From an optimization exercise on the open Yosys and OpenROAD flow, aimed at small area, a short achievable clock period and few clock cycles; shortcuts taken in it are not production practice. At most, simulation tests tie the RTL to the original design; equivalence was not proved. The series may have gaps, and a smaller design here may also do less where the tests do not look. Function not checked in runs 2 to 11: the RTL went through the layout flow alone.

### Power grid, run 1

The bar under the picture is 100 um long. Pins as bars on the die edge.
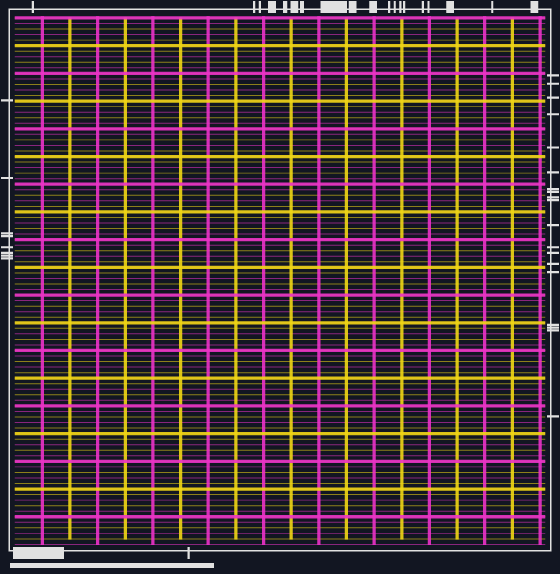
### Cells colored by class, run 1

Fill, decap, tap and diode cells in gray.
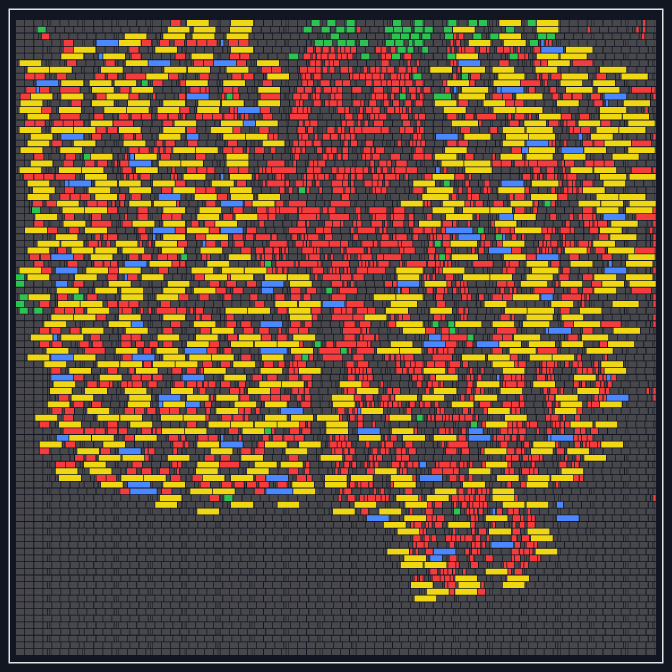
### Clock network drawn from the DEF, run 1

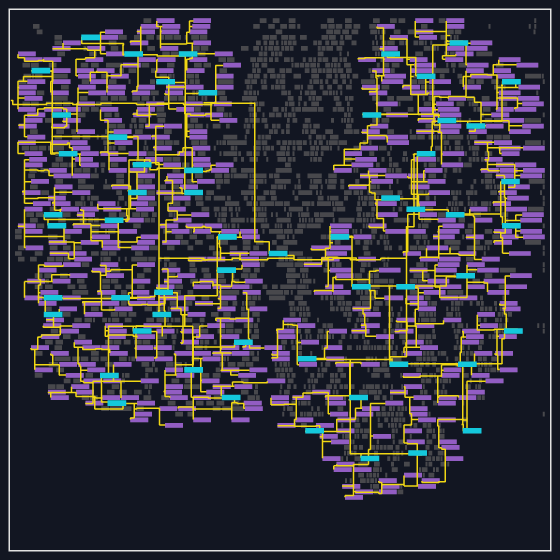
<file path="design/flow/run.sh">
#!/bin/bash
# synth_recipe.tcl (not shown) runs the flow's synth.tcl, then flattens the netlist and writes it again
# the make line also repeats each setting of config.mk as NAME=value (left out here)
make -C /OpenROAD-flow-scripts/flow DESIGN_CONFIG=/design/flow/config.mk WORK_HOME=/design/flow/orfs CLKGATE_MAP_FILE= SYNTH_SCRIPT=/design/flow/synth_recipe.tcl finish
</file>
<file path="design/flow/config.mk">
export PLATFORM = sky130hd
export DESIGN_NAME = top
export DESIGN_NICKNAME = top
export VERILOG_FILES = /design/flow/design.v
export SDC_FILE = /design/flow/constraint.sdc
export NUM_CORES = 4
export LEC_CHECK = 0
export CAP_MARGIN = 20
export CORE_MARGIN = 2
export CORE_UTILIZATION = 40
export SLEW_MARGIN = 20
</file>
<file path="design/flow/constraint.sdc">
create_clock -name core_clock -period 10.0 [get_ports {clk}]
set_input_delay 2.0000 -clock core_clock [delete_from_list [all_inputs] [get_ports {clk}]]
set_output_delay 2.0000 -clock core_clock [all_outputs]
set_load 0.01 [all_outputs]
</file>
<file path="design/flow/design.v">
module matrix_mult
    (   input Clock,
        input reset,  
        input Enable,     
        input [71:0] A,
        input [71:0] B,
        output reg [71:0] C,
        output reg done      
    );
reg signed [7:0] matA [2:0][2:0];
reg signed [7:0] matB [2:0][2:0];
reg signed [7:0] matC [2:0][2:0];
integer i,j,k;   
reg first_cycle;     
reg end_of_mult;     
reg signed [15:0] temp;  
always @(posedge Clock or posedge reset)
begin
    if(reset == 1) begin     
        i = 0;
        j = 0;
        k = 0;
        temp = 0;
        first_cycle = 1;
        end_of_mult = 0;
        done = 0;
        for(i=0;i<=2;i=i+1) begin
            for(j=0;j<=2;j=j+1) begin
                matA[i][j] = 8'd0;
                matB[i][j] = 8'd0;
                matC[i][j] = 8'd0;
            end
        end
    end
    else begin   
        if(Enable == 1)      
            if(first_cycle == 1) begin      
                for(i=0;i<=2;i=i+1) begin
                    for(j=0;j<=2;j=j+1) begin
                        matA[i][j] = A[(i*3+j)*8+:8];
                        matB[i][j] = B[(i*3+j)*8+:8];
                        matC[i][j] = 8'd0;
                    end
                end
                first_cycle = 0;
                end_of_mult = 0;
                temp = 0;
                i = 0;
                j = 0;
                k = 0;
            end
            else if(end_of_mult == 0) begin      
                temp = matA[i][k]*matB[k][j];
                matC[i][j] = matC[i][j] + temp[7:0];     
                if(k == 2) begin
                    k = 0;
                    if(j == 2) begin
                        j = 0;
                        if (i == 2) begin
                            i = 0;
                            end_of_mult = 1;
                        end
                        else
                            i = i + 1;
                    end
                    else
                        j = j+1;
                end
                else
                    k = k+1;
            end
            else if(end_of_mult == 1) begin      
                for(i=0;i<=2;i=i+1) begin    
                    for(j=0;j<=2;j=j+1) begin     
                        C[(i*3+j)*8+:8] = matC[i][j];
                    end
                end
                done = 1;    
            end
    end
end
endmodule
module top(
    input clk,              
    input rst,              
    input cyc,              
    input stb,              
    input we,               
	input [3:0] wb_sel,     
    input [31:0] adr,       
    input [31:0] dat_mosi,  
    output reg [31:0] dat_miso,  
    output reg ack,             
    output reg err              
);
parameter A_OFFSET = 0;     
parameter B_OFFSET = 9;     
parameter C_OFFSET = 18;    
parameter MAT_SIZE = 9;     
parameter INT_WIDTH = 8;  
reg [71:0] A, B;
reg Enable;
reg reset_matrix;
wire [71:0] C;
wire done;
matrix_mult mm_inst(
    .Clock(clk),
    .reset(reset_matrix),
    .Enable(Enable),
    .A(A),
    .B(B),
    .C(C),
    .done(done)
);
always @(posedge clk or posedge rst) begin
    if (rst) begin
        dat_miso <= 32'b0;
        ack <= 0;
        err <= 0;
        reset_matrix <= 1;
        Enable <= 0;
        A <= 72'b0;
        B <= 72'b0;
    end else if (cyc && stb) begin
        ack <= 0;
        err <= 0;
        reset_matrix <= 0;
        if (we && wb_sel[0]) begin
            reset_matrix <= 1;
            if (adr < A_OFFSET+MAT_SIZE) begin
                A[((adr-A_OFFSET)*INT_WIDTH)+:INT_WIDTH] <= dat_mosi[7:0];
                ack <= 1;
            end else if (adr >=B_OFFSET && adr < B_OFFSET+MAT_SIZE) begin
                B[((adr-B_OFFSET)*INT_WIDTH)+:INT_WIDTH] <= dat_mosi[7:0];
                ack <= 1;
            end else begin
                err <= 1;
            end
        end else if (!we) begin
            if (adr >= C_OFFSET && adr < C_OFFSET+MAT_SIZE) begin
                Enable <= 1;
                if (done) begin
                    dat_miso[7:0] <= C[(adr-C_OFFSET)*INT_WIDTH+:INT_WIDTH];
                    ack <= 1;
                    Enable <= 0;
                end
            end else begin
                err <= 1;
            end
        end
    end else begin
        ack <= 0;
        err <= 0;
    end
end
endmodule
</file>
==> impl_metrics.env, run 1 <==
export IMPL_dp_hpwl_um=42900
export IMPL_path_class="flop to flop"
export IMPL_worst_slack_ns=1.065
export IMPL_cp_max_fo=10
export IMPL_critPathLaunchType="flop"
export IMPL_area_delta_synth_final_pct=11.90
export IMPL_timing_rr_start="mm_inst.k[0]"
export IMPL_critPathMostFrequentCell="fa_1"
export IMPL_synth_area_sq_um=27250
export IMPL_drtPass1Iterations=5
export IMPL_crit_path_max_incr_delay_ns=0.55
export IMPL_multi_input_area_sq_um=12590
export IMPL_synth_fa_ha_area_frac=0.03682
export IMPL_fin_worst_skew_ns=0.01803
export IMPL_clkSinkCount=543
export IMPL_ff2ff_path_depth=27
export IMPL_place_inst=3141
export IMPL_place_gp_congestion=0.8905
export IMPL_synth_top_family_by_area="multiplexers"
export IMPL_layout_common_cells="dfrtp_1 (465), mux2_2 (358), nor2_1 (163)"
export IMPL_crit_arrival_ns=9.42
export IMPL_layout_commonest_cell="dfrtp_1"
export IMPL_rrSetupSlack_ns=1.06
export IMPL_cts_tree="built"
export IMPL_multi_input_area_share=0.4129
export IMPL_yosys_register_bits=543
export IMPL_antenna_found_initial=0
export IMPL_drt_initial_drc_count=1505
export IMPL_die_x_um=265.0
export IMPL_clock_area_frac=0.05998
export IMPL_chipHeight_um=265.0
export IMPL_clockBufferDepth=3
export IMPL_period_share=0.8935
export IMPL_fmax_mhz=111.9
export IMPL_holdWs_ns=0.3684
export IMPL_synth_compound_area_frac=0.07300
export IMPL_cp_required_ns=10.48
export IMPL_drc=0
export IMPL_drive_gt1_frac=0.2283
export IMPL_path_clk_slew_ns=0.06
export IMPL_largest_class="flip-flops and latches"
export IMPL_tightest_slew_ns=1.144
export IMPL_wl_um=65210
export IMPL_layout_min_cycle_time_ns=8.935
export IMPL_muxShareOfSynthArea=0.1784
export IMPL_overflow=0
export IMPL_syn_inst=2288
export IMPL_maxCapViolCount=0
export IMPL_yosysTopAreaCell="dfrtp_1"
export IMPL_cp_slowest_cell="fa_1"
export IMPL_cts_buffers=56
export IMPL_setup_viol=0
export IMPL_grt_use_total=0.1862
export IMPL_rsz0062_at_grt="false"
export IMPL_finalSetupTns_ns=0
export IMPL_clock_buffers=80
export IMPL_ctsResizeCount=0
export IMPL_final_antenna_net_count=0
export IMPL_finalHoldViolCount=0
export IMPL_reg2reg_to="mm_inst.matC[4][7]"
export IMPL_cts_root_buf="clkbuf_16"
export IMPL_endpoint="mm_inst.matC[4][7]"
export IMPL_synth_ff_type="dfrtp_1"
export IMPL_seq_cell_count=543
export IMPL_synthDistinctLibCells=85
export IMPL_dieArea_sq_um=70240
export IMPL_synth_area_leaders="dfrtp_1 (43%), mux2_2 (15%), edfxtp_1 (7.9%)"
export IMPL_critical_path_cell_count=27
export IMPL_startpoint="mm_inst.k[0]"
export IMPL_synth_top_cell_area_share=0.4270
export IMPL_grt_max_degree=147
export IMPL_layout_nets=2466
export IMPL_core_sq_um=67280
export IMPL_dr_total_vias=18180
export IMPL_tap_cells=873
export IMPL_rows=95
export IMPL_numPortBuffers=55
export IMPL_vias_per_cell=5.605
export IMPL_wl_per_cell_um=20.11
export IMPL_status="finished clean"
export IMPL_cts_max_level=2
export IMPL_async_flop_share=0.8674
export IMPL_start_util=0.4051
export IMPL_grt_pass1_vias=18580
export IMPL_buf_share=0.02618
export IMPL_cp_top_family="adder cells"
export IMPL_post_cts_buffers=0
export IMPL_pin_count=107
export IMPL_fin_cells=3243
export IMPL_cp_buffers_inverters=4
export IMPL_grt_pass1_wl_um=104500
export IMPL_fin_util=0.4533
export IMPL_ys_seq_area_frac=0.5121
export IMPL_seqCellArea_sq_um=13960
export IMPL_yosys_area_share_simple=0.1202
export IMPL_fillCellCount=6118
export IMPL_seq_area_frac=0.4576
Testbench counts for the RTL of run 1, summed over its fixed seeds: cycles 18,240.
About 'Power grid':
legend:
  magenta:
    net: VSS
  yellow:
    net: VDD
met1 rails: 96
rows: 95

About 'Cells colored by class':
legend:
  blue:
    class: clock drivers and dummy loads
    cells: 102
    share_of_their_area: 6.2%
  green:
    class: other buffers and delay cells
    cells: 86
    share_of_their_area: 2.7%
  yellow:
    class: flip-flops
    cells: 543
    share_of_their_area: 47%
  red:
    class: all other logic
    cells: 1,639
    share_of_their_area: 44%

About 'Clock network drawn from the DEF':
legend:
  purple:
    item: flip-flops
    count: 543
  yellow:
    item: clock wires
    length: 6,450 um
  cyan:
    item: cells driving clock nets
    count: 56
flops lie: spread over the die
routed clock nets: 57

-- run 1: cells in the mapped netlist (16+ instances only) --
| library cell | number |
|---|---|
| nand3_1 | 66 |
| nor3_1 | 48 |
| mux2_2 | 358 |
| nor2_1 | 164 |
| or3_1 | 23 |
| mux4_2 | 28 |
| inv_1 | 58 |
| mux2i_1 | 20 |
| a21oi_1 | 56 |
| nand2_1 | 154 |
| dfrtp_1 | 465 |
| xor2_1 | 66 |
| clkbuf_1 | 85 |
| a31oi_1 | 21 |
| edfxtp_1 | 72 |
| nand4_1 | 29 |
| nor2b_1 | 22 |
| o31ai_1 | 18 |
| o21ai_0 | 72 |
| fa_1 | 22 |
| and3_1 | 29 |
| ha_1 | 45 |
| nor4_1 | 32 |
| buf_4 | 25 |
| xnor2_1 | 65 |
| nand2b_1 | 16 |
-- run 1: metal layers --
metal,wire length [um],track usage,share of wire,vias up
li1,-,-,-,8331
met4,1593,0.05436,0.024,0
met3,2871,0.02509,0.044,94
met5,0,0,0,-
met2,31120,0.3031,0.48,433
met1,29620,0.2608,0.45,9319
--- run 2 (diff from run 1) ---
==> design/flow/design.v (replaced) <==
module matrix_mult (
    input  [71:0] A,
    input  [71:0] B,
    input  [2:0]  row,    
    input  [2:0]  col,    
    output [7:0]  c
);
    wire [7:0] a0 = ({8{row[0]}} & A[0*8+:8]) | ({8{row[1]}} & A[3*8+:8]) | ({8{row[2]}} & A[6*8+:8]);
    wire [7:0] a1 = ({8{row[0]}} & A[1*8+:8]) | ({8{row[1]}} & A[4*8+:8]) | ({8{row[2]}} & A[7*8+:8]);
    wire [7:0] a2 = ({8{row[0]}} & A[2*8+:8]) | ({8{row[1]}} & A[5*8+:8]) | ({8{row[2]}} & A[8*8+:8]);
    wire [7:0] b0 = ({8{col[0]}} & B[0*8+:8]) | ({8{col[1]}} & B[1*8+:8]) | ({8{col[2]}} & B[2*8+:8]);
    wire [7:0] b1 = ({8{col[0]}} & B[3*8+:8]) | ({8{col[1]}} & B[4*8+:8]) | ({8{col[2]}} & B[5*8+:8]);
    wire [7:0] b2 = ({8{col[0]}} & B[6*8+:8]) | ({8{col[1]}} & B[7*8+:8]) | ({8{col[2]}} & B[8*8+:8]);
    assign c = a0 * b0 + a1 * b1 + a2 * b2;
endmodule
module top(
    input clk,              
    input rst,              
    input cyc,              
    input stb,              
    input we,               
    input [3:0] wb_sel,     
    input [31:0] adr,       
    input [31:0] dat_mosi,  
    output [31:0] dat_miso,  
    output reg ack,             
    output reg err              
);
reg [71:0] A, B;
reg [7:0] rdata;
reg [2:0] nxt_row, nxt_col;
assign dat_miso = {24'b0, rdata};
wire req      = cyc & stb;
wire adr_hi0  = ~|adr[31:5];
wire [4:0] a5 = adr[4:0];
wire in_ab    = adr_hi0 & (a5 < 5'd18);
wire in_c     = adr_hi0 & (a5 >= 5'd18) & (a5 < 5'd27);
wire wr       = req & we & wb_sel[0];
wire rd       = req & ~we;
reg [2:0] r_row, r_col;
always @(*) begin
    case (a5)
        5'd18: begin r_row = 3'b001; r_col = 3'b001; end
        5'd19: begin r_row = 3'b001; r_col = 3'b010; end
        5'd20: begin r_row = 3'b001; r_col = 3'b100; end
        5'd21: begin r_row = 3'b010; r_col = 3'b001; end
        5'd22: begin r_row = 3'b010; r_col = 3'b010; end
        5'd23: begin r_row = 3'b010; r_col = 3'b100; end
        5'd24: begin r_row = 3'b100; r_col = 3'b001; end
        5'd25: begin r_row = 3'b100; r_col = 3'b010; end
        default: begin r_row = 3'b100; r_col = 3'b100; end
    endcase
end
wire hit = (r_row == nxt_row) & (r_col == nxt_col);
wire [7:0] c;
matrix_mult mm_inst(.A(A), .B(B), .row(nxt_row), .col(nxt_col), .c(c));
always @(posedge clk or posedge rst) begin
    if (rst) begin
        ack <= 1'b0;
        err <= 1'b0;
        nxt_row <= 3'b001;
        nxt_col <= 3'b001;
    end else begin
        ack <= (wr & in_ab) | (rd & in_c & hit);
        err <= (wr & ~in_ab) | (rd & ~in_c);
        if (wr) begin
            nxt_row <= 3'b001;
            nxt_col <= 3'b001;
        end else if (rd & in_c) begin
            if (hit) begin
                nxt_col <= {r_col[1:0], r_col[2]};
                nxt_row <= r_col[2] ? {r_row[1:0], r_row[2]} : r_row;
            end else begin
                nxt_row <= r_row;
                nxt_col <= r_col;
            end
        end
    end
end
always @(posedge clk)
    rdata <= c;
wire [7:0] wdata = rst ? 8'b0 : dat_mosi[7:0];
integer e;
always @(posedge clk) begin
    for (e = 0; e < 9; e = e + 1) begin
        if (rst | (wr & in_ab & (a5 == e)))     A[e*8+:8] <= wdata;
        if (rst | (wr & in_ab & (a5 == e + 9))) B[e*8+:8] <= wdata;
    end
end
endmodule
==> impl_metrics.env, run 2 <==
export IMPL_status="finished clean"
export IMPL_layout_min_cycle_time_ns=7.153
export IMPL_fin_worst_skew_ns=0.01918
export IMPL_grt_util_met1=0.2400
export IMPL_rows=55
export IMPL_rsz0062_at_grt="false"
export IMPL_layout_nets=1000
export IMPL_worst_slack_ns=2.847
export IMPL_antenna_found_initial=0
export IMPL_yosysTopAreaCell="edfxtp_1"
export IMPL_place_inst=1082
export IMPL_fmax_mhz=139.8
export IMPL_final_antenna_net_count=0
export IMPL_die_x_um=155.9
export IMPL_critPathMostFrequentCell="fa_1"
export IMPL_cp_required_ns=10.36
export IMPL_finalSetupTns_ns=0
export IMPL_pin_count=107
export IMPL_synthDistinctLibCells=41
export IMPL_grt_pass1_vias=5833
export IMPL_ctsResizeCount=0
export IMPL_holdWs_ns=0.7801
export IMPL_drt_initial_drc_count=512
export IMPL_layout_commonest_cell="edfxtp_1"
export IMPL_cts_root_buf="clkbuf_16"
export IMPL_wl_per_cell_um=18.40
export IMPL_start_util=0.4079
export IMPL_startpoint="nxt_col[1]"
export IMPL_dr_max_layer_used="met4"
export IMPL_fillCellCount=2045
export IMPL_synth_top_cell_area_share=0.4682
export IMPL_cp_max_fo=15
export IMPL_drc=0
export IMPL_async_flop_share=0.05000
export IMPL_synth_compound_area_frac=0.07533
export IMPL_vias_per_cell=5.164
export IMPL_crit_arrival_ns=7.51
export IMPL_grt_use_total=0.1760
export IMPL_overflow=0
export IMPL_fin_util=0.4768
export IMPL_cp_top_family="adder cells"
export IMPL_critPathLaunchType="flop"
export IMPL_area_delta_synth_final_pct=16.88
export IMPL_clockBufferDepth=2
export IMPL_yosys_area_share_simple=0.09226
export IMPL_grt_most_used_layer="met2"
export IMPL_cp_cell_sequence="a222oi_1 > nand2b_1 > fa_1 > fa_1 > fa_1 > inv_1 > fa_1 > fa_1 > fa_1 > inv_1 > fa_1 > inv_1 > ha_1 > a21o_1 > a21oi_1 > xnor2_1 > xnor2_1 > xnor2_1 > xnor2_1 > xnor2_1"
export IMPL_endpoint="rdata[7]"
export IMPL_chipHeight_um=155.9
export IMPL_cts_buffers=17
export IMPL_place_gp_congestion=0.7897
export IMPL_path_class="flop to flop"
export IMPL_synth_ff_type="edfxtp_1"
export IMPL_synth_area_leaders="edfxtp_1 (47%), fa_1 (11%), ha_1 (7.5%)"
export IMPL_tightest_slew_ns=1.045
export IMPL_syn_inst=733
export IMPL_rrSetupSlack_ns=2.85
export IMPL_finalHoldViolCount=0
export IMPL_fin_cells=1118
export IMPL_synth_fa_ha_area_frac=0.1872
export IMPL_path_clk_slew_ns=0.08
export IMPL_muxShareOfSynthArea=0.01301
export IMPL_wl_met1_um=9383
export IMPL_drtPass1Iterations=7
export IMPL_globalRouteMet2Util=0.2933
export IMPL_yosys_register_bits=160
export IMPL_wl_met2_um=9859
export IMPL_grt_pass1_wl_um=32060
export IMPL_cts_max_level=4
export IMPL_post_cts_buffers=0
export IMPL_layout_common_cells="edfxtp_1 (144), inv_1 (85), nor2_1 (78)"
export IMPL_maxCapViolCount=0
export IMPL_core_sq_um=22640
export IMPL_cp_buffers_inverters=3
export IMPL_drive_gt1_frac=0.1236
export IMPL_critical_path_cell_count=20
export IMPL_synth_top_family_by_area="adder cells"
export IMPL_setup_viol=0
export IMPL_dieArea_sq_um=24320
export IMPL_wl_um=20570
export IMPL_cts_tree="built"
export IMPL_period_share=0.7153
export IMPL_cts_hold_buf=0
export IMPL_reg2reg_to="rdata[7]"
export IMPL_numPortBuffers=55
export IMPL_synth_area_sq_um=9235
[run 2: cell count changes after synthesis, moves of 30 or more]
| cell | before | now |
|---|---|---|
| fa_1 | 22 | 52 |
| a21oi_1 | 56 | 7 |
| nand3_1 | 66 | 6 |
| mux2_2 | 358 | 0 |
| nand2_1 | 154 | 30 |
| clkbuf_1 | 85 | 11 |
| xor2_1 | 66 | 7 |
| edfxtp_1 | 72 | 144 |
| o21ai_0 | 72 | 18 |
| a222oi_1 | 2 | 46 |
| nor2_1 | 164 | 78 |
| dfrtp_1 | 465 | 6 |
| nor3_1 | 48 | 3 |
[run 2: area by class of cell]
type / count / area (sq um) / area share
multi-input cells: 461 / 3994 / 0.3700
clock buffers: 17 / 425.4 / 0.03941
repair buffers: 95 / 843.3 / 0.07813
clock inverters: 15 / 168.9 / 0.01565
well taps: 285 / 356.6 / 0.03304
flip-flops and latches: 160 / 4687 / 0.4342
inverters: 85 / 319.1 / 0.02956
[run 2: tightest hold or removal path: stages, from the launching register on]
cell	delay (ns)
dfrtp_1	0.54
nand2_1	0.12
mux2i_1	0.07
### Cells colored by class, run 2

Fill, decap, tap and diode cells in gray.
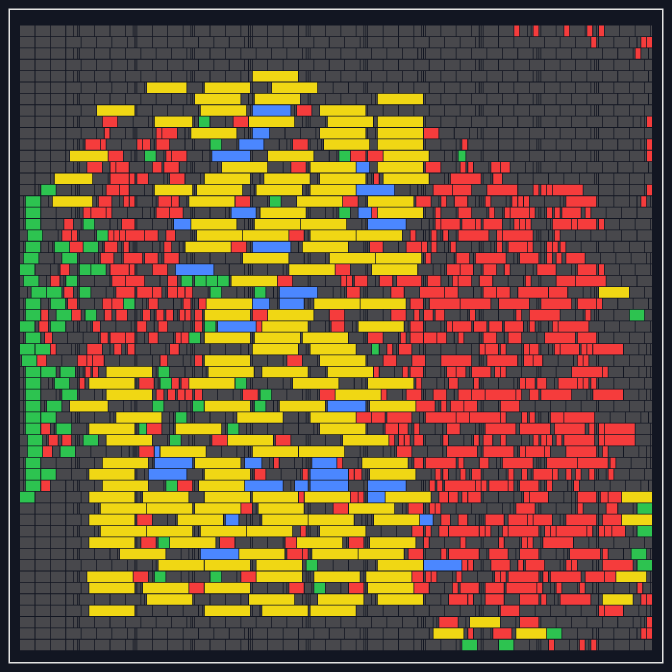
legend:
  red:
    class: all other logic
    cells: 546
    share_of_their_area: 41%
  blue:
    class: clock drivers and dummy loads
    cells: 32
    share_of_their_area: 5.7%
  green:
    class: other buffers and delay cells
    cells: 95
    share_of_their_area: 8.1%
  yellow:
    class: flip-flops
    cells: 160
    share_of_their_area: 45%

### Power grid, run 2

The bar under the picture is 50 um long. Pins as bars on the die edge.
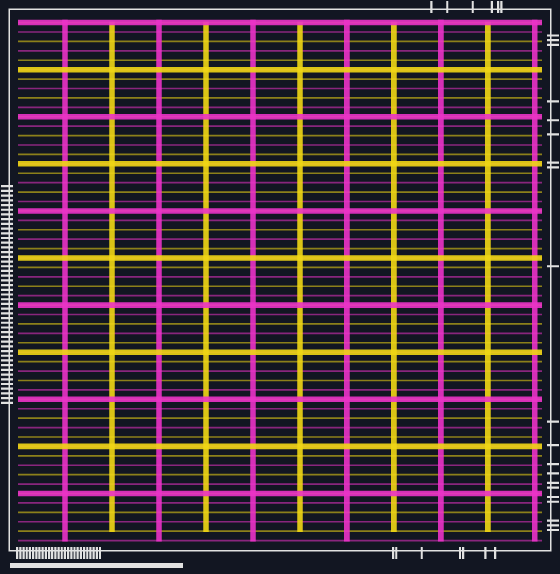
legend:
  magenta:
    net: VSS
  yellow:
    net: VDD
met5 straps: 11
met1 rails: 56
rows: 55

--- run 3 (diff from run 2) ---
--- a/design/flow/config.mk
+++ b/design/flow/config.mk
@@ -5,7 +5,9 @@
 export SDC_FILE = /design/flow/constraint.sdc
 export NUM_CORES = 4
 export LEC_CHECK = 0
+export ABC_CLOCK_PERIOD_IN_PS = 4000
 export CAP_MARGIN = 20
 export CORE_MARGIN = 2
 export CORE_UTILIZATION = 40
+export SETUP_SLACK_MARGIN = 4
 export SLEW_MARGIN = 20
==> impl_metrics.env, run 3 <==
export IMPL_status="finished clean"
export IMPL_drt_initial_drc_count=590
export IMPL_fin_util=0.4988
export IMPL_end_kind="flop"
export IMPL_cp_cell_sequence="a222oi_1 > buf_4 > buf_4 > or2_2 > fa_1 > fa_1 > fa_1 > inv_1 > fa_1 > fa_1 > fa_1 > inv_1 > fa_1 > inv_1 > ha_4 > a21oi_4 > xnor2_2 > xnor2_1 > xnor2_1 > xnor2_1 > xnor2_1"
export IMPL_pin_count=107
export IMPL_fillCellCount=2004
export IMPL_crit_arrival_ns=6.70
export IMPL_grt_most_used_layer="met2"
export IMPL_cp_top_family="adder cells"
export IMPL_yosysWarnings=1
export IMPL_overflow=0
export IMPL_maxCapViolCount=0
export IMPL_globalRouteMet2Util=0.3194
export IMPL_grt_use_total=0.1902
export IMPL_path_class="flop to flop"
export IMPL_grt_pass1_wl_um=34420
export IMPL_period_share=0.6363
export IMPL_path_clk_slew_ns=0.07
export IMPL_drtPass1Iterations=7
export IMPL_grt_pass1_vias=6271
export IMPL_core_sq_um=22640
export IMPL_cp_required_ns=10.34
export IMPL_synthDistinctLibCells=41
export IMPL_largest_class="flip-flops and latches"
export IMPL_yosysTopAreaCell="edfxtp_1"
export IMPL_fin_worst_skew_ns=0.009299
export IMPL_critPathMostFrequentCell="fa_1"
export IMPL_seq_cell_count=160
export IMPL_synth_area_leaders="edfxtp_1 (47%), fa_1 (11%), ha_1 (7.5%)"
export IMPL_endpoint="rdata[7]"
export IMPL_clockBufferDepth=2
export IMPL_yosys_register_bits=160
export IMPL_seqCellArea_sq_um=4695
export IMPL_placed_area_sq_um=10200
export IMPL_critical_path_cell_count=21
export IMPL_finalSetupTns_ns=0
export IMPL_drive_gt1_frac=0.1880
export IMPL_layout_commonest_cell="edfxtp_1"
export IMPL_dieArea_sq_um=24320
export IMPL_clkSinkCount=160
export IMPL_layout_min_cycle_time_ns=6.363
export IMPL_critPathLaunchType="flop"
export IMPL_cts_root_buf="clkbuf_16"
export IMPL_final_antenna_net_count=0
export IMPL_synth_top_cell_area_share=0.4682
export IMPL_area_delta_synth_final_pct=22.29
export IMPL_place_ws_ns=3.055
export IMPL_dp_hpwl_um=14260
export IMPL_layout_nets=1050
export IMPL_fin_cells=1168
export IMPL_cts_max_level=4
export IMPL_place_gp_congestion=0.7638
export IMPL_start_util=0.4079
export IMPL_cp_max_fo=7
export IMPL_grt_util_met1=0.2527
export IMPL_finalHoldViolCount=0
export IMPL_clock_buffers=18
export IMPL_layout_common_cells="edfxtp_1 (144), inv_1 (83), buf_4 (80)"
export IMPL_cts_buffers=17
export IMPL_async_flop_share=0.05000
export IMPL_synth_area_sq_um=9235
export IMPL_clock_area_frac=0.04919
export IMPL_worst_slack_ns=3.637
export IMPL_vias_per_cell=5.140
export IMPL_inv_count=85
export IMPL_multi_input_area_share=0.3604
export IMPL_synth_ff_type="edfxtp_1"
export IMPL_buf_share=0.1149
export IMPL_min_from="nxt_col[2]"
export IMPL_grtUsageMet3=0.03778
export IMPL_place_inst=1082
export IMPL_multi_input_area_sq_um=4070
export IMPL_cp_buffers_inverters=5
export IMPL_cts_tree="built"
export IMPL_holdWs_ns=0.6365
export IMPL_rsz0062_at_grt="true"
export IMPL_syn_inst=733
export IMPL_multi_input_gates=461
export IMPL_setup_viol=0
export IMPL_synth_edff_count=144
export IMPL_drc=0
export IMPL_cts_hold_buf=0
export IMPL_fmax_mhz=157.2
export IMPL_tap_cells=285
export IMPL_tightest_slew_ns=0.9325
export IMPL_wl_per_cell_um=18.50
export IMPL_reg2reg_to="rdata[7]"
export IMPL_antenna_found_initial=0
export IMPL_startpoint="nxt_col[0]"
export IMPL_seq_area_frac=0.4157
export IMPL_numPortBuffers=55
export IMPL_nonClockBufferCount=145
export IMPL_rrSetupSlack_ns=3.64
## run 3: cell counts after synthesis
No cell type changed its count.
## run 3: per-layer routing
| metal | vias up | wire length (um) |
|---|---|---|
| li1 | 2824 | - |
| met1 | 2953 | 9410 |
| met2 | 206 | 10520 |
| met3 | 21 | 1304 |
| met4 | 0 | 378 |
| met5 | - | 0 |
## run 3: kinds of logic (layout without fill, tap and decap cells)
group,after synthesis,after routing,share of synthesized area
fa+ha+maj,107,107,0.1872
flops,160,160,0.5075
simple gates,178,178,0.09227
xor+xnor,55,55,0.05460
compound gates,85,85,0.07533
other cells,1,24,0.0004061
buf+inv,135,262,0.06964
mux,12,12,0.01301
## run 3: timing repair
item	CTS	global route
setup endpoints to repair	2	1
buffers inserted	50	4
cloned	0	0
gates resized for setup	27	6
pin swaps	45	10
### Top view of the die, run 3

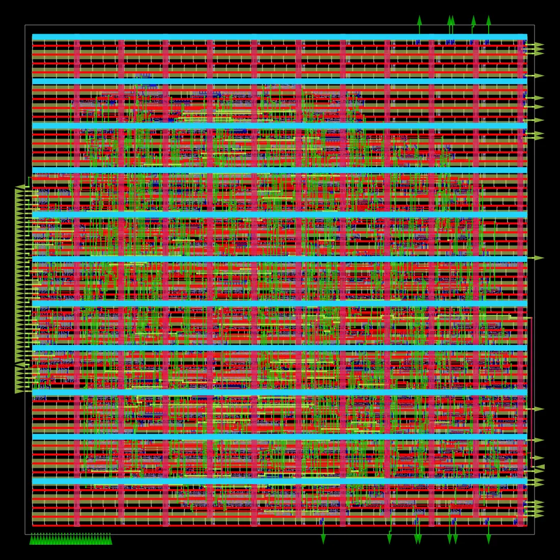
final wirelength: 21,610 um
# rows: 55
Die Ht: 155.9 um
Die W: 155.9 um
Design Area, Final: 11,290 sq um

### Routed metal, one color a layer, run 3

Only two layers are drawn.
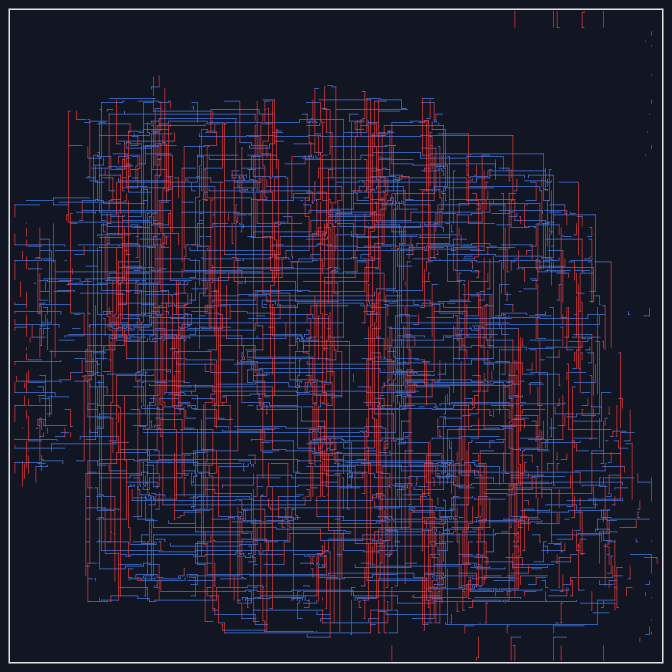
legend:
  blue:
    layer: met1
    wire_length: 9,410 um
  red:
    layer: met2
    wire_length: 10,500 um

==> run 4: a larger rewrite; changed files in full <==
==> design/flow/design.v <==
module matrix_mult (
    input  [71:0] A,
    input  [71:0] B,
    input  [2:0]  row,    
    input  [2:0]  col,    
    output [7:0]  c
);
    wire [7:0] a0 = ({8{row[0]}} & A[0*8+:8]) | ({8{row[1]}} & A[3*8+:8]) | ({8{row[2]}} & A[6*8+:8]);
    wire [7:0] a1 = ({8{row[0]}} & A[1*8+:8]) | ({8{row[1]}} & A[4*8+:8]) | ({8{row[2]}} & A[7*8+:8]);
    wire [7:0] a2 = ({8{row[0]}} & A[2*8+:8]) | ({8{row[1]}} & A[5*8+:8]) | ({8{row[2]}} & A[8*8+:8]);
    wire [7:0] b0 = ({8{col[0]}} & B[0*8+:8]) | ({8{col[1]}} & B[1*8+:8]) | ({8{col[2]}} & B[2*8+:8]);
    wire [7:0] b1 = ({8{col[0]}} & B[3*8+:8]) | ({8{col[1]}} & B[4*8+:8]) | ({8{col[2]}} & B[5*8+:8]);
    wire [7:0] b2 = ({8{col[0]}} & B[6*8+:8]) | ({8{col[1]}} & B[7*8+:8]) | ({8{col[2]}} & B[8*8+:8]);
    wire s1 = (a0[0] & b0[6]) ^ (a0[1] & b0[5]) ^ (a0[2] & b0[4]);
    wire k2 = ((a0[0] & b0[6]) & (a0[1] & b0[5])) | ((a0[0] & b0[6]) & (a0[2] & b0[4])) | ((a0[1] & b0[5]) & (a0[2] & b0[4]));
    wire s3 = (a0[0] & b0[7]) ^ (a0[1] & b0[6]) ^ (a0[2] & b0[5]);
    wire s4 = (a0[3] & b0[4]) ^ (a0[4] & b0[3]) ^ (a0[5] & b0[2]);
    wire s5 = (a0[6] & b0[1]) ^ (a0[7] & b0[0]) ^ (a1[0] & b1[7]);
    wire s6 = (a0[0] & b0[4]) ^ (a0[1] & b0[3]) ^ (a0[2] & b0[2]);
    wire k7 = ((a0[0] & b0[4]) & (a0[1] & b0[3])) | ((a0[0] & b0[4]) & (a0[2] & b0[2])) | ((a0[1] & b0[3]) & (a0[2] & b0[2]));
    wire s8 = (a0[0] & b0[5]) ^ (a0[1] & b0[4]) ^ (a0[2] & b0[3]);
    wire k9 = ((a0[0] & b0[5]) & (a0[1] & b0[4])) | ((a0[0] & b0[5]) & (a0[2] & b0[3])) | ((a0[1] & b0[4]) & (a0[2] & b0[3]));
    wire s10 = (a0[3] & b0[2]) ^ (a0[4] & b0[1]) ^ (a0[5] & b0[0]);
    wire k11 = ((a0[3] & b0[2]) & (a0[4] & b0[1])) | ((a0[3] & b0[2]) & (a0[5] & b0[0])) | ((a0[4] & b0[1]) & (a0[5] & b0[0]));
    wire s12 = (a1[0] & b1[5]) ^ (a1[1] & b1[4]) ^ (a1[2] & b1[3]);
    wire k13 = ((a1[0] & b1[5]) & (a1[1] & b1[4])) | ((a1[0] & b1[5]) & (a1[2] & b1[3])) | ((a1[1] & b1[4]) & (a1[2] & b1[3]));
    wire s14 = (a0[3] & b0[3]) ^ (a0[4] & b0[2]) ^ (a0[5] & b0[1]);
    wire k15 = ((a0[3] & b0[3]) & (a0[4] & b0[2])) | ((a0[3] & b0[3]) & (a0[5] & b0[1])) | ((a0[4] & b0[2]) & (a0[5] & b0[1]));
    wire s16 = (a0[6] & b0[0]) ^ (a1[0] & b1[6]) ^ (a1[1] & b1[5]);
    wire k17 = ((a0[6] & b0[0]) & (a1[0] & b1[6])) | ((a0[6] & b0[0]) & (a1[1] & b1[5])) | ((a1[0] & b1[6]) & (a1[1] & b1[5]));
    wire s18 = (a1[2] & b1[4]) ^ (a1[3] & b1[3]) ^ (a1[4] & b1[2]);
    wire k19 = ((a1[2] & b1[4]) & (a1[3] & b1[3])) | ((a1[2] & b1[4]) & (a1[4] & b1[2])) | ((a1[3] & b1[3]) & (a1[4] & b1[2]));
    wire s20 = (a1[5] & b1[1]) ^ (a1[6] & b1[0]) ^ (a2[0] & b2[6]);
    wire k21 = ((a1[5] & b1[1]) & (a1[6] & b1[0])) | ((a1[5] & b1[1]) & (a2[0] & b2[6])) | ((a1[6] & b1[0]) & (a2[0] & b2[6]));
    wire s22 = (a2[1] & b2[5]) ^ (a2[2] & b2[4]);
    wire k23 = (a2[1] & b2[5]) & (a2[2] & b2[4]);
    wire s24 = k2 ^ (a1[1] & b1[6]) ^ (a1[2] & b1[5]);
    wire s25 = (a1[3] & b1[4]) ^ (a1[4] & b1[3]) ^ (a1[5] & b1[2]);
    wire s26 = (a1[6] & b1[1]) ^ (a1[7] & b1[0]) ^ (a2[0] & b2[7]);
    wire s27 = (a2[1] & b2[6]) ^ (a2[2] & b2[5]) ^ (a2[3] & b2[4]);
    wire s28 = (a2[4] & b2[3]) ^ (a2[5] & b2[2]) ^ (a2[6] & b2[1]);
    wire s29 = (a2[7] & b2[0]) ^ s3;
    wire s30 = (a0[0] & b0[3]) ^ (a0[1] & b0[2]) ^ (a0[2] & b0[1]);
    wire k31 = ((a0[0] & b0[3]) & (a0[1] & b0[2])) | ((a0[0] & b0[3]) & (a0[2] & b0[1])) | ((a0[1] & b0[2]) & (a0[2] & b0[1]));
    wire s32 = (a0[3] & b0[0]) ^ (a1[0] & b1[3]);
    wire k33 = (a0[3] & b0[0]) & (a1[0] & b1[3]);
    wire s34 = (a0[3] & b0[1]) ^ (a0[4] & b0[0]) ^ (a1[0] & b1[4]);
    wire k35 = ((a0[3] & b0[1]) & (a0[4] & b0[0])) | ((a0[3] & b0[1]) & (a1[0] & b1[4])) | ((a0[4] & b0[0]) & (a1[0] & b1[4]));
    wire s36 = (a1[1] & b1[3]) ^ (a1[2] & b1[2]) ^ (a1[3] & b1[1]);
    wire k37 = ((a1[1] & b1[3]) & (a1[2] & b1[2])) | ((a1[1] & b1[3]) & (a1[3] & b1[1])) | ((a1[2] & b1[2]) & (a1[3] & b1[1]));
    wire s38 = (a1[4] & b1[0]) ^ (a2[0] & b2[4]) ^ (a2[1] & b2[3]);
    wire k39 = ((a1[4] & b1[0]) & (a2[0] & b2[4])) | ((a1[4] & b1[0]) & (a2[1] & b2[3])) | ((a2[0] & b2[4]) & (a2[1] & b2[3]));
    wire s40 = k7 ^ (a1[3] & b1[2]) ^ (a1[4] & b1[1]);
    wire k41 = (k7 & (a1[3] & b1[2])) | (k7 & (a1[4] & b1[1])) | ((a1[3] & b1[2]) & (a1[4] & b1[1]));
    wire s42 = (a1[5] & b1[0]) ^ (a2[0] & b2[5]) ^ (a2[1] & b2[4]);
    wire k43 = ((a1[5] & b1[0]) & (a2[0] & b2[5])) | ((a1[5] & b1[0]) & (a2[1] & b2[4])) | ((a2[0] & b2[5]) & (a2[1] & b2[4]));
    wire s44 = (a2[2] & b2[3]) ^ (a2[3] & b2[2]) ^ (a2[4] & b2[1]);
    wire k45 = ((a2[2] & b2[3]) & (a2[3] & b2[2])) | ((a2[2] & b2[3]) & (a2[4] & b2[1])) | ((a2[3] & b2[2]) & (a2[4] & b2[1]));
    wire s46 = (a2[5] & b2[0]) ^ s8;
    wire k47 = (a2[5] & b2[0]) & s8;
    wire s48 = k9 ^ k11 ^ k13;
    wire k49 = (k9 & k11) | (k9 & k13) | (k11 & k13);
    wire s50 = (a2[3] & b2[3]) ^ (a2[4] & b2[2]) ^ (a2[5] & b2[1]);
    wire k51 = ((a2[3] & b2[3]) & (a2[4] & b2[2])) | ((a2[3] & b2[3]) & (a2[5] & b2[1])) | ((a2[4] & b2[2]) & (a2[5] & b2[1]));
    wire s52 = (a2[6] & b2[0]) ^ s1 ^ s14;
    wire k53 = ((a2[6] & b2[0]) & s1) | ((a2[6] & b2[0]) & s14) | (s1 & s14);
    wire s54 = s16 ^ s18 ^ s20;
    wire k55 = (s16 & s18) | (s16 & s20) | (s18 & s20);
    wire s56 = k15 ^ k17 ^ k19;
    wire s57 = k21 ^ k23 ^ s4;
    wire s58 = s5 ^ s24 ^ s25;
    wire s59 = s26 ^ s27 ^ s28;
    wire s60 = (a0[0] & b0[2]) ^ (a0[1] & b0[1]) ^ (a0[2] & b0[0]);
    wire k61 = ((a0[0] & b0[2]) & (a0[1] & b0[1])) | ((a0[0] & b0[2]) & (a0[2] & b0[0])) | ((a0[1] & b0[1]) & (a0[2] & b0[0]));
    wire s62 = (a1[0] & b1[2]) ^ (a1[1] & b1[1]);
    wire k63 = (a1[0] & b1[2]) & (a1[1] & b1[1]);
    wire s64 = (a1[1] & b1[2]) ^ (a1[2] & b1[1]) ^ (a1[3] & b1[0]);
    wire k65 = ((a1[1] & b1[2]) & (a1[2] & b1[1])) | ((a1[1] & b1[2]) & (a1[3] & b1[0])) | ((a1[2] & b1[1]) & (a1[3] & b1[0]));
    wire s66 = (a2[0] & b2[3]) ^ (a2[1] & b2[2]) ^ (a2[2] & b2[1]);
    wire k67 = ((a2[0] & b2[3]) & (a2[1] & b2[2])) | ((a2[0] & b2[3]) & (a2[2] & b2[1])) | ((a2[1] & b2[2]) & (a2[2] & b2[1]));
    wire s68 = (a2[3] & b2[0]) ^ s30;
    wire k69 = (a2[3] & b2[0]) & s30;
    wire s70 = k31 ^ k33 ^ (a2[2] & b2[2]);
    wire k71 = (k31 & k33) | (k31 & (a2[2] & b2[2])) | (k33 & (a2[2] & b2[2]));
    wire s72 = (a2[3] & b2[1]) ^ (a2[4] & b2[0]) ^ s6;
    wire k73 = ((a2[3] & b2[1]) & (a2[4] & b2[0])) | ((a2[3] & b2[1]) & s6) | ((a2[4] & b2[0]) & s6);
    wire s74 = s34 ^ s36 ^ s38;
    wire k75 = (s34 & s36) | (s34 & s38) | (s36 & s38);
    wire s76 = k35 ^ k37 ^ k39;
    wire k77 = (k35 & k37) | (k35 & k39) | (k37 & k39);
    wire s78 = s10 ^ s12 ^ s40;
    wire k79 = (s10 & s12) | (s10 & s40) | (s12 & s40);
    wire s80 = s42 ^ s44 ^ s46;
    wire k81 = (s42 & s44) | (s42 & s46) | (s44 & s46);
    wire s82 = k41 ^ k43 ^ k45;
    wire k83 = (k41 & k43) | (k41 & k45) | (k43 & k45);
    wire s84 = k47 ^ s22 ^ s48;
    wire k85 = (k47 & s22) | (k47 & s48) | (s22 & s48);
    wire s86 = s50 ^ s52 ^ s54;
    wire k87 = (s50 & s52) | (s50 & s54) | (s52 & s54);
    wire s88 = k49 ^ k51 ^ k53;
    wire s89 = k55 ^ s29 ^ s56;
    wire s90 = s57 ^ s58 ^ s59;
    wire s91 = (a0[0] & b0[1]) ^ (a0[1] & b0[0]) ^ (a1[0] & b1[1]);
    wire k92 = ((a0[0] & b0[1]) & (a0[1] & b0[0])) | ((a0[0] & b0[1]) & (a1[0] & b1[1])) | ((a0[1] & b0[0]) & (a1[0] & b1[1]));
    wire s93 = (a1[2] & b1[0]) ^ (a2[0] & b2[2]) ^ (a2[1] & b2[1]);
    wire k94 = ((a1[2] & b1[0]) & (a2[0] & b2[2])) | ((a1[2] & b1[0]) & (a2[1] & b2[1])) | ((a2[0] & b2[2]) & (a2[1] & b2[1]));
    wire s95 = (a2[2] & b2[0]) ^ s60;
    wire k96 = (a2[2] & b2[0]) & s60;
    wire s97 = k61 ^ k63 ^ s32;
    wire k98 = (k61 & k63) | (k61 & s32) | (k63 & s32);
    wire s99 = s64 ^ s66 ^ s68;
    wire k100 = (s64 & s66) | (s64 & s68) | (s66 & s68);
    wire s101 = k65 ^ k67 ^ k69;
    wire k102 = (k65 & k67) | (k65 & k69) | (k67 & k69);
    wire s103 = s70 ^ s72 ^ s74;
    wire k104 = (s70 & s72) | (s70 & s74) | (s72 & s74);
    wire s105 = k71 ^ k73 ^ k75;
    wire k106 = (k71 & k73) | (k71 & k75) | (k73 & k75);
    wire s107 = s76 ^ s78 ^ s80;
    wire k108 = (s76 & s78) | (s76 & s80) | (s78 & s80);
    wire s109 = k77 ^ k79 ^ k81;
    wire k110 = (k77 & k79) | (k77 & k81) | (k79 & k81);
    wire s111 = s82 ^ s84 ^ s86;
    wire k112 = (s82 & s84) | (s82 & s86) | (s84 & s86);
    wire s113 = k83 ^ k85 ^ k87;
    wire s114 = s88 ^ s89 ^ s90;
    wire s115 = (a1[1] & b1[0]) ^ (a2[0] & b2[1]);
    wire k116 = (a1[1] & b1[0]) & (a2[0] & b2[1]);
    wire s117 = k92 ^ s62 ^ s93;
    wire k118 = (k92 & s62) | (k92 & s93) | (s62 & s93);
    wire s119 = k94 ^ k96 ^ s97;
    wire k120 = (k94 & k96) | (k94 & s97) | (k96 & s97);
    wire s121 = k98 ^ k100 ^ s101;
    wire k122 = (k98 & k100) | (k98 & s101) | (k100 & s101);
    wire s123 = k102 ^ k104 ^ s105;
    wire k124 = (k102 & k104) | (k102 & s105) | (k104 & s105);
    wire s125 = k106 ^ k108 ^ s109;
    wire k126 = (k106 & k108) | (k106 & s109) | (k108 & s109);
    wire s127 = k110 ^ k112 ^ s113;
    wire s128 = (a0[0] & b0[0]) ^ (a1[0] & b1[0]);
    wire k129 = (a0[0] & b0[0]) & (a1[0] & b1[0]);
    wire s130 = (a2[1] & b2[0]) ^ s91 ^ s115;
    wire k131 = ((a2[1] & b2[0]) & s91) | ((a2[1] & b2[0]) & s115) | (s91 & s115);
    wire s132 = k116 ^ s95 ^ s117;
    wire k133 = (k116 & s95) | (k116 & s117) | (s95 & s117);
    wire s134 = k118 ^ s99 ^ s119;
    wire k135 = (k118 & s99) | (k118 & s119) | (s99 & s119);
    wire s136 = k120 ^ s103 ^ s121;
    wire k137 = (k120 & s103) | (k120 & s121) | (s103 & s121);
    wire s138 = k122 ^ s107 ^ s123;
    wire k139 = (k122 & s107) | (k122 & s123) | (s107 & s123);
    wire s140 = k124 ^ s111 ^ s125;
    wire k141 = (k124 & s111) | (k124 & s125) | (s111 & s125);
    wire s142 = k126 ^ s114 ^ s127;
    wire [7:0] x = {k141, k139, k137, k135, k133, k131, k129, (a2[0] & b2[0])};
    wire [7:0] y = {s142, s140, s138, s136, s134, s132, s130, s128};
    assign c = x + y;
endmodule
module top(
    input clk,              
    input rst,              
    input cyc,              
    input stb,              
    input we,               
    input [3:0] wb_sel,     
    input [31:0] adr,       
    input [31:0] dat_mosi,  
    output [31:0] dat_miso,  
    output reg ack,             
    output reg err              
);
reg [71:0] A, B;
reg [7:0] rdata;
reg [2:0] nxt_row, nxt_col;
assign dat_miso = {24'b0, rdata};
wire req      = cyc & stb;
wire adr_hi0  = ~|adr[31:5];
wire [4:0] a5 = adr[4:0];
wire in_ab    = adr_hi0 & (a5 < 5'd18);
wire in_c     = adr_hi0 & (a5 >= 5'd18) & (a5 < 5'd27);
wire wr       = req & we & wb_sel[0];
wire rd       = req & ~we;
reg [2:0] r_row, r_col;
always @(*) begin
    case (a5)
        5'd18: begin r_row = 3'b001; r_col = 3'b001; end
        5'd19: begin r_row = 3'b001; r_col = 3'b010; end
        5'd20: begin r_row = 3'b001; r_col = 3'b100; end
        5'd21: begin r_row = 3'b010; r_col = 3'b001; end
        5'd22: begin r_row = 3'b010; r_col = 3'b010; end
        5'd23: begin r_row = 3'b010; r_col = 3'b100; end
        5'd24: begin r_row = 3'b100; r_col = 3'b001; end
        5'd25: begin r_row = 3'b100; r_col = 3'b010; end
        default: begin r_row = 3'b100; r_col = 3'b100; end
    endcase
end
wire hit = (r_row == nxt_row) & (r_col == nxt_col);
wire [7:0] c;
matrix_mult mm_inst(.A(A), .B(B), .row(nxt_row), .col(nxt_col), .c(c));
always @(posedge clk or posedge rst) begin
    if (rst) begin
        ack <= 1'b0;
        err <= 1'b0;
        nxt_row <= 3'b001;
        nxt_col <= 3'b001;
    end else begin
        ack <= (wr & in_ab) | (rd & in_c & hit);
        err <= (wr & ~in_ab) | (rd & ~in_c);
        if (wr) begin
            nxt_row <= 3'b001;
            nxt_col <= 3'b001;
        end else if (rd & in_c) begin
            if (hit) begin
                nxt_col <= {r_col[1:0], r_col[2]};
                nxt_row <= r_col[2] ? {r_row[1:0], r_row[2]} : r_row;
            end else begin
                nxt_row <= r_row;
                nxt_col <= r_col;
            end
        end
    end
end
always @(posedge clk)
    rdata <= c;
wire [7:0] wdata = rst ? 8'b0 : dat_mosi[7:0];
integer e;
always @(posedge clk) begin
    for (e = 0; e < 9; e = e + 1) begin
        if (rst | (wr & in_ab & (a5 == e)))     A[e*8+:8] <= wdata;
        if (rst | (wr & in_ab & (a5 == e + 9))) B[e*8+:8] <= wdata;
    end
end
endmodule
==> design/flow/config.mk <==
export PLATFORM = sky130hd
export DESIGN_NAME = top
export DESIGN_NICKNAME = top
export VERILOG_FILES = /design/flow/design.v
export SDC_FILE = /design/flow/constraint.sdc
export NUM_CORES = 4
export LEC_CHECK = 0
export CAP_MARGIN = 20
export CORE_MARGIN = 2
export CORE_UTILIZATION = 40
export SLEW_MARGIN = 20
==> impl_metrics.env, run 4 <==
export IMPL_status="finished clean"
export IMPL_numPortBuffers=55
export IMPL_grtUsageMet3=0.03413
export IMPL_die_x_um=151.7
export IMPL_vias_per_cell=5.408
export IMPL_ctsResizeCount=0
export IMPL_grt_pass1_wl_um=32320
export IMPL_holdWs_ns=0.6167
export IMPL_crit_arrival_ns=6.39
export IMPL_layout_common_cells="edfxtp_1 (144), nor2_1 (84), clkdlybuf4s50_1 (55)"
export IMPL_route_met3_wl_um=1362
export IMPL_start_util=0.4036
export IMPL_synth_top_family_by_area="adder cells"
export IMPL_placed_area_sq_um=9676
export IMPL_fin_worst_skew_ns=0.008999
export IMPL_synth_edff_count=144
export IMPL_yosys_area_share_simple=0.09032
export IMPL_period_share=0.6078
export IMPL_dp_hpwl_um=14660
export IMPL_fin_util=0.4731
export IMPL_rows=54
export IMPL_layout_commonest_cell="edfxtp_1"
export IMPL_dr_max_layer_used="met4"
export IMPL_core_sq_um=21620
export IMPL_clockBufferDepth=2
export IMPL_synth_xor_area_frac=0.05448
export IMPL_cts_hold_buf=0
export IMPL_grt_use_total=0.1914
export IMPL_design_area_sq_um=10230
export IMPL_cp_max_fo=26
export IMPL_grt_pass1_vias=5810
export IMPL_layout_nets=898
export IMPL_cts_buffers=17
export IMPL_path_class="flop to flop"
export IMPL_wl_met2_um=10210
export IMPL_critPathLaunchType="flop"
export IMPL_fin_cells=1043
export IMPL_post_cts_buffers=0
export IMPL_wl_um=20960
export IMPL_syn_inst=665
export IMPL_cp_top_family="adder cells"
export IMPL_path_clk_slew_ns=0.07
export IMPL_overflow=0
export IMPL_end_kind="flop"
export IMPL_synth_top_cell_area_share=0.4955
export IMPL_fmax_mhz=164.5
export IMPL_place_ws_ns=3.982
export IMPL_synth_area_sq_um=8727
export IMPL_muxShareOfSynthArea=0.01032
export IMPL_globalRouteMet2Util=0.3205
export IMPL_cts_max_level=4
export IMPL_place_gp_congestion=0.8881
export IMPL_cts_root_buf="clkbuf_16"
export IMPL_synth_area_leaders="edfxtp_1 (50%), fa_1 (12%), a222oi_1 (5.3%)"
export IMPL_wl_met1_um=8679
export IMPL_finalHoldViolCount=0
export IMPL_yosys_register_bits=160
export IMPL_critical_path_cell_count=16
export IMPL_clkSinkCount=160
export IMPL_drc=0
export IMPL_dieArea_sq_um=23020
export IMPL_place_inst=1012
export IMPL_worst_slack_ns=3.922
## run 4: cell count changes in the layout (fill, tap and decap cells not counted), moves of 5 or more
| cell | before | now |
|---|---|---|
| buf_6 | 5 | 0 |
| ha_1 | 52 | 21 |
| nand2_1 | 29 | 20 |
| inv_1 | 83 | 54 |
| nor2_1 | 78 | 84 |
| a31o_2 | 0 | 7 |
| buf_4 | 80 | 39 |
| xnor2_1 | 44 | 37 |
## run 4: final cells by class
type	instances	area (sq um)
clock buffers	17	425.4
clock inverters	14	127.6
fillers	1939	11390
inverters	55	206.4
multi-input cells	423	3588
flip-flops and latches	160	4687
well taps	280	350.3
repair buffers	94	843.3
## run 4: worst paths after layout
path / from / to / slack (ns)
worst max-delay path: nxt_col[1] / rdata[7] / 3.92
worst min register to register: nxt_col[2] / nxt_col[2] / 0.62
max in group asynchronous: rst / nxt_row[1] / 7.20
min in group asynchronous: rst / ack / 2.39
worst min-delay path: nxt_col[2] / nxt_col[2] / 0.62
worst max register to register: nxt_col[1] / rdata[7] / 3.92
### Cells colored by class, run 4

Fill, decap, tap and diode cells in gray.
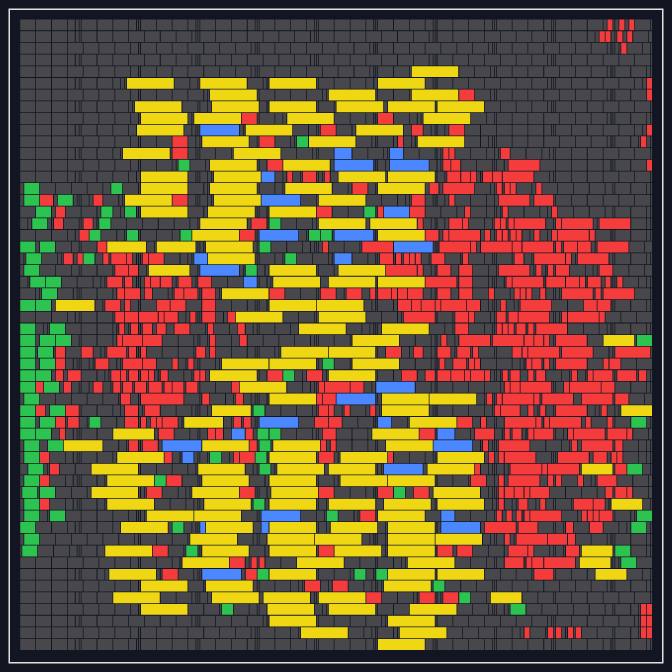
legend:
  yellow:
    class: flip-flops
    cells: 160
    share_of_their_area: 47%
  red:
    class: all other logic
    cells: 478
    share_of_their_area: 38%
  green:
    class: other buffers and delay cells
    cells: 94
    share_of_their_area: 8.5%
  blue:
    class: clock drivers and dummy loads
    cells: 31
    share_of_their_area: 5.6%

### Routed metal, one color a layer, run 4

Only two layers are drawn.
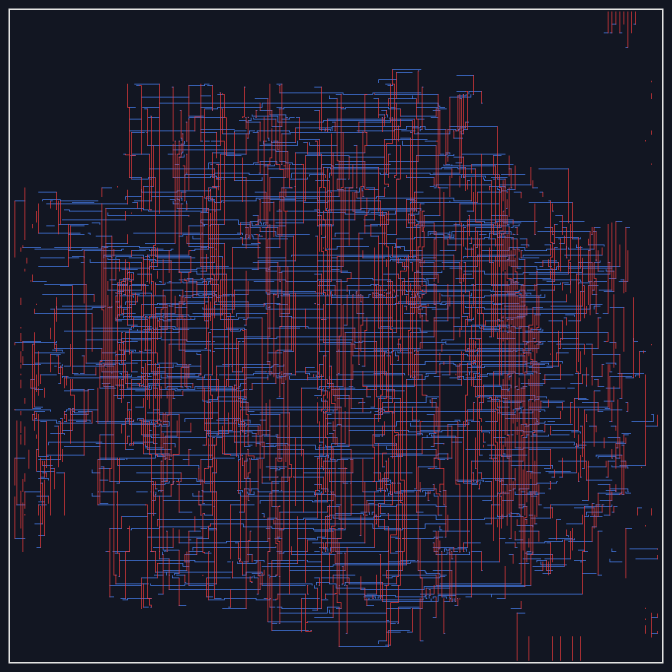
legend:
  red:
    layer: met2
    wire_length: 10,200 um
  blue:
    layer: met1
    wire_length: 8,680 um

--- run 5 (diff from run 4) ---
--- a/design/flow/config.mk
+++ b/design/flow/config.mk
@@ -5,7 +5,9 @@
 export SDC_FILE = /design/flow/constraint.sdc
 export NUM_CORES = 4
 export LEC_CHECK = 0
+export ABC_CLOCK_PERIOD_IN_PS = 3000
 export CAP_MARGIN = 20
 export CORE_MARGIN = 2
 export CORE_UTILIZATION = 40
+export SETUP_SLACK_MARGIN = 5
 export SLEW_MARGIN = 20
==> impl_metrics.env, run 5 <==
export IMPL_vias_per_cell=5.422
export IMPL_seq_cell_count=160
export IMPL_die_x_um=151.7
export IMPL_place_gp_congestion=0.8509
export IMPL_rows=54
export IMPL_ctsResizeCount=20
export IMPL_dp_hpwl_um=14670
export IMPL_synth_area_sq_um=8727
export IMPL_reg2reg_to="rdata[7]"
export IMPL_crit_arrival_ns=5.63
export IMPL_min_from="nxt_col[2]"
export IMPL_core_sq_um=21620
export IMPL_place_ws_ns=3.947
export IMPL_path_class="flop to flop"
export IMPL_grt_use_total=0.2032
export IMPL_post_cts_buffers=49
export IMPL_clock_area_frac=0.05141
export IMPL_dieArea_sq_um=23020
export IMPL_multi_input_gates=423
export IMPL_multi_input_area_share=0.3368
export IMPL_clock_buffers=17
export IMPL_cts_root_buf="clkbuf_16"
export IMPL_nonClockBufferCount=151
export IMPL_fin_worst_skew_ns=0.01087
export IMPL_path_clk_slew_ns=0.07
export IMPL_finalHoldViolCount=0
export IMPL_layout_commonest_cell="edfxtp_1"
export IMPL_status="finished clean"
export IMPL_cp_max_fo=8
export IMPL_cts_buffers=17
export IMPL_layout_nets=955
export IMPL_multi_input_area_sq_um=3656
export IMPL_grt_pass1_vias=6214
export IMPL_overflow=0
export IMPL_clkSinkCount=160
export IMPL_seqCellArea_sq_um=4707
export IMPL_end_kind="flop"
export IMPL_syn_inst=665
export IMPL_largest_class="flip-flops and latches"
export IMPL_place_inst=1009
export IMPL_design_area_sq_um=10850
export IMPL_yosys_register_bits=160
export IMPL_placed_area_sq_um=9656
export IMPL_layout_common_cells="edfxtp_1 (144), nor2_1 (82), buf_4 (82)"
export IMPL_rrSetupSlack_ns=4.68
export IMPL_buf_share=0.1268
export IMPL_critPathLaunchType="flop"
export IMPL_worst_slack_ns=4.682
export IMPL_numPortBuffers=55
export IMPL_synth_area_leaders="edfxtp_1 (50%), fa_1 (12%), a222oi_1 (5.3%)"
export IMPL_wl_um=22390
run 5: cell count changes in the layout (fill, tap and decap cells not counted), sizes merged:
cell | before | now
buf | 39 | 95
clkinvlp | 1 | 3
inv | 63 | 59
clkinv | 5 | 7
clkbuf | 17 | 18
bufinv | 0 | 1
run 5: cell families after synthesis:
group,Yosys count,share of synthesized area
AOI/OAI and AO/OA,97,0.09376
xor gates and xnor gates,51,0.05448
adders and majority gates,74,0.1517
buffers and inverters,105,0.06193
DFF,160,0.5371
muxes,9,0.01032
other,1,0.0004297
and+or+nand+nor,168,0.09032
run 5: per-layer routing:
metal	global-route usage	part of all wire
met5	0	0
met4	0.06852	0.028
met3	0.03503	0.070
met2	0.3480	0.50
met1	0.2623	0.40
run 5: how the worst max path moves through the flow:
stage | from | to | slack, ns | depth (start not counted)
floorplan | nxt_row[2] | rdata[7] | 5.00 | 20
global placement | nxt_col[1] | rdata[7] | 3.96 | 16
detailed placement | nxt_row[2] | rdata[7] | 3.95 | 19
CTS | nxt_row[0] | rdata[7] | 4.77 | 19
global route | nxt_row[2] | rdata[7] | 4.51 | 20
finish | nxt_row[0] | rdata[7] | 4.68 | 17
### Clock network drawn from the DEF, run 5

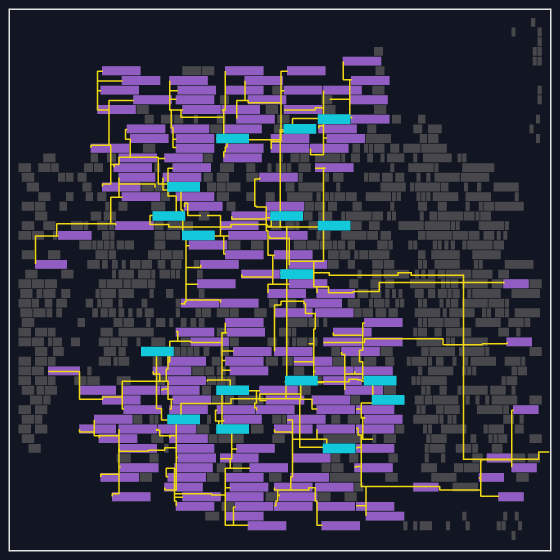
legend:
  purple:
    item: flip-flops
    count: 160
  cyan:
    item: cells driving clock nets
    count: 17
  yellow:
    item: clock wires
    length: 1,860 um
routed clock nets: 18

### Cells colored by class, run 5

Fill, decap, tap and diode cells in gray.
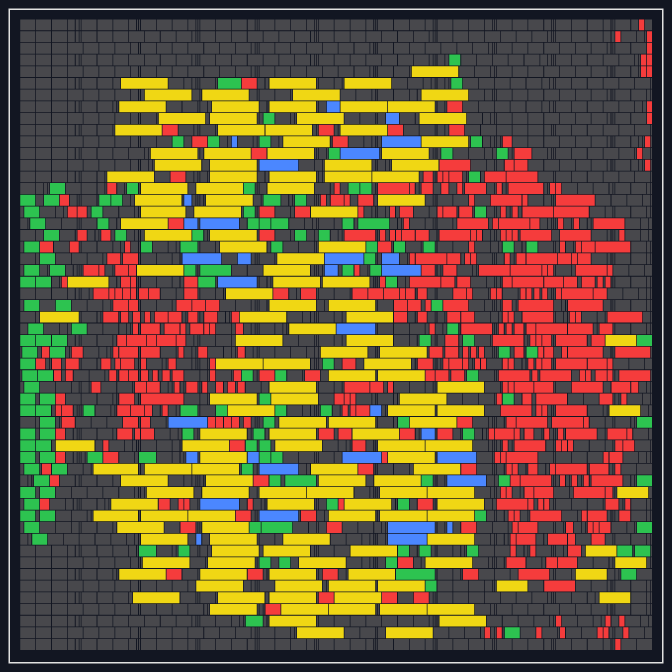
legend:
  blue:
    class: clock drivers and dummy loads
    cells: 32
    share_of_their_area: 5.3%
  yellow:
    class: flip-flops
    cells: 160
    share_of_their_area: 45%
  red:
    class: all other logic
    cells: 478
    share_of_their_area: 37%
  green:
    class: other buffers and delay cells
    cells: 151
    share_of_their_area: 13%

--- run 6 (diff from run 5) ---
--- a/design/flow/design.v
+++ b/design/flow/design.v
@@ -1,4 +1,5 @@
 module matrix_mult (
+    input         clk,
     input  [71:0] A,
     input  [71:0] B,
     input  [2:0]  row,    
@@ -153,8 +154,42 @@
     wire s140 = k124 ^ s111 ^ s125;
     wire k141 = (k124 & s111) | (k124 & s125) | (s111 & s125);
     wire s142 = k126 ^ s114 ^ s127;
-    wire [7:0] x = {k141, k139, k137, k135, k133, k131, k129, (a2[0] & b2[0])};
-    wire [7:0] y = {s142, s140, s138, s136, s134, s132, s130, s128};
+    reg p0_0;
+    reg p0_1;
+    reg p1_0;
+    reg p1_1;
+    reg p2_0;
+    reg p2_1;
+    reg p3_0;
+    reg p3_1;
+    reg p4_0;
+    reg p4_1;
+    reg p5_0;
+    reg p5_1;
+    reg p6_0;
+    reg p6_1;
+    reg p7_0;
+    reg p7_1;
+    always @(posedge clk) begin
+        p0_0 <= (a2[0] & b2[0]);
+        p0_1 <= s128;
+        p1_0 <= k129;
+        p1_1 <= s130;
+        p2_0 <= k131;
+        p2_1 <= s132;
+        p3_0 <= k133;
+        p3_1 <= s134;
+        p4_0 <= k135;
+        p4_1 <= s136;
+        p5_0 <= k137;
+        p5_1 <= s138;
+        p6_0 <= k139;
+        p6_1 <= s140;
+        p7_0 <= k141;
+        p7_1 <= s142;
+    end
+    wire [7:0] x = {p7_0, p6_0, p5_0, p4_0, p3_0, p2_0, p1_0, p0_0};
+    wire [7:0] y = {p7_1, p6_1, p5_1, p4_1, p3_1, p2_1, p1_1, p0_1};
     assign c = x + y;
 endmodule
 module top(
@@ -172,7 +207,9 @@
 );
 reg [71:0] A, B;
 reg [7:0] rdata;
-reg [2:0] nxt_row, nxt_col;
+reg [2:0] tgt_row, tgt_col;    
+reg [4:0] tag;                 
+reg stale;
 assign dat_miso = {24'b0, rdata};
 wire req      = cyc & stb;
 wire adr_hi0  = ~|adr[31:5];
@@ -181,6 +218,23 @@
 wire in_c     = adr_hi0 & (a5 >= 5'd18) & (a5 < 5'd27);
 wire wr       = req & we & wb_sel[0];
 wire rd       = req & ~we;
+wire wr_ab    = wr & in_ab;
+wire rd_c     = rd & in_c;
+wire hit = (a5 == tag) & ~stale;
+reg [4:0] tgt_adr;
+always @(*) begin
+    case ({tgt_row, tgt_col})
+        6'b001_001: tgt_adr = 5'd18;
+        6'b001_010: tgt_adr = 5'd19;
+        6'b001_100: tgt_adr = 5'd20;
+        6'b010_001: tgt_adr = 5'd21;
+        6'b010_010: tgt_adr = 5'd22;
+        6'b010_100: tgt_adr = 5'd23;
+        6'b100_001: tgt_adr = 5'd24;
+        6'b100_010: tgt_adr = 5'd25;
+        default:    tgt_adr = 5'd26;
+    endcase
+end
 reg [2:0] r_row, r_col;
 always @(*) begin
     case (a5)
@@ -195,29 +249,40 @@
         default: begin r_row = 3'b100; r_col = 3'b100; end
     endcase
 end
-wire hit = (r_row == nxt_row) & (r_col == nxt_col);
+wire [2:0] n_col = {r_col[1:0], r_col[2]};
+wire [2:0] n_row = r_col[2] ? {r_row[1:0], r_row[2]} : r_row;
+wire [2:0] p_row = hit ? n_row : r_row;
+wire [2:0] p_col = hit ? n_col : r_col;
+wire p_in_stage1 = (p_row == tgt_row) & (p_col == tgt_col);
+wire [2:0] q_col = {p_col[1:0], p_col[2]};
+wire [2:0] q_row = p_col[2] ? {p_row[1:0], p_row[2]} : p_row;
+wire [2:0] w_row = (a5 < 5'd3) ? 3'b001 : (a5 < 5'd6) ? 3'b010 : 3'b100;
+wire [1:0] b_idx = (a5 == 5'd9 || a5 == 5'd12 || a5 == 5'd15) ? 2'd0 :
+                   (a5 == 5'd10 || a5 == 5'd13 || a5 == 5'd16) ? 2'd1 : 2'd2;
+wire [2:0] w_col = 3'b001 << b_idx;
+wire w_is_a = a5 < 5'd9;
+wire touch = w_is_a ? |(w_row & tgt_row) : |(w_col & tgt_col);
 wire [7:0] c;
-matrix_mult mm_inst(.A(A), .B(B), .row(nxt_row), .col(nxt_col), .c(c));
+matrix_mult mm_inst(.clk(clk), .A(A), .B(B), .row(tgt_row), .col(tgt_col), .c(c));
 always @(posedge clk or posedge rst) begin
     if (rst) begin
         ack <= 1'b0;
         err <= 1'b0;
-        nxt_row <= 3'b001;
-        nxt_col <= 3'b001;
+        tgt_row <= 3'b001;
+        tgt_col <= 3'b001;
+        tag <= 5'd18;
+        stale <= 1'b1;
     end else begin
-        ack <= (wr & in_ab) | (rd & in_c & hit);
+        ack <= wr_ab | (rd_c & hit);
         err <= (wr & ~in_ab) | (rd & ~in_c);
+        tag <= tgt_adr;
+        stale <= wr_ab & touch;
         if (wr) begin
-            nxt_row <= 3'b001;
-            nxt_col <= 3'b001;
-        end else if (rd & in_c) begin
-            if (hit) begin
-                nxt_col <= {r_col[1:0], r_col[2]};
-                nxt_row <= r_col[2] ? {r_row[1:0], r_row[2]} : r_row;
-            end else begin
-                nxt_row <= r_row;
-                nxt_col <= r_col;
-            end
+            tgt_row <= 3'b001;
+            tgt_col <= (a5 == 5'd17) ? 3'b010 : 3'b001;
+        end else if (rd_c) begin
+            tgt_row <= p_in_stage1 ? q_row : p_row;
+            tgt_col <= p_in_stage1 ? q_col : p_col;
         end
     end
 end
@@ -227,8 +292,8 @@
 integer e;
 always @(posedge clk) begin
     for (e = 0; e < 9; e = e + 1) begin
-        if (rst | (wr & in_ab & (a5 == e)))     A[e*8+:8] <= wdata;
-        if (rst | (wr & in_ab & (a5 == e + 9))) B[e*8+:8] <= wdata;
+        if (rst | (wr_ab & (a5 == e)))     A[e*8+:8] <= wdata;
+        if (rst | (wr_ab & (a5 == e + 9))) B[e*8+:8] <= wdata;
     end
 end
 endmodule
==> design/flow/config.mk (replaced) <==
export PLATFORM = sky130hd
export DESIGN_NAME = top
export DESIGN_NICKNAME = top
export VERILOG_FILES = /design/flow/design.v
export SDC_FILE = /design/flow/constraint.sdc
export NUM_CORES = 4
export LEC_CHECK = 0
export CAP_MARGIN = 20
export CORE_MARGIN = 2
export CORE_UTILIZATION = 40
export SLEW_MARGIN = 20
==> impl_metrics.env, run 6 <==
export IMPL_cp_top_family="adder cells"
export IMPL_dp_hpwl_um=15470
export IMPL_layout_commonest_cell="edfxtp_1"
export IMPL_nonClockBufferCount=96
export IMPL_rrSetupSlack_ns=4.72
export IMPL_synth_xor_area_frac=0.04946
export IMPL_synth_area_leaders="edfxtp_1 (45%), fa_1 (11%), dfxtp_1 (5.0%)"
export IMPL_yosysWarnings=2
export IMPL_timing_rr_start="tgt_col[0]"
export IMPL_numPortBuffers=55
export IMPL_synth_fa_ha_area_frac=0.1392
export IMPL_critPathLaunchType="flop"
export IMPL_clock_buffers=17
export IMPL_cp_buffers_inverters=4
export IMPL_dr_total_vias=6188
export IMPL_multi_input_area_sq_um=4053
export IMPL_wl_met2_um=11290
export IMPL_cp_max_fo=32
export IMPL_seq_cell_count=181
export IMPL_seqCellArea_sq_um=5135
export IMPL_fillCellCount=2145
export IMPL_synth_compound_area_frac=0.09826
export IMPL_dr_max_layer_used="met4"
export IMPL_multi_input_area_share=0.3605
export IMPL_yosys_register_bits=181
export IMPL_multi_input_gates=518
export IMPL_final_antenna_net_count=0
export IMPL_synth_most_common_cell="edfxtp_1"
export IMPL_layout_common_cells="edfxtp_1 (144), nor2_1 (77), nand2_1 (67)"
export IMPL_wl_met1_um=9762
export IMPL_wl_um=22290
export IMPL_buf_share=0.07613
export IMPL_cts_tree="built"
export IMPL_largest_class="flip-flops and latches"
export IMPL_grt_pass1_vias=6115
export IMPL_cp_slowest_cell="dfstp_2"
export IMPL_min_from="mm_inst.p0_0"
export IMPL_core_sq_um=23470
export IMPL_ys_seq_area_frac=0.5370
export IMPL_syn_inst=780
export IMPL_die_x_um=158.6
export IMPL_post_cts_buffers=0
export IMPL_tightest_slew_ns=1.021
export IMPL_fin_worst_skew_ns=0.01489
export IMPL_worstHoldEndpoint="rdata[0]"
export IMPL_layout_nets=1012
export IMPL_place_gp_congestion=0.9041
export IMPL_setup_viol=0
export IMPL_cp_cell_sequence="a222oi_1 > buf_4 > or2_2 > fa_1 > inv_1 > ha_1 > inv_1 > fa_1 > inv_1 > fa_1 > fa_1 > xnor2_1 > xnor2_1 > xnor2_1 > xnor2_1 > xnor2_1 > xnor2_1 > xnor2_1"
export IMPL_critPathMostFrequentCell="xnor2_1"
export IMPL_synth_top_family_by_area="adder cells"
export IMPL_synthDistinctLibCells=54
export IMPL_crit_arrival_ns=5.61
export IMPL_end_kind="flop"
export IMPL_rows=56
export IMPL_clock_area_frac=0.05409
export IMPL_clockBufferDepth=2
export IMPL_grt_pass1_wl_um=34270
export IMPL_path_class="flop to flop"
export IMPL_grt_use_total=0.1868
export IMPL_tap_cells=319
export IMPL_route_met3_wl_um=1078
export IMPL_period_share=0.5277
export IMPL_yosys_area_share_simple=0.1145
export IMPL_vias_per_cell=5.170
export IMPL_drtPass1Iterations=6
export IMPL_muxShareOfSynthArea=0.01047
export IMPL_finalHoldViolCount=0
export IMPL_reg2reg_to="mm_inst.p7_1"
export IMPL_dieArea_sq_um=25160
export IMPL_critical_path_cell_count=18
export IMPL_cts_root_buf="clkbuf_16"
export IMPL_maxCapViolCount=0
export IMPL_ctsResizeCount=0
export IMPL_seq_area_frac=0.4568
export IMPL_cts_buffers=17
export IMPL_cts_hold_buf=0
export IMPL_endpoint="mm_inst.p7_1"
export IMPL_synth_edff_count=144
export IMPL_status="finished clean"
export IMPL_clkSinkCount=181
export IMPL_synth_area_sq_um=9563
export IMPL_startpoint="tgt_col[0]"
export IMPL_path_clk_slew_ns=0.08
export IMPL_overflow=0
export IMPL_drive_gt1_frac=0.1207
export IMPL_hold_path_class="flop to flop"
run 6: cell types whose count changed after synthesis, moves of 6 or more:
cell / previous run / this run
inv_1: 54 / 48
nand2_1: 20 / 67
o21ai_0: 15 / 23
xnor2_1: 37 / 46
clkbuf_1: 8 / 22
buf_6: 6 / 0
a22oi_1: 2 / 14
nand3_1: 4 / 13
dfxtp_1: 8 / 24
a222oi_1: 46 / 37
nor2_1: 84 / 77
a31o_2: 7 / 0
nand2b_1: 7 / 13
run 6: through the flow:
| step | cell area (sq um) | std cells | setup slack, ns |
|---|---|---|---|
| after global routing | 11240 | 1197 | 4.470 |
| final | 11240 | 1197 | 4.723 |
| after floorplan | 9649 | 803 | 5.078 |
| after global placement | 10620 | 1164 | 4.380 |
| after detailed placement | 10620 | 1165 | 4.351 |
| after CTS | 11230 | 1197 | 4.712 |
run 6: metal layers:
metal	track usage	up-vias
met5	0	-
met4	0.04076	0
met3	0.03321	12
met2	0.3210	204
met1	0.2482	3060
li1	-	2912
### Path with the least slack, run 6

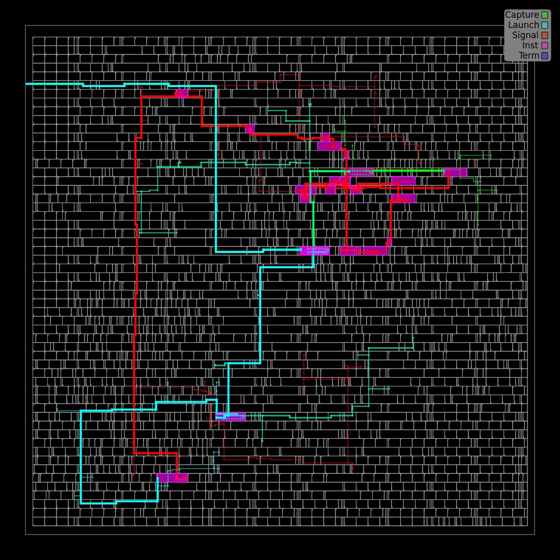
post-layout util: 0.4789
TNS Setup: 0 ns
final cell count without fillers: 1,197
Worst Setup Slack, final: 4.723 ns
crit path time final: 5.277 ns

### Power grid, run 6

The bar under the picture is 50 um long. Pins as bars on the die edge.
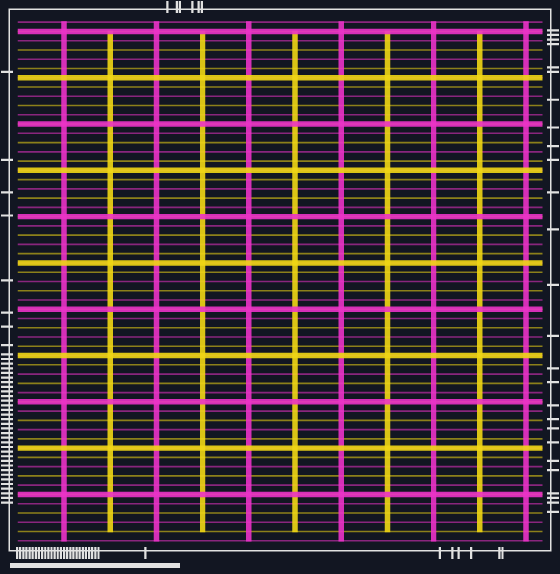
legend:
  yellow:
    net: VDD
  magenta:
    net: VSS
met4 straps: 11
signal pins: 107
rows: 56

--- run 7 (diff from run 6) ---
--- a/design/flow/config.mk
+++ b/design/flow/config.mk
@@ -5,7 +5,9 @@
 export SDC_FILE = /design/flow/constraint.sdc
 export NUM_CORES = 4
 export LEC_CHECK = 0
+export ABC_CLOCK_PERIOD_IN_PS = 3000
 export CAP_MARGIN = 20
 export CORE_MARGIN = 2
 export CORE_UTILIZATION = 40
+export SETUP_SLACK_MARGIN = 5
 export SLEW_MARGIN = 20
==> impl_metrics.env, run 7 <==
export IMPL_status="finished clean"
export IMPL_cp_top_family="adder cells"
export IMPL_dieArea_sq_um=25160
export IMPL_grt_max_degree=35
export IMPL_yosysTopAreaCell="edfxtp_1"
export IMPL_setup_viol=0
export IMPL_end_kind="flop"
export IMPL_synth_edff_count=144
export IMPL_drtPass1Iterations=6
export IMPL_overflow=0
export IMPL_synth_most_common_cell="edfxtp_1"
export IMPL_ys_seq_area_frac=0.5370
export IMPL_drive_gt1_frac=0.1349
export IMPL_yosys_register_bits=181
export IMPL_rows=56
export IMPL_cts_buffers=17
export IMPL_timing_rr_start="tgt_row[0]"
export IMPL_crit_arrival_ns=5.21
export IMPL_dr_total_vias=6224
export IMPL_synthDistinctLibCells=54
export IMPL_yosys_area_share_simple=0.1145
export IMPL_grt_pass1_vias=6180
export IMPL_ctsResizeCount=12
export IMPL_cp_slowest_cell="dfstp_4"
export IMPL_cts_tree="built"
export IMPL_synth_area_leaders="edfxtp_1 (45%), fa_1 (11%), dfxtp_1 (5.0%)"
export IMPL_grt_pass1_wl_um=34760
export IMPL_synth_fa_ha_area_frac=0.1392
export IMPL_multi_input_area_sq_um=4075
export IMPL_reg2reg_to="mm_inst.p7_1"
export IMPL_critical_path_cell_count=18
export IMPL_synth_area_sq_um=9563
export IMPL_layout_commonest_cell="edfxtp_1"
export IMPL_period_share=0.4869
export IMPL_dp_hpwl_um=15470
export IMPL_yosysWarnings=2
export IMPL_cts_hold_buf=0
export IMPL_seqCellArea_sq_um=5144
export IMPL_numPortBuffers=55
export IMPL_finalSetupTns_ns=0
export IMPL_tightest_slew_ns=1.015
export IMPL_synth_compound_area_frac=0.09826
export IMPL_layout_nets=1016
export IMPL_clkSinkCount=181
export IMPL_min_from="mm_inst.p0_0"
export IMPL_critPathMostFrequentCell="xnor2_1"
export IMPL_startpoint="tgt_row[0]"
export IMPL_path_clk_slew_ns=0.08
export IMPL_synth_xor_area_frac=0.04946
export IMPL_cp_buffers_inverters=4
export IMPL_cts_root_buf="clkbuf_16"
export IMPL_vias_per_cell=5.182
export IMPL_fillCellCount=2129
export IMPL_cts_max_level=4
export IMPL_grt_use_total=0.1899
export IMPL_worstHoldEndpoint="rdata[0]"
export IMPL_relSlewSlack=0.3231
export IMPL_core_sq_um=23470
export IMPL_finalHoldViolCount=0
export IMPL_clockBufferDepth=2
export IMPL_synth_top_family_by_area="adder cells"
export IMPL_endpoint="mm_inst.p7_1"
export IMPL_hold_path_class="flop to flop"
export IMPL_muxShareOfSynthArea=0.01047
export IMPL_post_cts_buffers=1
export IMPL_fin_worst_skew_ns=0.01556
export IMPL_syn_inst=780
export IMPL_path_class="flop to flop"
export IMPL_final_antenna_net_count=0
export IMPL_place_gp_congestion=0.9041
## run 7: per-stage QoR
step           utilization  setup slack (ns)  area (sq um)  std cells
2_1_floorplan            -             5.078          9649        803
3_3_place_gp        0.4523             4.380         10620       1164
3_5_place_dp        0.4526             4.351         10620       1165
4_1_cts             0.4816             4.943         11300       1199
5_1_grt             0.4841             4.982         11360       1201
6_report            0.4841             5.131         11360       1201
## run 7: cell type report
class,count,share of cell area
Clock inverter,15,0.01608
Inverter,51,0.01685
Multi-Input combinational cell,518,0.3586
Tap cell,319,0.03512
Timing Repair Buffer,100,0.08324
Sequential cell,181,0.4527
Clock buffer,17,0.03744
## run 7: metal layers
layer	share of wire	global-route usage	wire length (um)	vias up
li1	-	-	-	2922
met1	0.43	0.2518	9842	3051
met2	0.50	0.3261	11440	234
met3	0.058	0.03375	1326	17
met4	0.011	0.04290	259	0
met5	0	0	0	-
### Top view of the die, run 7

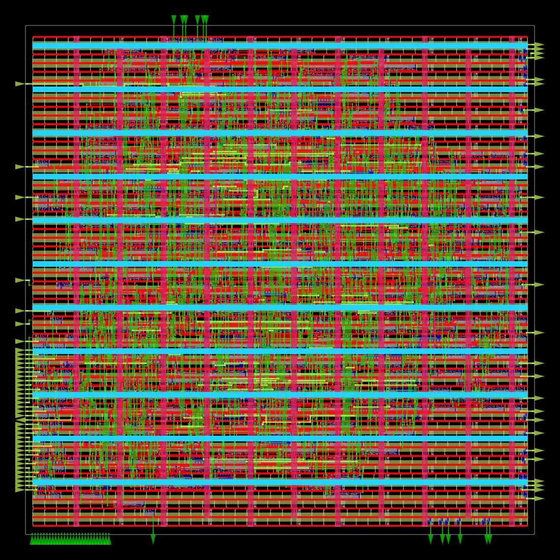
num ports: 107
Die W: 158.6 um
Design Area, Final: 11,360 sq um
final wirelength: 22,870 um

### Path with the least slack, run 7

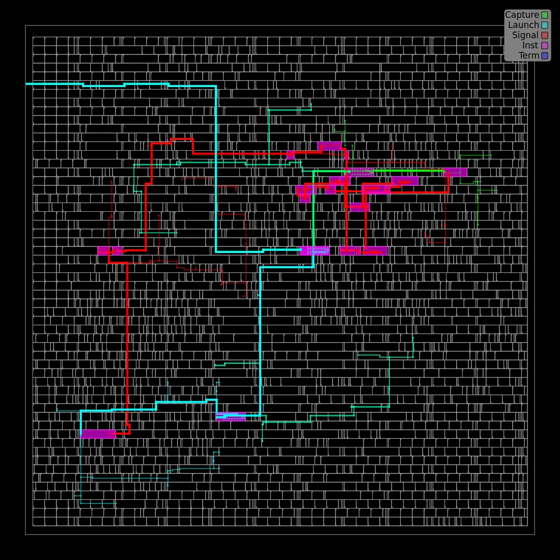
Worst Setup Slack, final: 5.131 ns
final cell count without fillers: 1,201
post-layout util: 0.4841
crit path time final: 4.869 ns

--- run 8: outline of the changes from run 7 ---
design/flow/design.v: 299 -> 346 lines; modules unchanged: 0
  matrix_mult: edited, 194 -> 252 lines
  top: edited, 105 -> 94 lines
==> module top as of run 8 <==
module top(
    input clk,              
    input rst,              
    input cyc,              
    input stb,              
    input we,               
    input [3:0] wb_sel,     
    input [31:0] adr,       
    input [31:0] dat_mosi,  
    output [31:0] dat_miso,  
    output reg ack,             
    output reg err              
);
reg [71:0] A, B;
reg [7:0] rdata;
reg [2:0] tgt_row, tgt_col;    
reg [4:0] tgt_adr;             
reg [4:0] tag;                 
reg fresh;                     
assign dat_miso = {24'b0, rdata};
wire req      = cyc & stb;
wire adr_hi0  = ~|adr[31:5];
wire [4:0] a5 = adr[4:0];
wire in_ab    = adr_hi0 & (a5 < 5'd18);
wire in_c     = adr_hi0 & (a5 >= 5'd18) & (a5 < 5'd27);
wire wr       = req & we & wb_sel[0];
wire rd       = req & ~we;
wire wr_ab    = wr & in_ab;
wire rd_c     = rd & in_c;
wire hit = adr_hi0 & (a5 == tag) & fresh;
reg [2:0] r_row, r_col;
always @(*) begin
    case (a5)
        5'd18: begin r_row = 3'b001; r_col = 3'b001; end
        5'd19: begin r_row = 3'b001; r_col = 3'b010; end
        5'd20: begin r_row = 3'b001; r_col = 3'b100; end
        5'd21: begin r_row = 3'b010; r_col = 3'b001; end
        5'd22: begin r_row = 3'b010; r_col = 3'b010; end
        5'd23: begin r_row = 3'b010; r_col = 3'b100; end
        5'd24: begin r_row = 3'b100; r_col = 3'b001; end
        5'd25: begin r_row = 3'b100; r_col = 3'b010; end
        default: begin r_row = 3'b100; r_col = 3'b100; end
    endcase
end
wire [2:0] n_col = {tgt_col[1:0], tgt_col[2]};
wire [2:0] n_row = tgt_col[2] ? {tgt_row[1:0], tgt_row[2]} : tgt_row;
wire [4:0] n_adr = (tgt_adr == 5'd26) ? 5'd18 : tgt_adr + 5'd1;
wire w_is_a = a5 < 5'd9;
wire w_row0 = a5 < 5'd3;
wire w_row1 = ~w_row0 & (a5 < 5'd6);
wire w_row2 = ~w_row0 & ~w_row1;
wire w_col0 = (a5 == 5'd9) | (a5 == 5'd12) | (a5 == 5'd15);
wire w_col1 = (a5 == 5'd10) | (a5 == 5'd13) | (a5 == 5'd16);
wire w_col2 = ~w_col0 & ~w_col1;
wire touch = w_is_a ? |({w_row2, w_row1, w_row0} & tgt_row)
                    : |({w_col2, w_col1, w_col0} & tgt_col);
wire [7:0] c;
matrix_mult mm_inst(.clk(clk), .A(A), .B(B), .row(tgt_row), .col(tgt_col), .c(c));
always @(posedge clk or posedge rst) begin
    if (rst) begin
        ack <= 1'b0;
        err <= 1'b0;
        tgt_row <= 3'b000;
        tgt_col <= 3'b000;
        tgt_adr <= 5'd0;
        tag <= 5'd0;
        fresh <= 1'b0;
    end else begin
        ack <= wr_ab | (rd_c & hit);
        err <= (wr & ~in_ab) | (rd & ~in_c);
        tag <= tgt_adr;
        fresh <= ~(wr_ab & touch);
        if (wr) begin
            tgt_row <= 3'b001;
            tgt_col <= (a5 == 5'd17) ? 3'b010 : 3'b001;
            tgt_adr <= (a5 == 5'd17) ? 5'd19 : 5'd18;
        end else if (rd_c) begin
            tgt_row <= hit ? n_row : r_row;
            tgt_col <= hit ? n_col : r_col;
            tgt_adr <= hit ? n_adr : a5;
        end
    end
end
always @(posedge clk)
    rdata <= c;
wire [7:0] wdata = rst ? 8'b0 : dat_mosi[7:0];
integer e;
always @(posedge clk) begin
    for (e = 0; e < 9; e = e + 1) begin
        if (rst | (wr_ab & (a5 == e)))     A[e*8+:8] <= wdata;
        if (rst | (wr_ab & (a5 == e + 9))) B[e*8+:8] <= wdata;
    end
end
endmodule
--- a/design/flow/config.mk
+++ b/design/flow/config.mk
@@ -6,5 +6,5 @@
 export NUM_CORES = 4
 export LEC_CHECK = 0
-export ABC_CLOCK_PERIOD_IN_PS = 3000
+export ABC_CLOCK_PERIOD_IN_PS = 4000
 export CAP_MARGIN = 20
 export CORE_MARGIN = 2
==> impl_metrics.env, run 8 <==
export IMPL_die_x_um=163.5
export IMPL_cts_root_buf="clkbuf_16"
export IMPL_dieArea_sq_um=26730
export IMPL_relSlewSlack=0.2887
export IMPL_grt_pass1_vias=6187
export IMPL_yosys_register_bits=216
export IMPL_endpoint="A[53]"
export IMPL_reg2reg_to="mm_inst.p7_4"
export IMPL_layout_nets=1016
export IMPL_ys_seq_area_frac=0.5759
export IMPL_core_sq_um=25110
export IMPL_drtPass1Iterations=6
export IMPL_cts_tree="built"
export IMPL_grt_max_degree=37
export IMPL_dr_total_vias=6251
export IMPL_pin_count=107
export IMPL_dr_max_layer_used="met4"
export IMPL_min_from="mm_inst.p0_2"
export IMPL_final_antenna_net_count=0
export IMPL_ctsResizeCount=0
export IMPL_rows=58
export IMPL_cp_buffers_inverters=1
export IMPL_grt_most_used_layer="met2"
export IMPL_synth_edff_count=144
export IMPL_path_clk_slew_ns=0.06
export IMPL_multi_input_gates=481
export IMPL_buf_share=0.06770
export IMPL_design_area_sq_um=11870
export IMPL_wl_um=22060
export IMPL_finalSetupTns_ns=0
export IMPL_period_share=0.4535
export IMPL_timing_rr_start="tgt_col[0]"
export IMPL_synth_most_common_cell="edfxtp_1"
export IMPL_vias_per_cell=5.153
export IMPL_seq_area_frac=0.4939
export IMPL_synth_area_leaders="edfxtp_1 (42%), fa_1 (11%), dfxtp_1 (10%)"
export IMPL_syn_inst=785
export IMPL_worstHoldEndpoint="rdata[0]"
export IMPL_yosysWarnings=2
export IMPL_numPortBuffers=55
export IMPL_fillCellCount=2283
export IMPL_end_kind="flop"
export IMPL_wl_met2_um=10900
export IMPL_cts_max_level=1
export IMPL_overflow=0
export IMPL_path_class="primary input to flop"
export IMPL_cts_buffers=23
export IMPL_cp_slowest_cell="nor2_1"
export IMPL_drive_gt1_frac=0.1133
export IMPL_finalHoldViolCount=0
export IMPL_clkSinkCount=216
export IMPL_tap_cells=330
export IMPL_grt_util_met1=0.2315
export IMPL_multi_input_area_sq_um=3892
export IMPL_multi_input_area_share=0.3281
export IMPL_globalRouteMet2Util=0.2927
export IMPL_fin_cells=1213
export IMPL_grt_pass1_wl_um=34980
export IMPL_wl_met1_um=9594
export IMPL_clockBufferDepth=3
export IMPL_status="finished clean"
export IMPL_seq_cell_count=216
export IMPL_dp_hpwl_um=15240
export IMPL_route_met3_wl_um=1173
export IMPL_cts_hold_buf=0
export IMPL_grtUsageMet3=0.02489
export IMPL_clock_buffers=28
export IMPL_clock_area_frac=0.05810
export IMPL_hold_path_class="flop to flop"
export IMPL_largest_class="flip-flops and latches"
export IMPL_layout_commonest_cell="edfxtp_1"
export IMPL_critical_path_cell_count=6
export IMPL_place_gp_congestion=0.8211
run 8: changes by cell type in the layout (fill, tap and decap cells not counted), moves of 6 or more:
cell,change
clkbuf_16,+6
inv_1,+8
o21ai_0,-13
dfxtp_1,+29
dfrtp_1,+11
nand2b_1,-8
and2_1,-7
a222oi_1,+11
nand2_1,-35
nor2_1,+26
buf_4,-6
a22oi_1,-14
run 8: stage by stage:
stage                     hold WS (ns)  worst slack (ns)    util
after floorplan                 0.3519             5.715       -
after global placement          0.4343             4.934  0.4437
after detailed placement        0.4397             4.951  0.4441
after CTS                       0.4508             5.489  0.4716
after global routing            0.4700             5.127  0.4725
final                           0.4521             5.465  0.4725
run 8: cell families after synthesis:
logic type / Yosys count / share of synthesized area
muxes: 8 / 0.007869
other: 1 / 0.0003685
xor gates and xnor gates: 51 / 0.04537
and+or+nand+nor: 210 / 0.09529
DFF: 216 / 0.5759
AOI/OAI and AO/OA: 112 / 0.08804
adders and majority gates: 76 / 0.1333
buffers and inverters: 111 / 0.05385
### Clock network drawn from the DEF, run 8

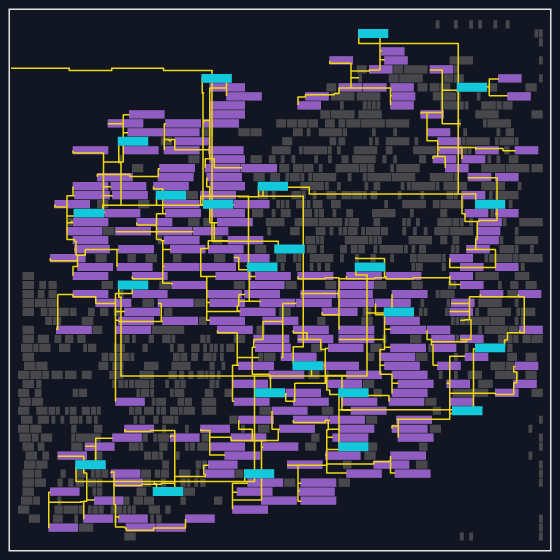
legend:
  cyan:
    item: cells driving clock nets
    count: 23
  purple:
    item: flip-flops
    count: 216
  yellow:
    item: clock wires
    length: 2,580 um
flops lie: spread over the die

### Routed metal, one color a layer, run 8

Only two layers are drawn.
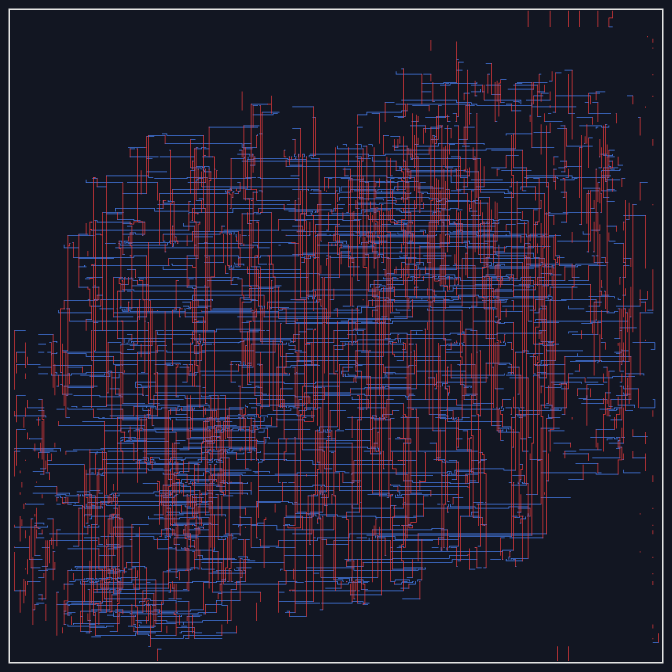
legend:
  red:
    layer: met2
    wire_length: 10,900 um
  blue:
    layer: met1
    wire_length: 9,590 um

--- run 9 (diff from run 8) ---
--- a/design/flow/config.mk
+++ b/design/flow/config.mk
@@ -5,7 +5,7 @@
 export SDC_FILE = /design/flow/constraint.sdc
 export NUM_CORES = 4
 export LEC_CHECK = 0
-export ABC_CLOCK_PERIOD_IN_PS = 4000
+export ABC_CLOCK_PERIOD_IN_PS = 1500
 export CAP_MARGIN = 20
 export CORE_MARGIN = 2
 export CORE_UTILIZATION = 40
==> impl_metrics.env, run 9 <==
export IMPL_synth_fa_ha_area_frac=0.1333
export IMPL_status="finished clean"
export IMPL_layout_nets=1016
export IMPL_fillCellCount=2283
export IMPL_dr_max_layer_used="met4"
export IMPL_cp_buffers_inverters=1
export IMPL_path_class="primary input to flop"
export IMPL_wl_met1_um=9594
export IMPL_pin_count=107
export IMPL_cts_max_level=1
export IMPL_drtPass1Iterations=6
export IMPL_worst_slack_ns=5.465
export IMPL_grt_util_met1=0.2315
export IMPL_wl_met2_um=10900
export IMPL_globalRouteMet2Util=0.2927
export IMPL_synth_top_family_by_area="adder cells"
export IMPL_dr_total_vias=6251
export IMPL_layout_commonest_cell="edfxtp_1"
export IMPL_reg_top3="A: 72 flops, B: 72 flops, rdata: 8 flops"
export IMPL_fin_cells=1213
export IMPL_setup_viol=0
export IMPL_ctsResizeCount=0
export IMPL_numPortBuffers=55
export IMPL_muxShareOfSynthArea=0.007869
export IMPL_grt_max_degree=37
export IMPL_period_share=0.4535
export IMPL_clockBufferDepth=3
export IMPL_design_area_sq_um=11870
export IMPL_grt_use_total=0.1709
export IMPL_route_met3_wl_um=1173
export IMPL_cts_buffers=23
export IMPL_grtUsageMet3=0.02489
export IMPL_finalSetupTns_ns=0
export IMPL_hold_path_class="flop to flop"
export IMPL_yosys_register_bits=216
export IMPL_ys_seq_area_frac=0.5759
export IMPL_grt_pass1_wl_um=34980
export IMPL_wl_um=22060
export IMPL_cts_hold_buf=0
export IMPL_end_kind="flop"
export IMPL_grt_most_used_layer="met2"
export IMPL_syn_inst=785
export IMPL_maxCapViolCount=0
export IMPL_relSlewSlack=0.2887
export IMPL_fin_util=0.4725
export IMPL_cp_top_family="simple AND/OR/NAND/NOR gates"
export IMPL_yosys_area_share_simple=0.09529
export IMPL_holdWs_ns=0.4521
export IMPL_clkSinkCount=216
export IMPL_critPathLaunchType="primary input"
export IMPL_final_antenna_net_count=0
export IMPL_place_ws_ns=4.951
export IMPL_min_from="mm_inst.p0_2"
export IMPL_path_clk_slew_ns=0.06
export IMPL_dp_hpwl_um=15240
export IMPL_timing_rr_start="tgt_col[0]"
export IMPL_yosysWarnings=2
export IMPL_grt_pass1_vias=6187
export IMPL_finalHoldViolCount=0
export IMPL_critPathMostFrequentCell="nand2_1"
export IMPL_synth_compound_area_frac=0.08804
export IMPL_cts_root_buf="clkbuf_16"
export IMPL_synth_commonest_cells="edfxtp_1 (144), nor2_1 (103), fa_1 (54), inv_1 (54), dfxtp_1 (53)"
export IMPL_synth_most_common_cell="edfxtp_1"
export IMPL_drive_gt1_frac=0.1133
export IMPL_synth_edff_count=144
export IMPL_overflow=0
export IMPL_die_x_um=163.5
export IMPL_cts_tree="built"
export IMPL_cp_slowest_cell="nor2_1"
export IMPL_place_gp_congestion=0.8211
export IMPL_cp_required_ns=10.16
export IMPL_crit_arrival_ns=4.70
export IMPL_layout_min_cycle_time_ns=4.535
export IMPL_vias_per_cell=5.153
export IMPL_place_inst=1170
export IMPL_synth_xor_area_frac=0.04537
export IMPL_fmax_mhz=220.5
export IMPL_synth_area_leaders="edfxtp_1 (42%), fa_1 (11%), dfxtp_1 (10%)"
export IMPL_core_sq_um=25110
-- run 9: cell counts in the layout (fill, tap and decap cells not counted) --
Identical to the previous run, type by type.
-- run 9: path summary, 6_finish.rpt --
kind	endpoint	slack [ns]	cells after the start
max in group asynchronous	tgt_adr[3]	7.55	3
setup reg to reg	mm_inst.p7_4	6.21	9
hold / removal	rdata[0]	0.45	1
setup / recovery	A[53]	5.46	6
min in group asynchronous	tgt_col[0]	2.14	3
hold reg to reg	rdata[0]	0.45	1
-- run 9: cell type report --
type / count / area, sq um / area share
clock buffers: 28 / 594.3 / 0.05009
clock inverters: 13 / 95.09 / 0.008014
inverters: 55 / 206.4 / 0.01740
multi-input cells: 481 / 3892 / 0.3281
flip-flops and latches: 216 / 5861 / 0.4939
well taps: 330 / 412.9 / 0.03480
repair buffers: 90 / 803.3 / 0.06770
### Cells colored by class, run 9

Fill, decap, tap and diode cells in gray.
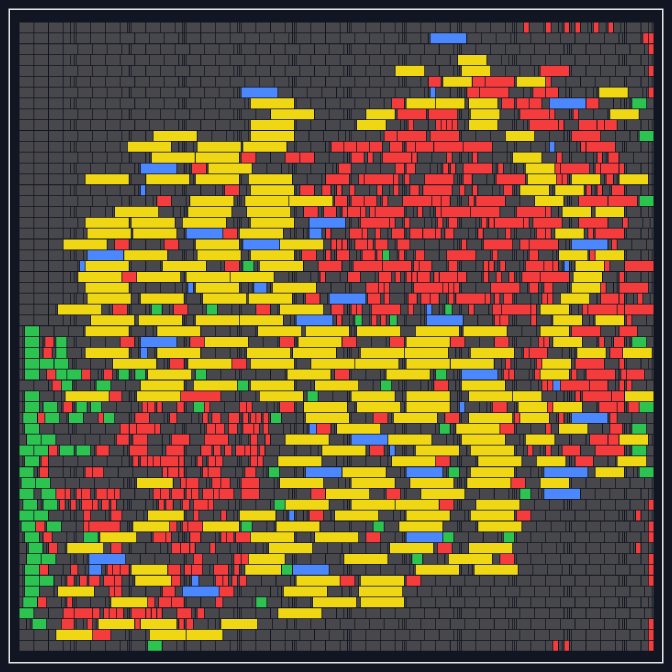
legend:
  yellow:
    class: flip-flops
    cells: 216
    share_of_their_area: 51%
  red:
    class: all other logic
    cells: 536
    share_of_their_area: 36%
  green:
    class: other buffers and delay cells
    cells: 90
    share_of_their_area: 7.0%
  blue:
    class: clock drivers and dummy loads
    cells: 41
    share_of_their_area: 6.0%

### Top view of the die, run 9

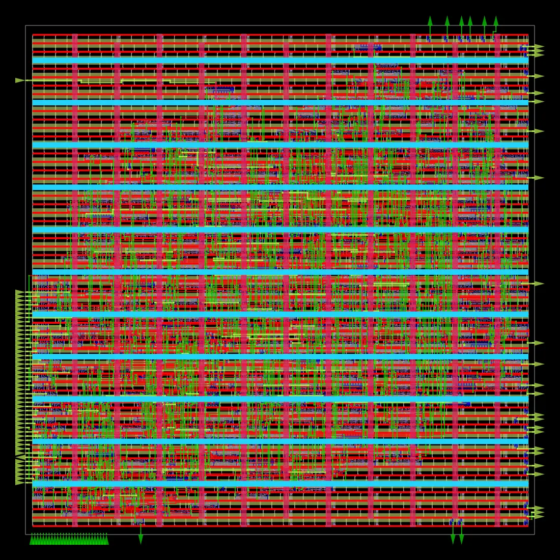
# rows: 58
DIE AREA: 26,730 sq um

--- run 10 (diff from run 9) ---
==> design/flow/config.mk (replaced) <==
export PLATFORM = sky130hd
export DESIGN_NAME = top
export DESIGN_NICKNAME = top
export VERILOG_FILES = /design/flow/design.v
export SDC_FILE = /design/flow/constraint.sdc
export NUM_CORES = 4
export LEC_CHECK = 0
export CAP_MARGIN = 50
export CORE_MARGIN = 2
export CORE_UTILIZATION = 40
export SETUP_SLACK_MARGIN = 5
export SLEW_MARGIN = 70
==> impl_metrics.env, run 10 <==
export IMPL_synth_edff_count=144
export IMPL_cp_top_family="buffers and inverters"
export IMPL_dr_total_vias=6511
export IMPL_status="finished clean"
export IMPL_fin_util=0.4971
export IMPL_grt_max_degree=37
export IMPL_drtPass1Iterations=5
export IMPL_synth_area_sq_um=10180
export IMPL_end_kind="flop"
export IMPL_muxShareOfSynthArea=0.007869
export IMPL_cp_buffers_inverters=3
export IMPL_route_met3_wl_um=1166
export IMPL_drive_gt1_frac=0.1306
export IMPL_crit_arrival_ns=4.71
export IMPL_dieArea_sq_um=26730
export IMPL_grt_util_met1=0.2308
export IMPL_cp_slowest_cell="dfrtp_4"
export IMPL_ys_seq_area_frac=0.5759
export IMPL_place_ws_ns=5.038
export IMPL_period_share=0.4316
export IMPL_synth_most_common_cell="edfxtp_1"
export IMPL_grtUsageMet3=0.02362
export IMPL_synth_commonest_cells="edfxtp_1 (144), nor2_1 (103), fa_1 (54), inv_1 (54), dfxtp_1 (53)"
export IMPL_post_cts_buffers=0
export IMPL_synth_compound_area_frac=0.08804
export IMPL_yosys_register_bits=216
export IMPL_yosysWarnings=2
export IMPL_timing_rr_start="tgt_col[0]"
export IMPL_grt_pass1_wl_um=36140
export IMPL_synthDistinctLibCells=50
export IMPL_synth_xor_area_frac=0.04537
export IMPL_place_inst=1242
export IMPL_cts_max_level=1
export IMPL_cts_buffers=23
export IMPL_worst_slack_ns=5.684
export IMPL_wl_met1_um=9751
export IMPL_pin_count=107
export IMPL_path_clk_slew_ns=0.06
export IMPL_synth_top_cell_area_share=0.4249
export IMPL_place_gp_congestion=0.8211
export IMPL_yosysTopAreaCell="edfxtp_1"
export IMPL_cp_required_ns=10.39
export IMPL_synth_area_leaders="edfxtp_1 (42%), fa_1 (11%), dfxtp_1 (10%)"
export IMPL_finalHoldViolCount=0
export IMPL_clkSinkCount=216
export IMPL_overflow=0
export IMPL_rows=58
export IMPL_design_area_sq_um=12480
export IMPL_critPathLaunchType="flop"
export IMPL_cts_hold_buf=0
export IMPL_ctsResizeCount=0
export IMPL_wl_um=22430
export IMPL_synth_top_family_by_area="adder cells"
export IMPL_cts_root_buf="clkbuf_16"
export IMPL_wl_met2_um=11100
export IMPL_setup_viol=0
export IMPL_fin_cells=1287
export IMPL_numPortBuffers=55
export IMPL_critPathMostFrequentCell="fa_1"
export IMPL_grt_pass1_vias=6673
export IMPL_clockBufferDepth=3
export IMPL_finalSetupTns_ns=0
export IMPL_crit_path_max_incr_delay_ns=0.63
export IMPL_syn_inst=785
export IMPL_endpoint="mm_inst.p6_5"
export IMPL_drc=0
export IMPL_synth_fa_ha_area_frac=0.1333
export IMPL_reg_top3="A: 72 flops, B: 72 flops, rdata: 8 flops"
export IMPL_grt_use_total=0.1747
export IMPL_rrSetupSlack_ns=5.68
export IMPL_layout_nets=1089
export IMPL_cts_tree="built"
export IMPL_fmax_mhz=231.7
export IMPL_layout_min_cycle_time_ns=4.316
export IMPL_dp_hpwl_um=15710
export IMPL_grt_most_used_layer="met2"
export IMPL_yosys_area_share_simple=0.09529
export IMPL_hold_path_class="flop to flop"
export IMPL_die_x_um=163.5
export IMPL_dr_max_layer_used="met4"
export IMPL_holdWs_ns=0.4515
export IMPL_reg2reg_to="mm_inst.p6_5"
export IMPL_maxCapViolCount=0
export IMPL_core_sq_um=25110
export IMPL_layout_commonest_cell="edfxtp_1"
export IMPL_critical_path_cell_count=8
export IMPL_path_class="flop to flop"
export IMPL_vias_per_cell=5.059
export IMPL_final_antenna_net_count=0
export IMPL_globalRouteMet2Util=0.3044
export IMPL_ff2ff_path_depth=8
-- run 10: changes by cell type in the layout (fill, tap and decap cells not counted), sizes merged --
cell / previous run / this run
clkdlybuf4s18: 0 / 1
bufinv: 1 / 3
buf: 34 / 81
clkdlybuf4s50: 55 / 73
inv: 56 / 58
clkbuf: 29 / 26
clkinv: 10 / 9
clkdlybuf4s15: 0 / 2
clkdlybuf4s25: 0 / 6
-- run 10: worst min-delay path by stage --
stage	from	to	cells past startpoint
after global placement	mm_inst.p0_2	rdata[0]	1
final	mm_inst.p0_2	rdata[0]	1
after floorplan	tgt_adr[2]	tag[2]	0
after detailed placement	tgt_adr[4]	tag[4]	0
after CTS	mm_inst.p0_2	rdata[0]	1
after global routing	mm_inst.p0_2	rdata[0]	1
-- run 10: cell type report --
type / count / area, sq um
clock buffer: 26 / 606.8
clock inverter: 16 / 167.7
fill: 2231 / 12630
inverter: 55 / 206.4
multi-input combinational: 481 / 3958
sequential: 216 / 5864
tap: 330 / 412.9
timing repair buffer: 163 / 1266
### Cells colored by class, run 10

Fill, decap, tap and diode cells in gray.
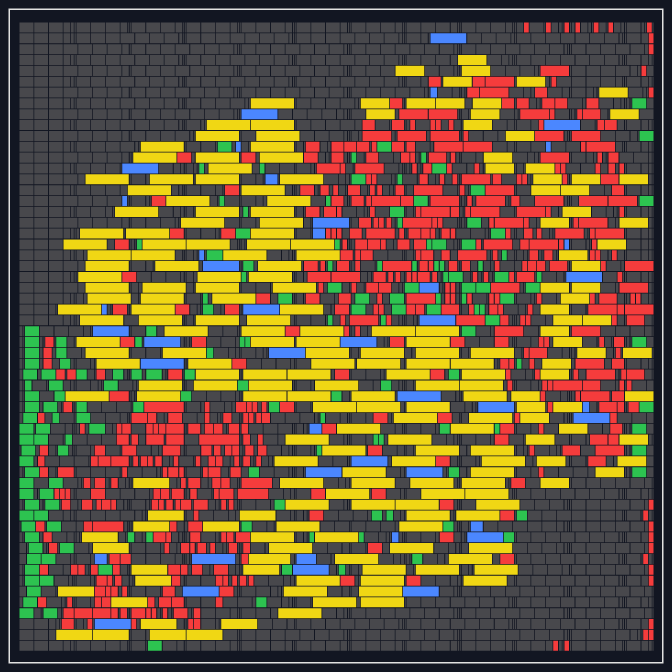
legend:
  green:
    class: other buffers and delay cells
    cells: 163
    share_of_their_area: 10%
  red:
    class: all other logic
    cells: 536
    share_of_their_area: 35%
  yellow:
    class: flip-flops
    cells: 216
    share_of_their_area: 49%
  blue:
    class: clock drivers and dummy loads
    cells: 42
    share_of_their_area: 6.4%

### Clock network drawn from the DEF, run 10

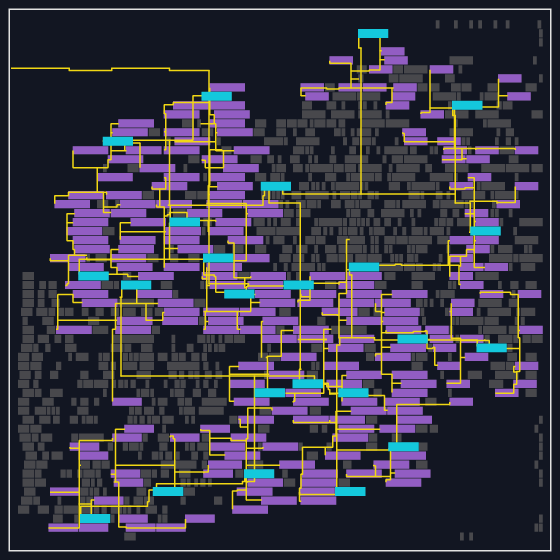
legend:
  yellow:
    item: clock wires
    length: 2,610 um
  purple:
    item: flip-flops
    count: 216
  cyan:
    item: cells driving clock nets
    count: 23
flops lie: spread over the die
routed clock nets: 24

--- run 11 (diff from run 10) ---
==> design/flow/flow/run.sh (new file) <==
#!/bin/bash
bash standard.sh SETUP_SLACK_MARGIN=6.5 finish > standard.log 2>&1
==> design/flow/standard.sh (new file) <==
#!/bin/bash
# synth_recipe.tcl (not shown) runs the flow's synth.tcl, then flattens the netlist and writes it again
# the make line also repeats each setting of config.mk as NAME=value (left out here)
make -C /OpenROAD-flow-scripts/flow DESIGN_CONFIG=/design/flow/config.mk WORK_HOME=/design/flow/orfs CLKGATE_MAP_FILE= SYNTH_SCRIPT=/design/flow/synth_recipe.tcl "${@:-finish}"
==> design/flow/config.mk (replaced) <==
export PLATFORM = sky130hd
export DESIGN_NAME = top
export DESIGN_NICKNAME = top
export VERILOG_FILES = /design/flow/design.v
export SDC_FILE = /design/flow/constraint.sdc
export NUM_CORES = 4
export LEC_CHECK = 0
export CAP_MARGIN = 20
export CORE_MARGIN = 2
export CORE_UTILIZATION = 40
export SLEW_MARGIN = 20
removed: design/flow/run.sh
==> impl_metrics.env, run 11 <==
export IMPL_synth_most_common_cell="edfxtp_1"
export IMPL_syn_inst=785
export IMPL_path_class="primary input to flop"
export IMPL_layout_commonest_cell="edfxtp_1"
export IMPL_grt_pass1_vias=6652
export IMPL_status="finished clean"
export IMPL_finalSetupTns_ns=0
export IMPL_hold_path_depth=1
export IMPL_overflow=0
export IMPL_timing_rr_start="tgt_row[1]"
export IMPL_fmax_mhz=293.7
export IMPL_route_met3_wl_um=1075
export IMPL_multi_input_area_share=0.3386
export IMPL_clkSinkCount=216
export IMPL_ff2ff_path_depth=5
export IMPL_grt_max_degree=37
export IMPL_wl_met2_um=11790
export IMPL_final_antenna_net_count=0
export IMPL_layout_min_cycle_time_ns=3.405
export IMPL_grt_use_total=0.1834
export IMPL_grtUsageMet3=0.02387
export IMPL_end_kind="flop"
export IMPL_worstHoldEndpoint="rdata[0]"
export IMPL_buf_share=0.08888
export IMPL_reg_top3="A: 72 flops, B: 72 flops, rdata: 8 flops"
export IMPL_setup_viol=0
export IMPL_vias_per_cell=5.196
export IMPL_synth_area_sq_um=10180
export IMPL_nonClockBufferCount=126
export IMPL_multi_input_gates=481
export IMPL_numPortBuffers=55
export IMPL_dp_hpwl_um=15640
export IMPL_inv_count=55
export IMPL_dr_max_layer_used="met4"
export IMPL_cts_root_buf="clkbuf_16"
export IMPL_crit_arrival_ns=3.56
export IMPL_place_gp_congestion=0.8447
export IMPL_globalRouteMet2Util=0.3159
export IMPL_tap_cells=330
export IMPL_fillCellCount=2237
export IMPL_hold_path_class="flop to flop"
export IMPL_rrSetupSlack_ns=6.68
export IMPL_rows=58
export IMPL_ys_seq_area_frac=0.5759
export IMPL_pin_count=107
export IMPL_synth_top_cell_area_share=0.4249
export IMPL_grt_util_met1=0.2484
export IMPL_dieArea_sq_um=26730
export IMPL_endpoint="B[24]"
export IMPL_cp_required_ns=10.15
export IMPL_cts_buffers=24
export IMPL_yosysTopAreaCell="edfxtp_1"
export IMPL_min_from="mm_inst.p0_2"
export IMPL_finalHoldViolCount=0
==> run 11: cell counts after synthesis <==
Identical to the previous run, type by type.
==> run 11: repair_timing <==
item                       CTS  global route
hold buffers                 0             0
gates resized for setup     76            37
setup buffers               36             4
pin swaps                   29            17
setup endpoints to repair  162           150
gates cloned                 0             1
==> run 11: metrics by stage <==
stage	cells	utilization	area [sq um]	setup slack [ns]
final	1250	0.5035	12640	6.595
after global routing	1250	0.5035	12640	6.497
after CTS	1244	0.5008	12580	6.440
after detailed placement	1166	0.4511	11330	4.994
after global placement	1166	0.4511	11330	4.982
after floorplan	808	-	10510	6.305
==> run 11: cell families after synthesis <==
group	count (synthesis)	synth area share
and+or+nand+nor	210	0.09529
xor gates and xnor gates	51	0.04537
muxes	8	0.007869
other	1	0.0003685
AOI/OAI and AO/OA	112	0.08804
DFF	216	0.5759
adders and majority gates	76	0.1333
buffers and inverters	111	0.05385
### Power grid, run 11

The bar under the picture is 50 um long. Pins as bars on the die edge.
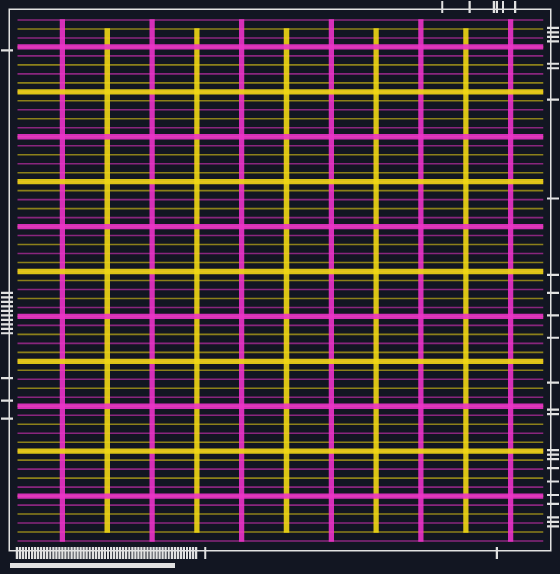
legend:
  yellow:
    net: VDD
  magenta:
    net: VSS
met4 straps: 11
met1 rails: 59
met5 straps: 11

### Clock network drawn from the DEF, run 11

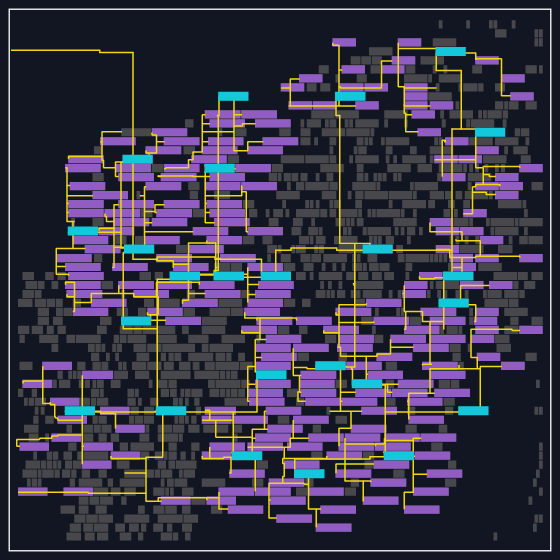
legend:
  cyan:
    item: cells driving clock nets
    count: 24
  purple:
    item: flip-flops
    count: 216
  yellow:
    item: clock wires
    length: 2,610 um
routed clock nets: 25


==> layout pictures side by side <==
Clock network drawn from the DEF.
(a)
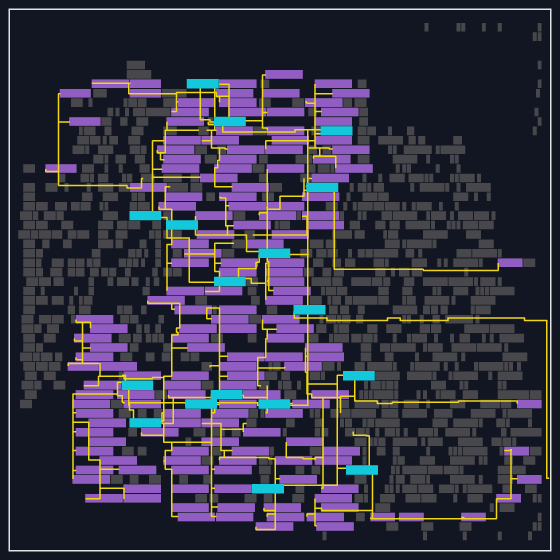
(b)
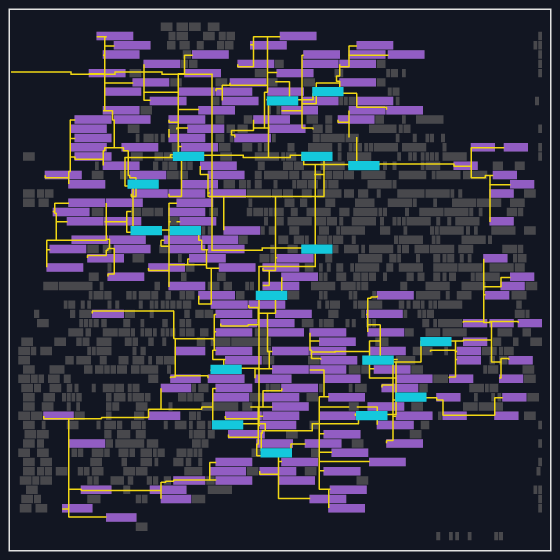
(c)
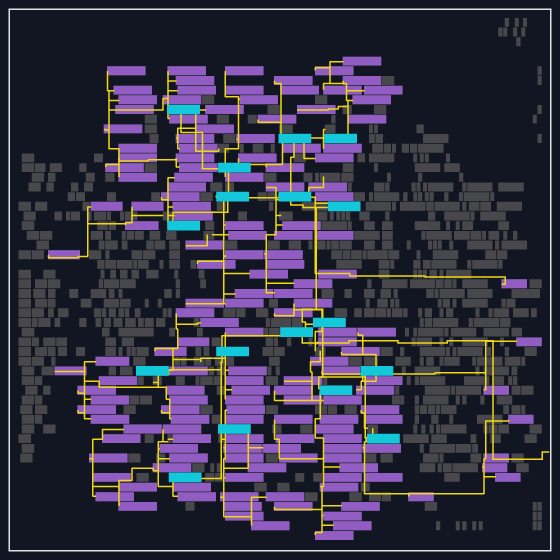
(c): run 4
(b): run 7
(a): run 3


==> screenshots <==
Cells colored by class.
Fill, decap, tap and diode cells in gray.
picture 1
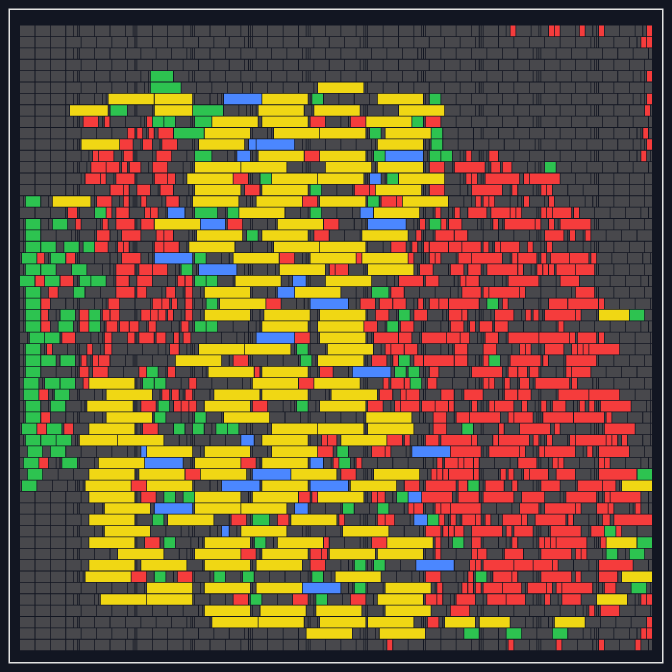
picture 2
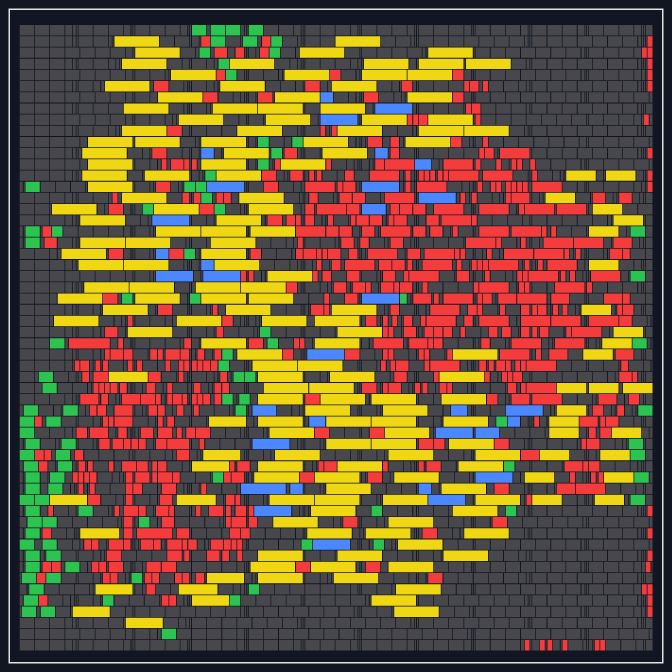
picture 3
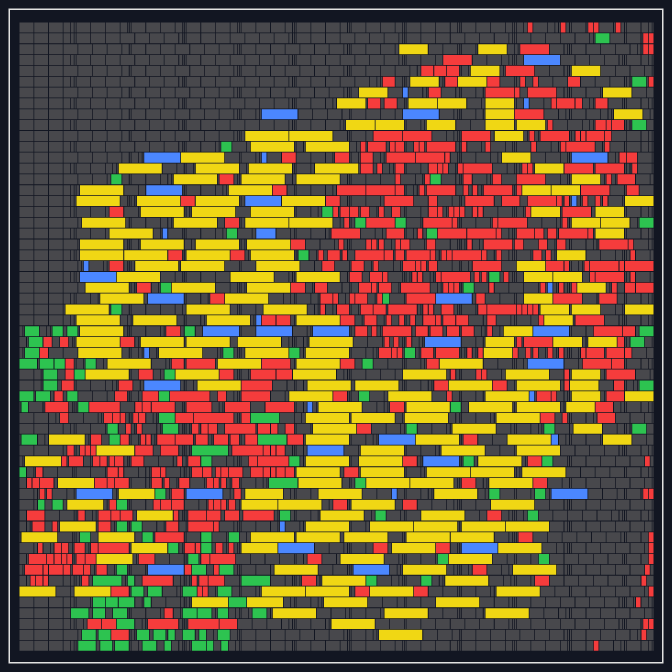
- run 3 = picture 1
- run 11 = picture 3
- run 6 = picture 2
Of these, most sequential cells: picture 3

-- afterwards: timing with drivers on the ports --
In the flow no input, the clock included, has a driving cell. The finished layouts below were timed again as built, in two steps. Step 1 sets driving cells, clkbuf_16 on the clock port and buf_2 on the other inputs (assumed; they add their load-dependent delay and slew). Step 2 moves the port delays by t, midway between the first and last clock arrival at a register: inputs arrive t later, outputs are due t later. That takes back most of the time a late clock gives input paths. a / b / c = ideal / step 1 / step 2; a / b = the first two.
run | t, ns | setup WS [ns] | slew at the worst register clock pin (ns) | cell pins on the clock port's net
run 1 | 0.663 | 1.065 / 1.065 / 1.065 | 0.06 / 0.06 | 1
run 2 | 0.470 | 2.847 / 2.847 / 2.847 | 0.08 / 0.08 | 1
run 3 | 0.466 | 3.637 / 3.637 / 3.637 | 0.07 / 0.07 | 1
run 4 | 0.466 | 3.922 / 3.922 / 3.922 | 0.07 / 0.07 | 1
run 5 | 0.466 | 4.682 / 4.682 / 4.682 | 0.07 / 0.07 | 1
run 6 | 0.478 | 4.723 / 4.723 / 4.342 | 0.08 / 0.08 | 1
run 7 | 0.480 | 5.131 / 5.131 / 4.750 | 0.08 / 0.08 | 1
run 8 | 0.551 | 5.465 / 5.485 / 4.934 | 0.06 / 0.06 | 1
run 9 | 0.551 | 5.465 / 5.485 / 4.934 | 0.06 / 0.06 | 1
run 10 | 0.564 | 5.684 / 5.684 / 5.244 | 0.06 / 0.06 | 1
run 11 | 0.550 | 6.595 / 6.578 / 6.065 | 0.06 / 0.06 | 1
After both steps setup and hold are still met in every run listed.
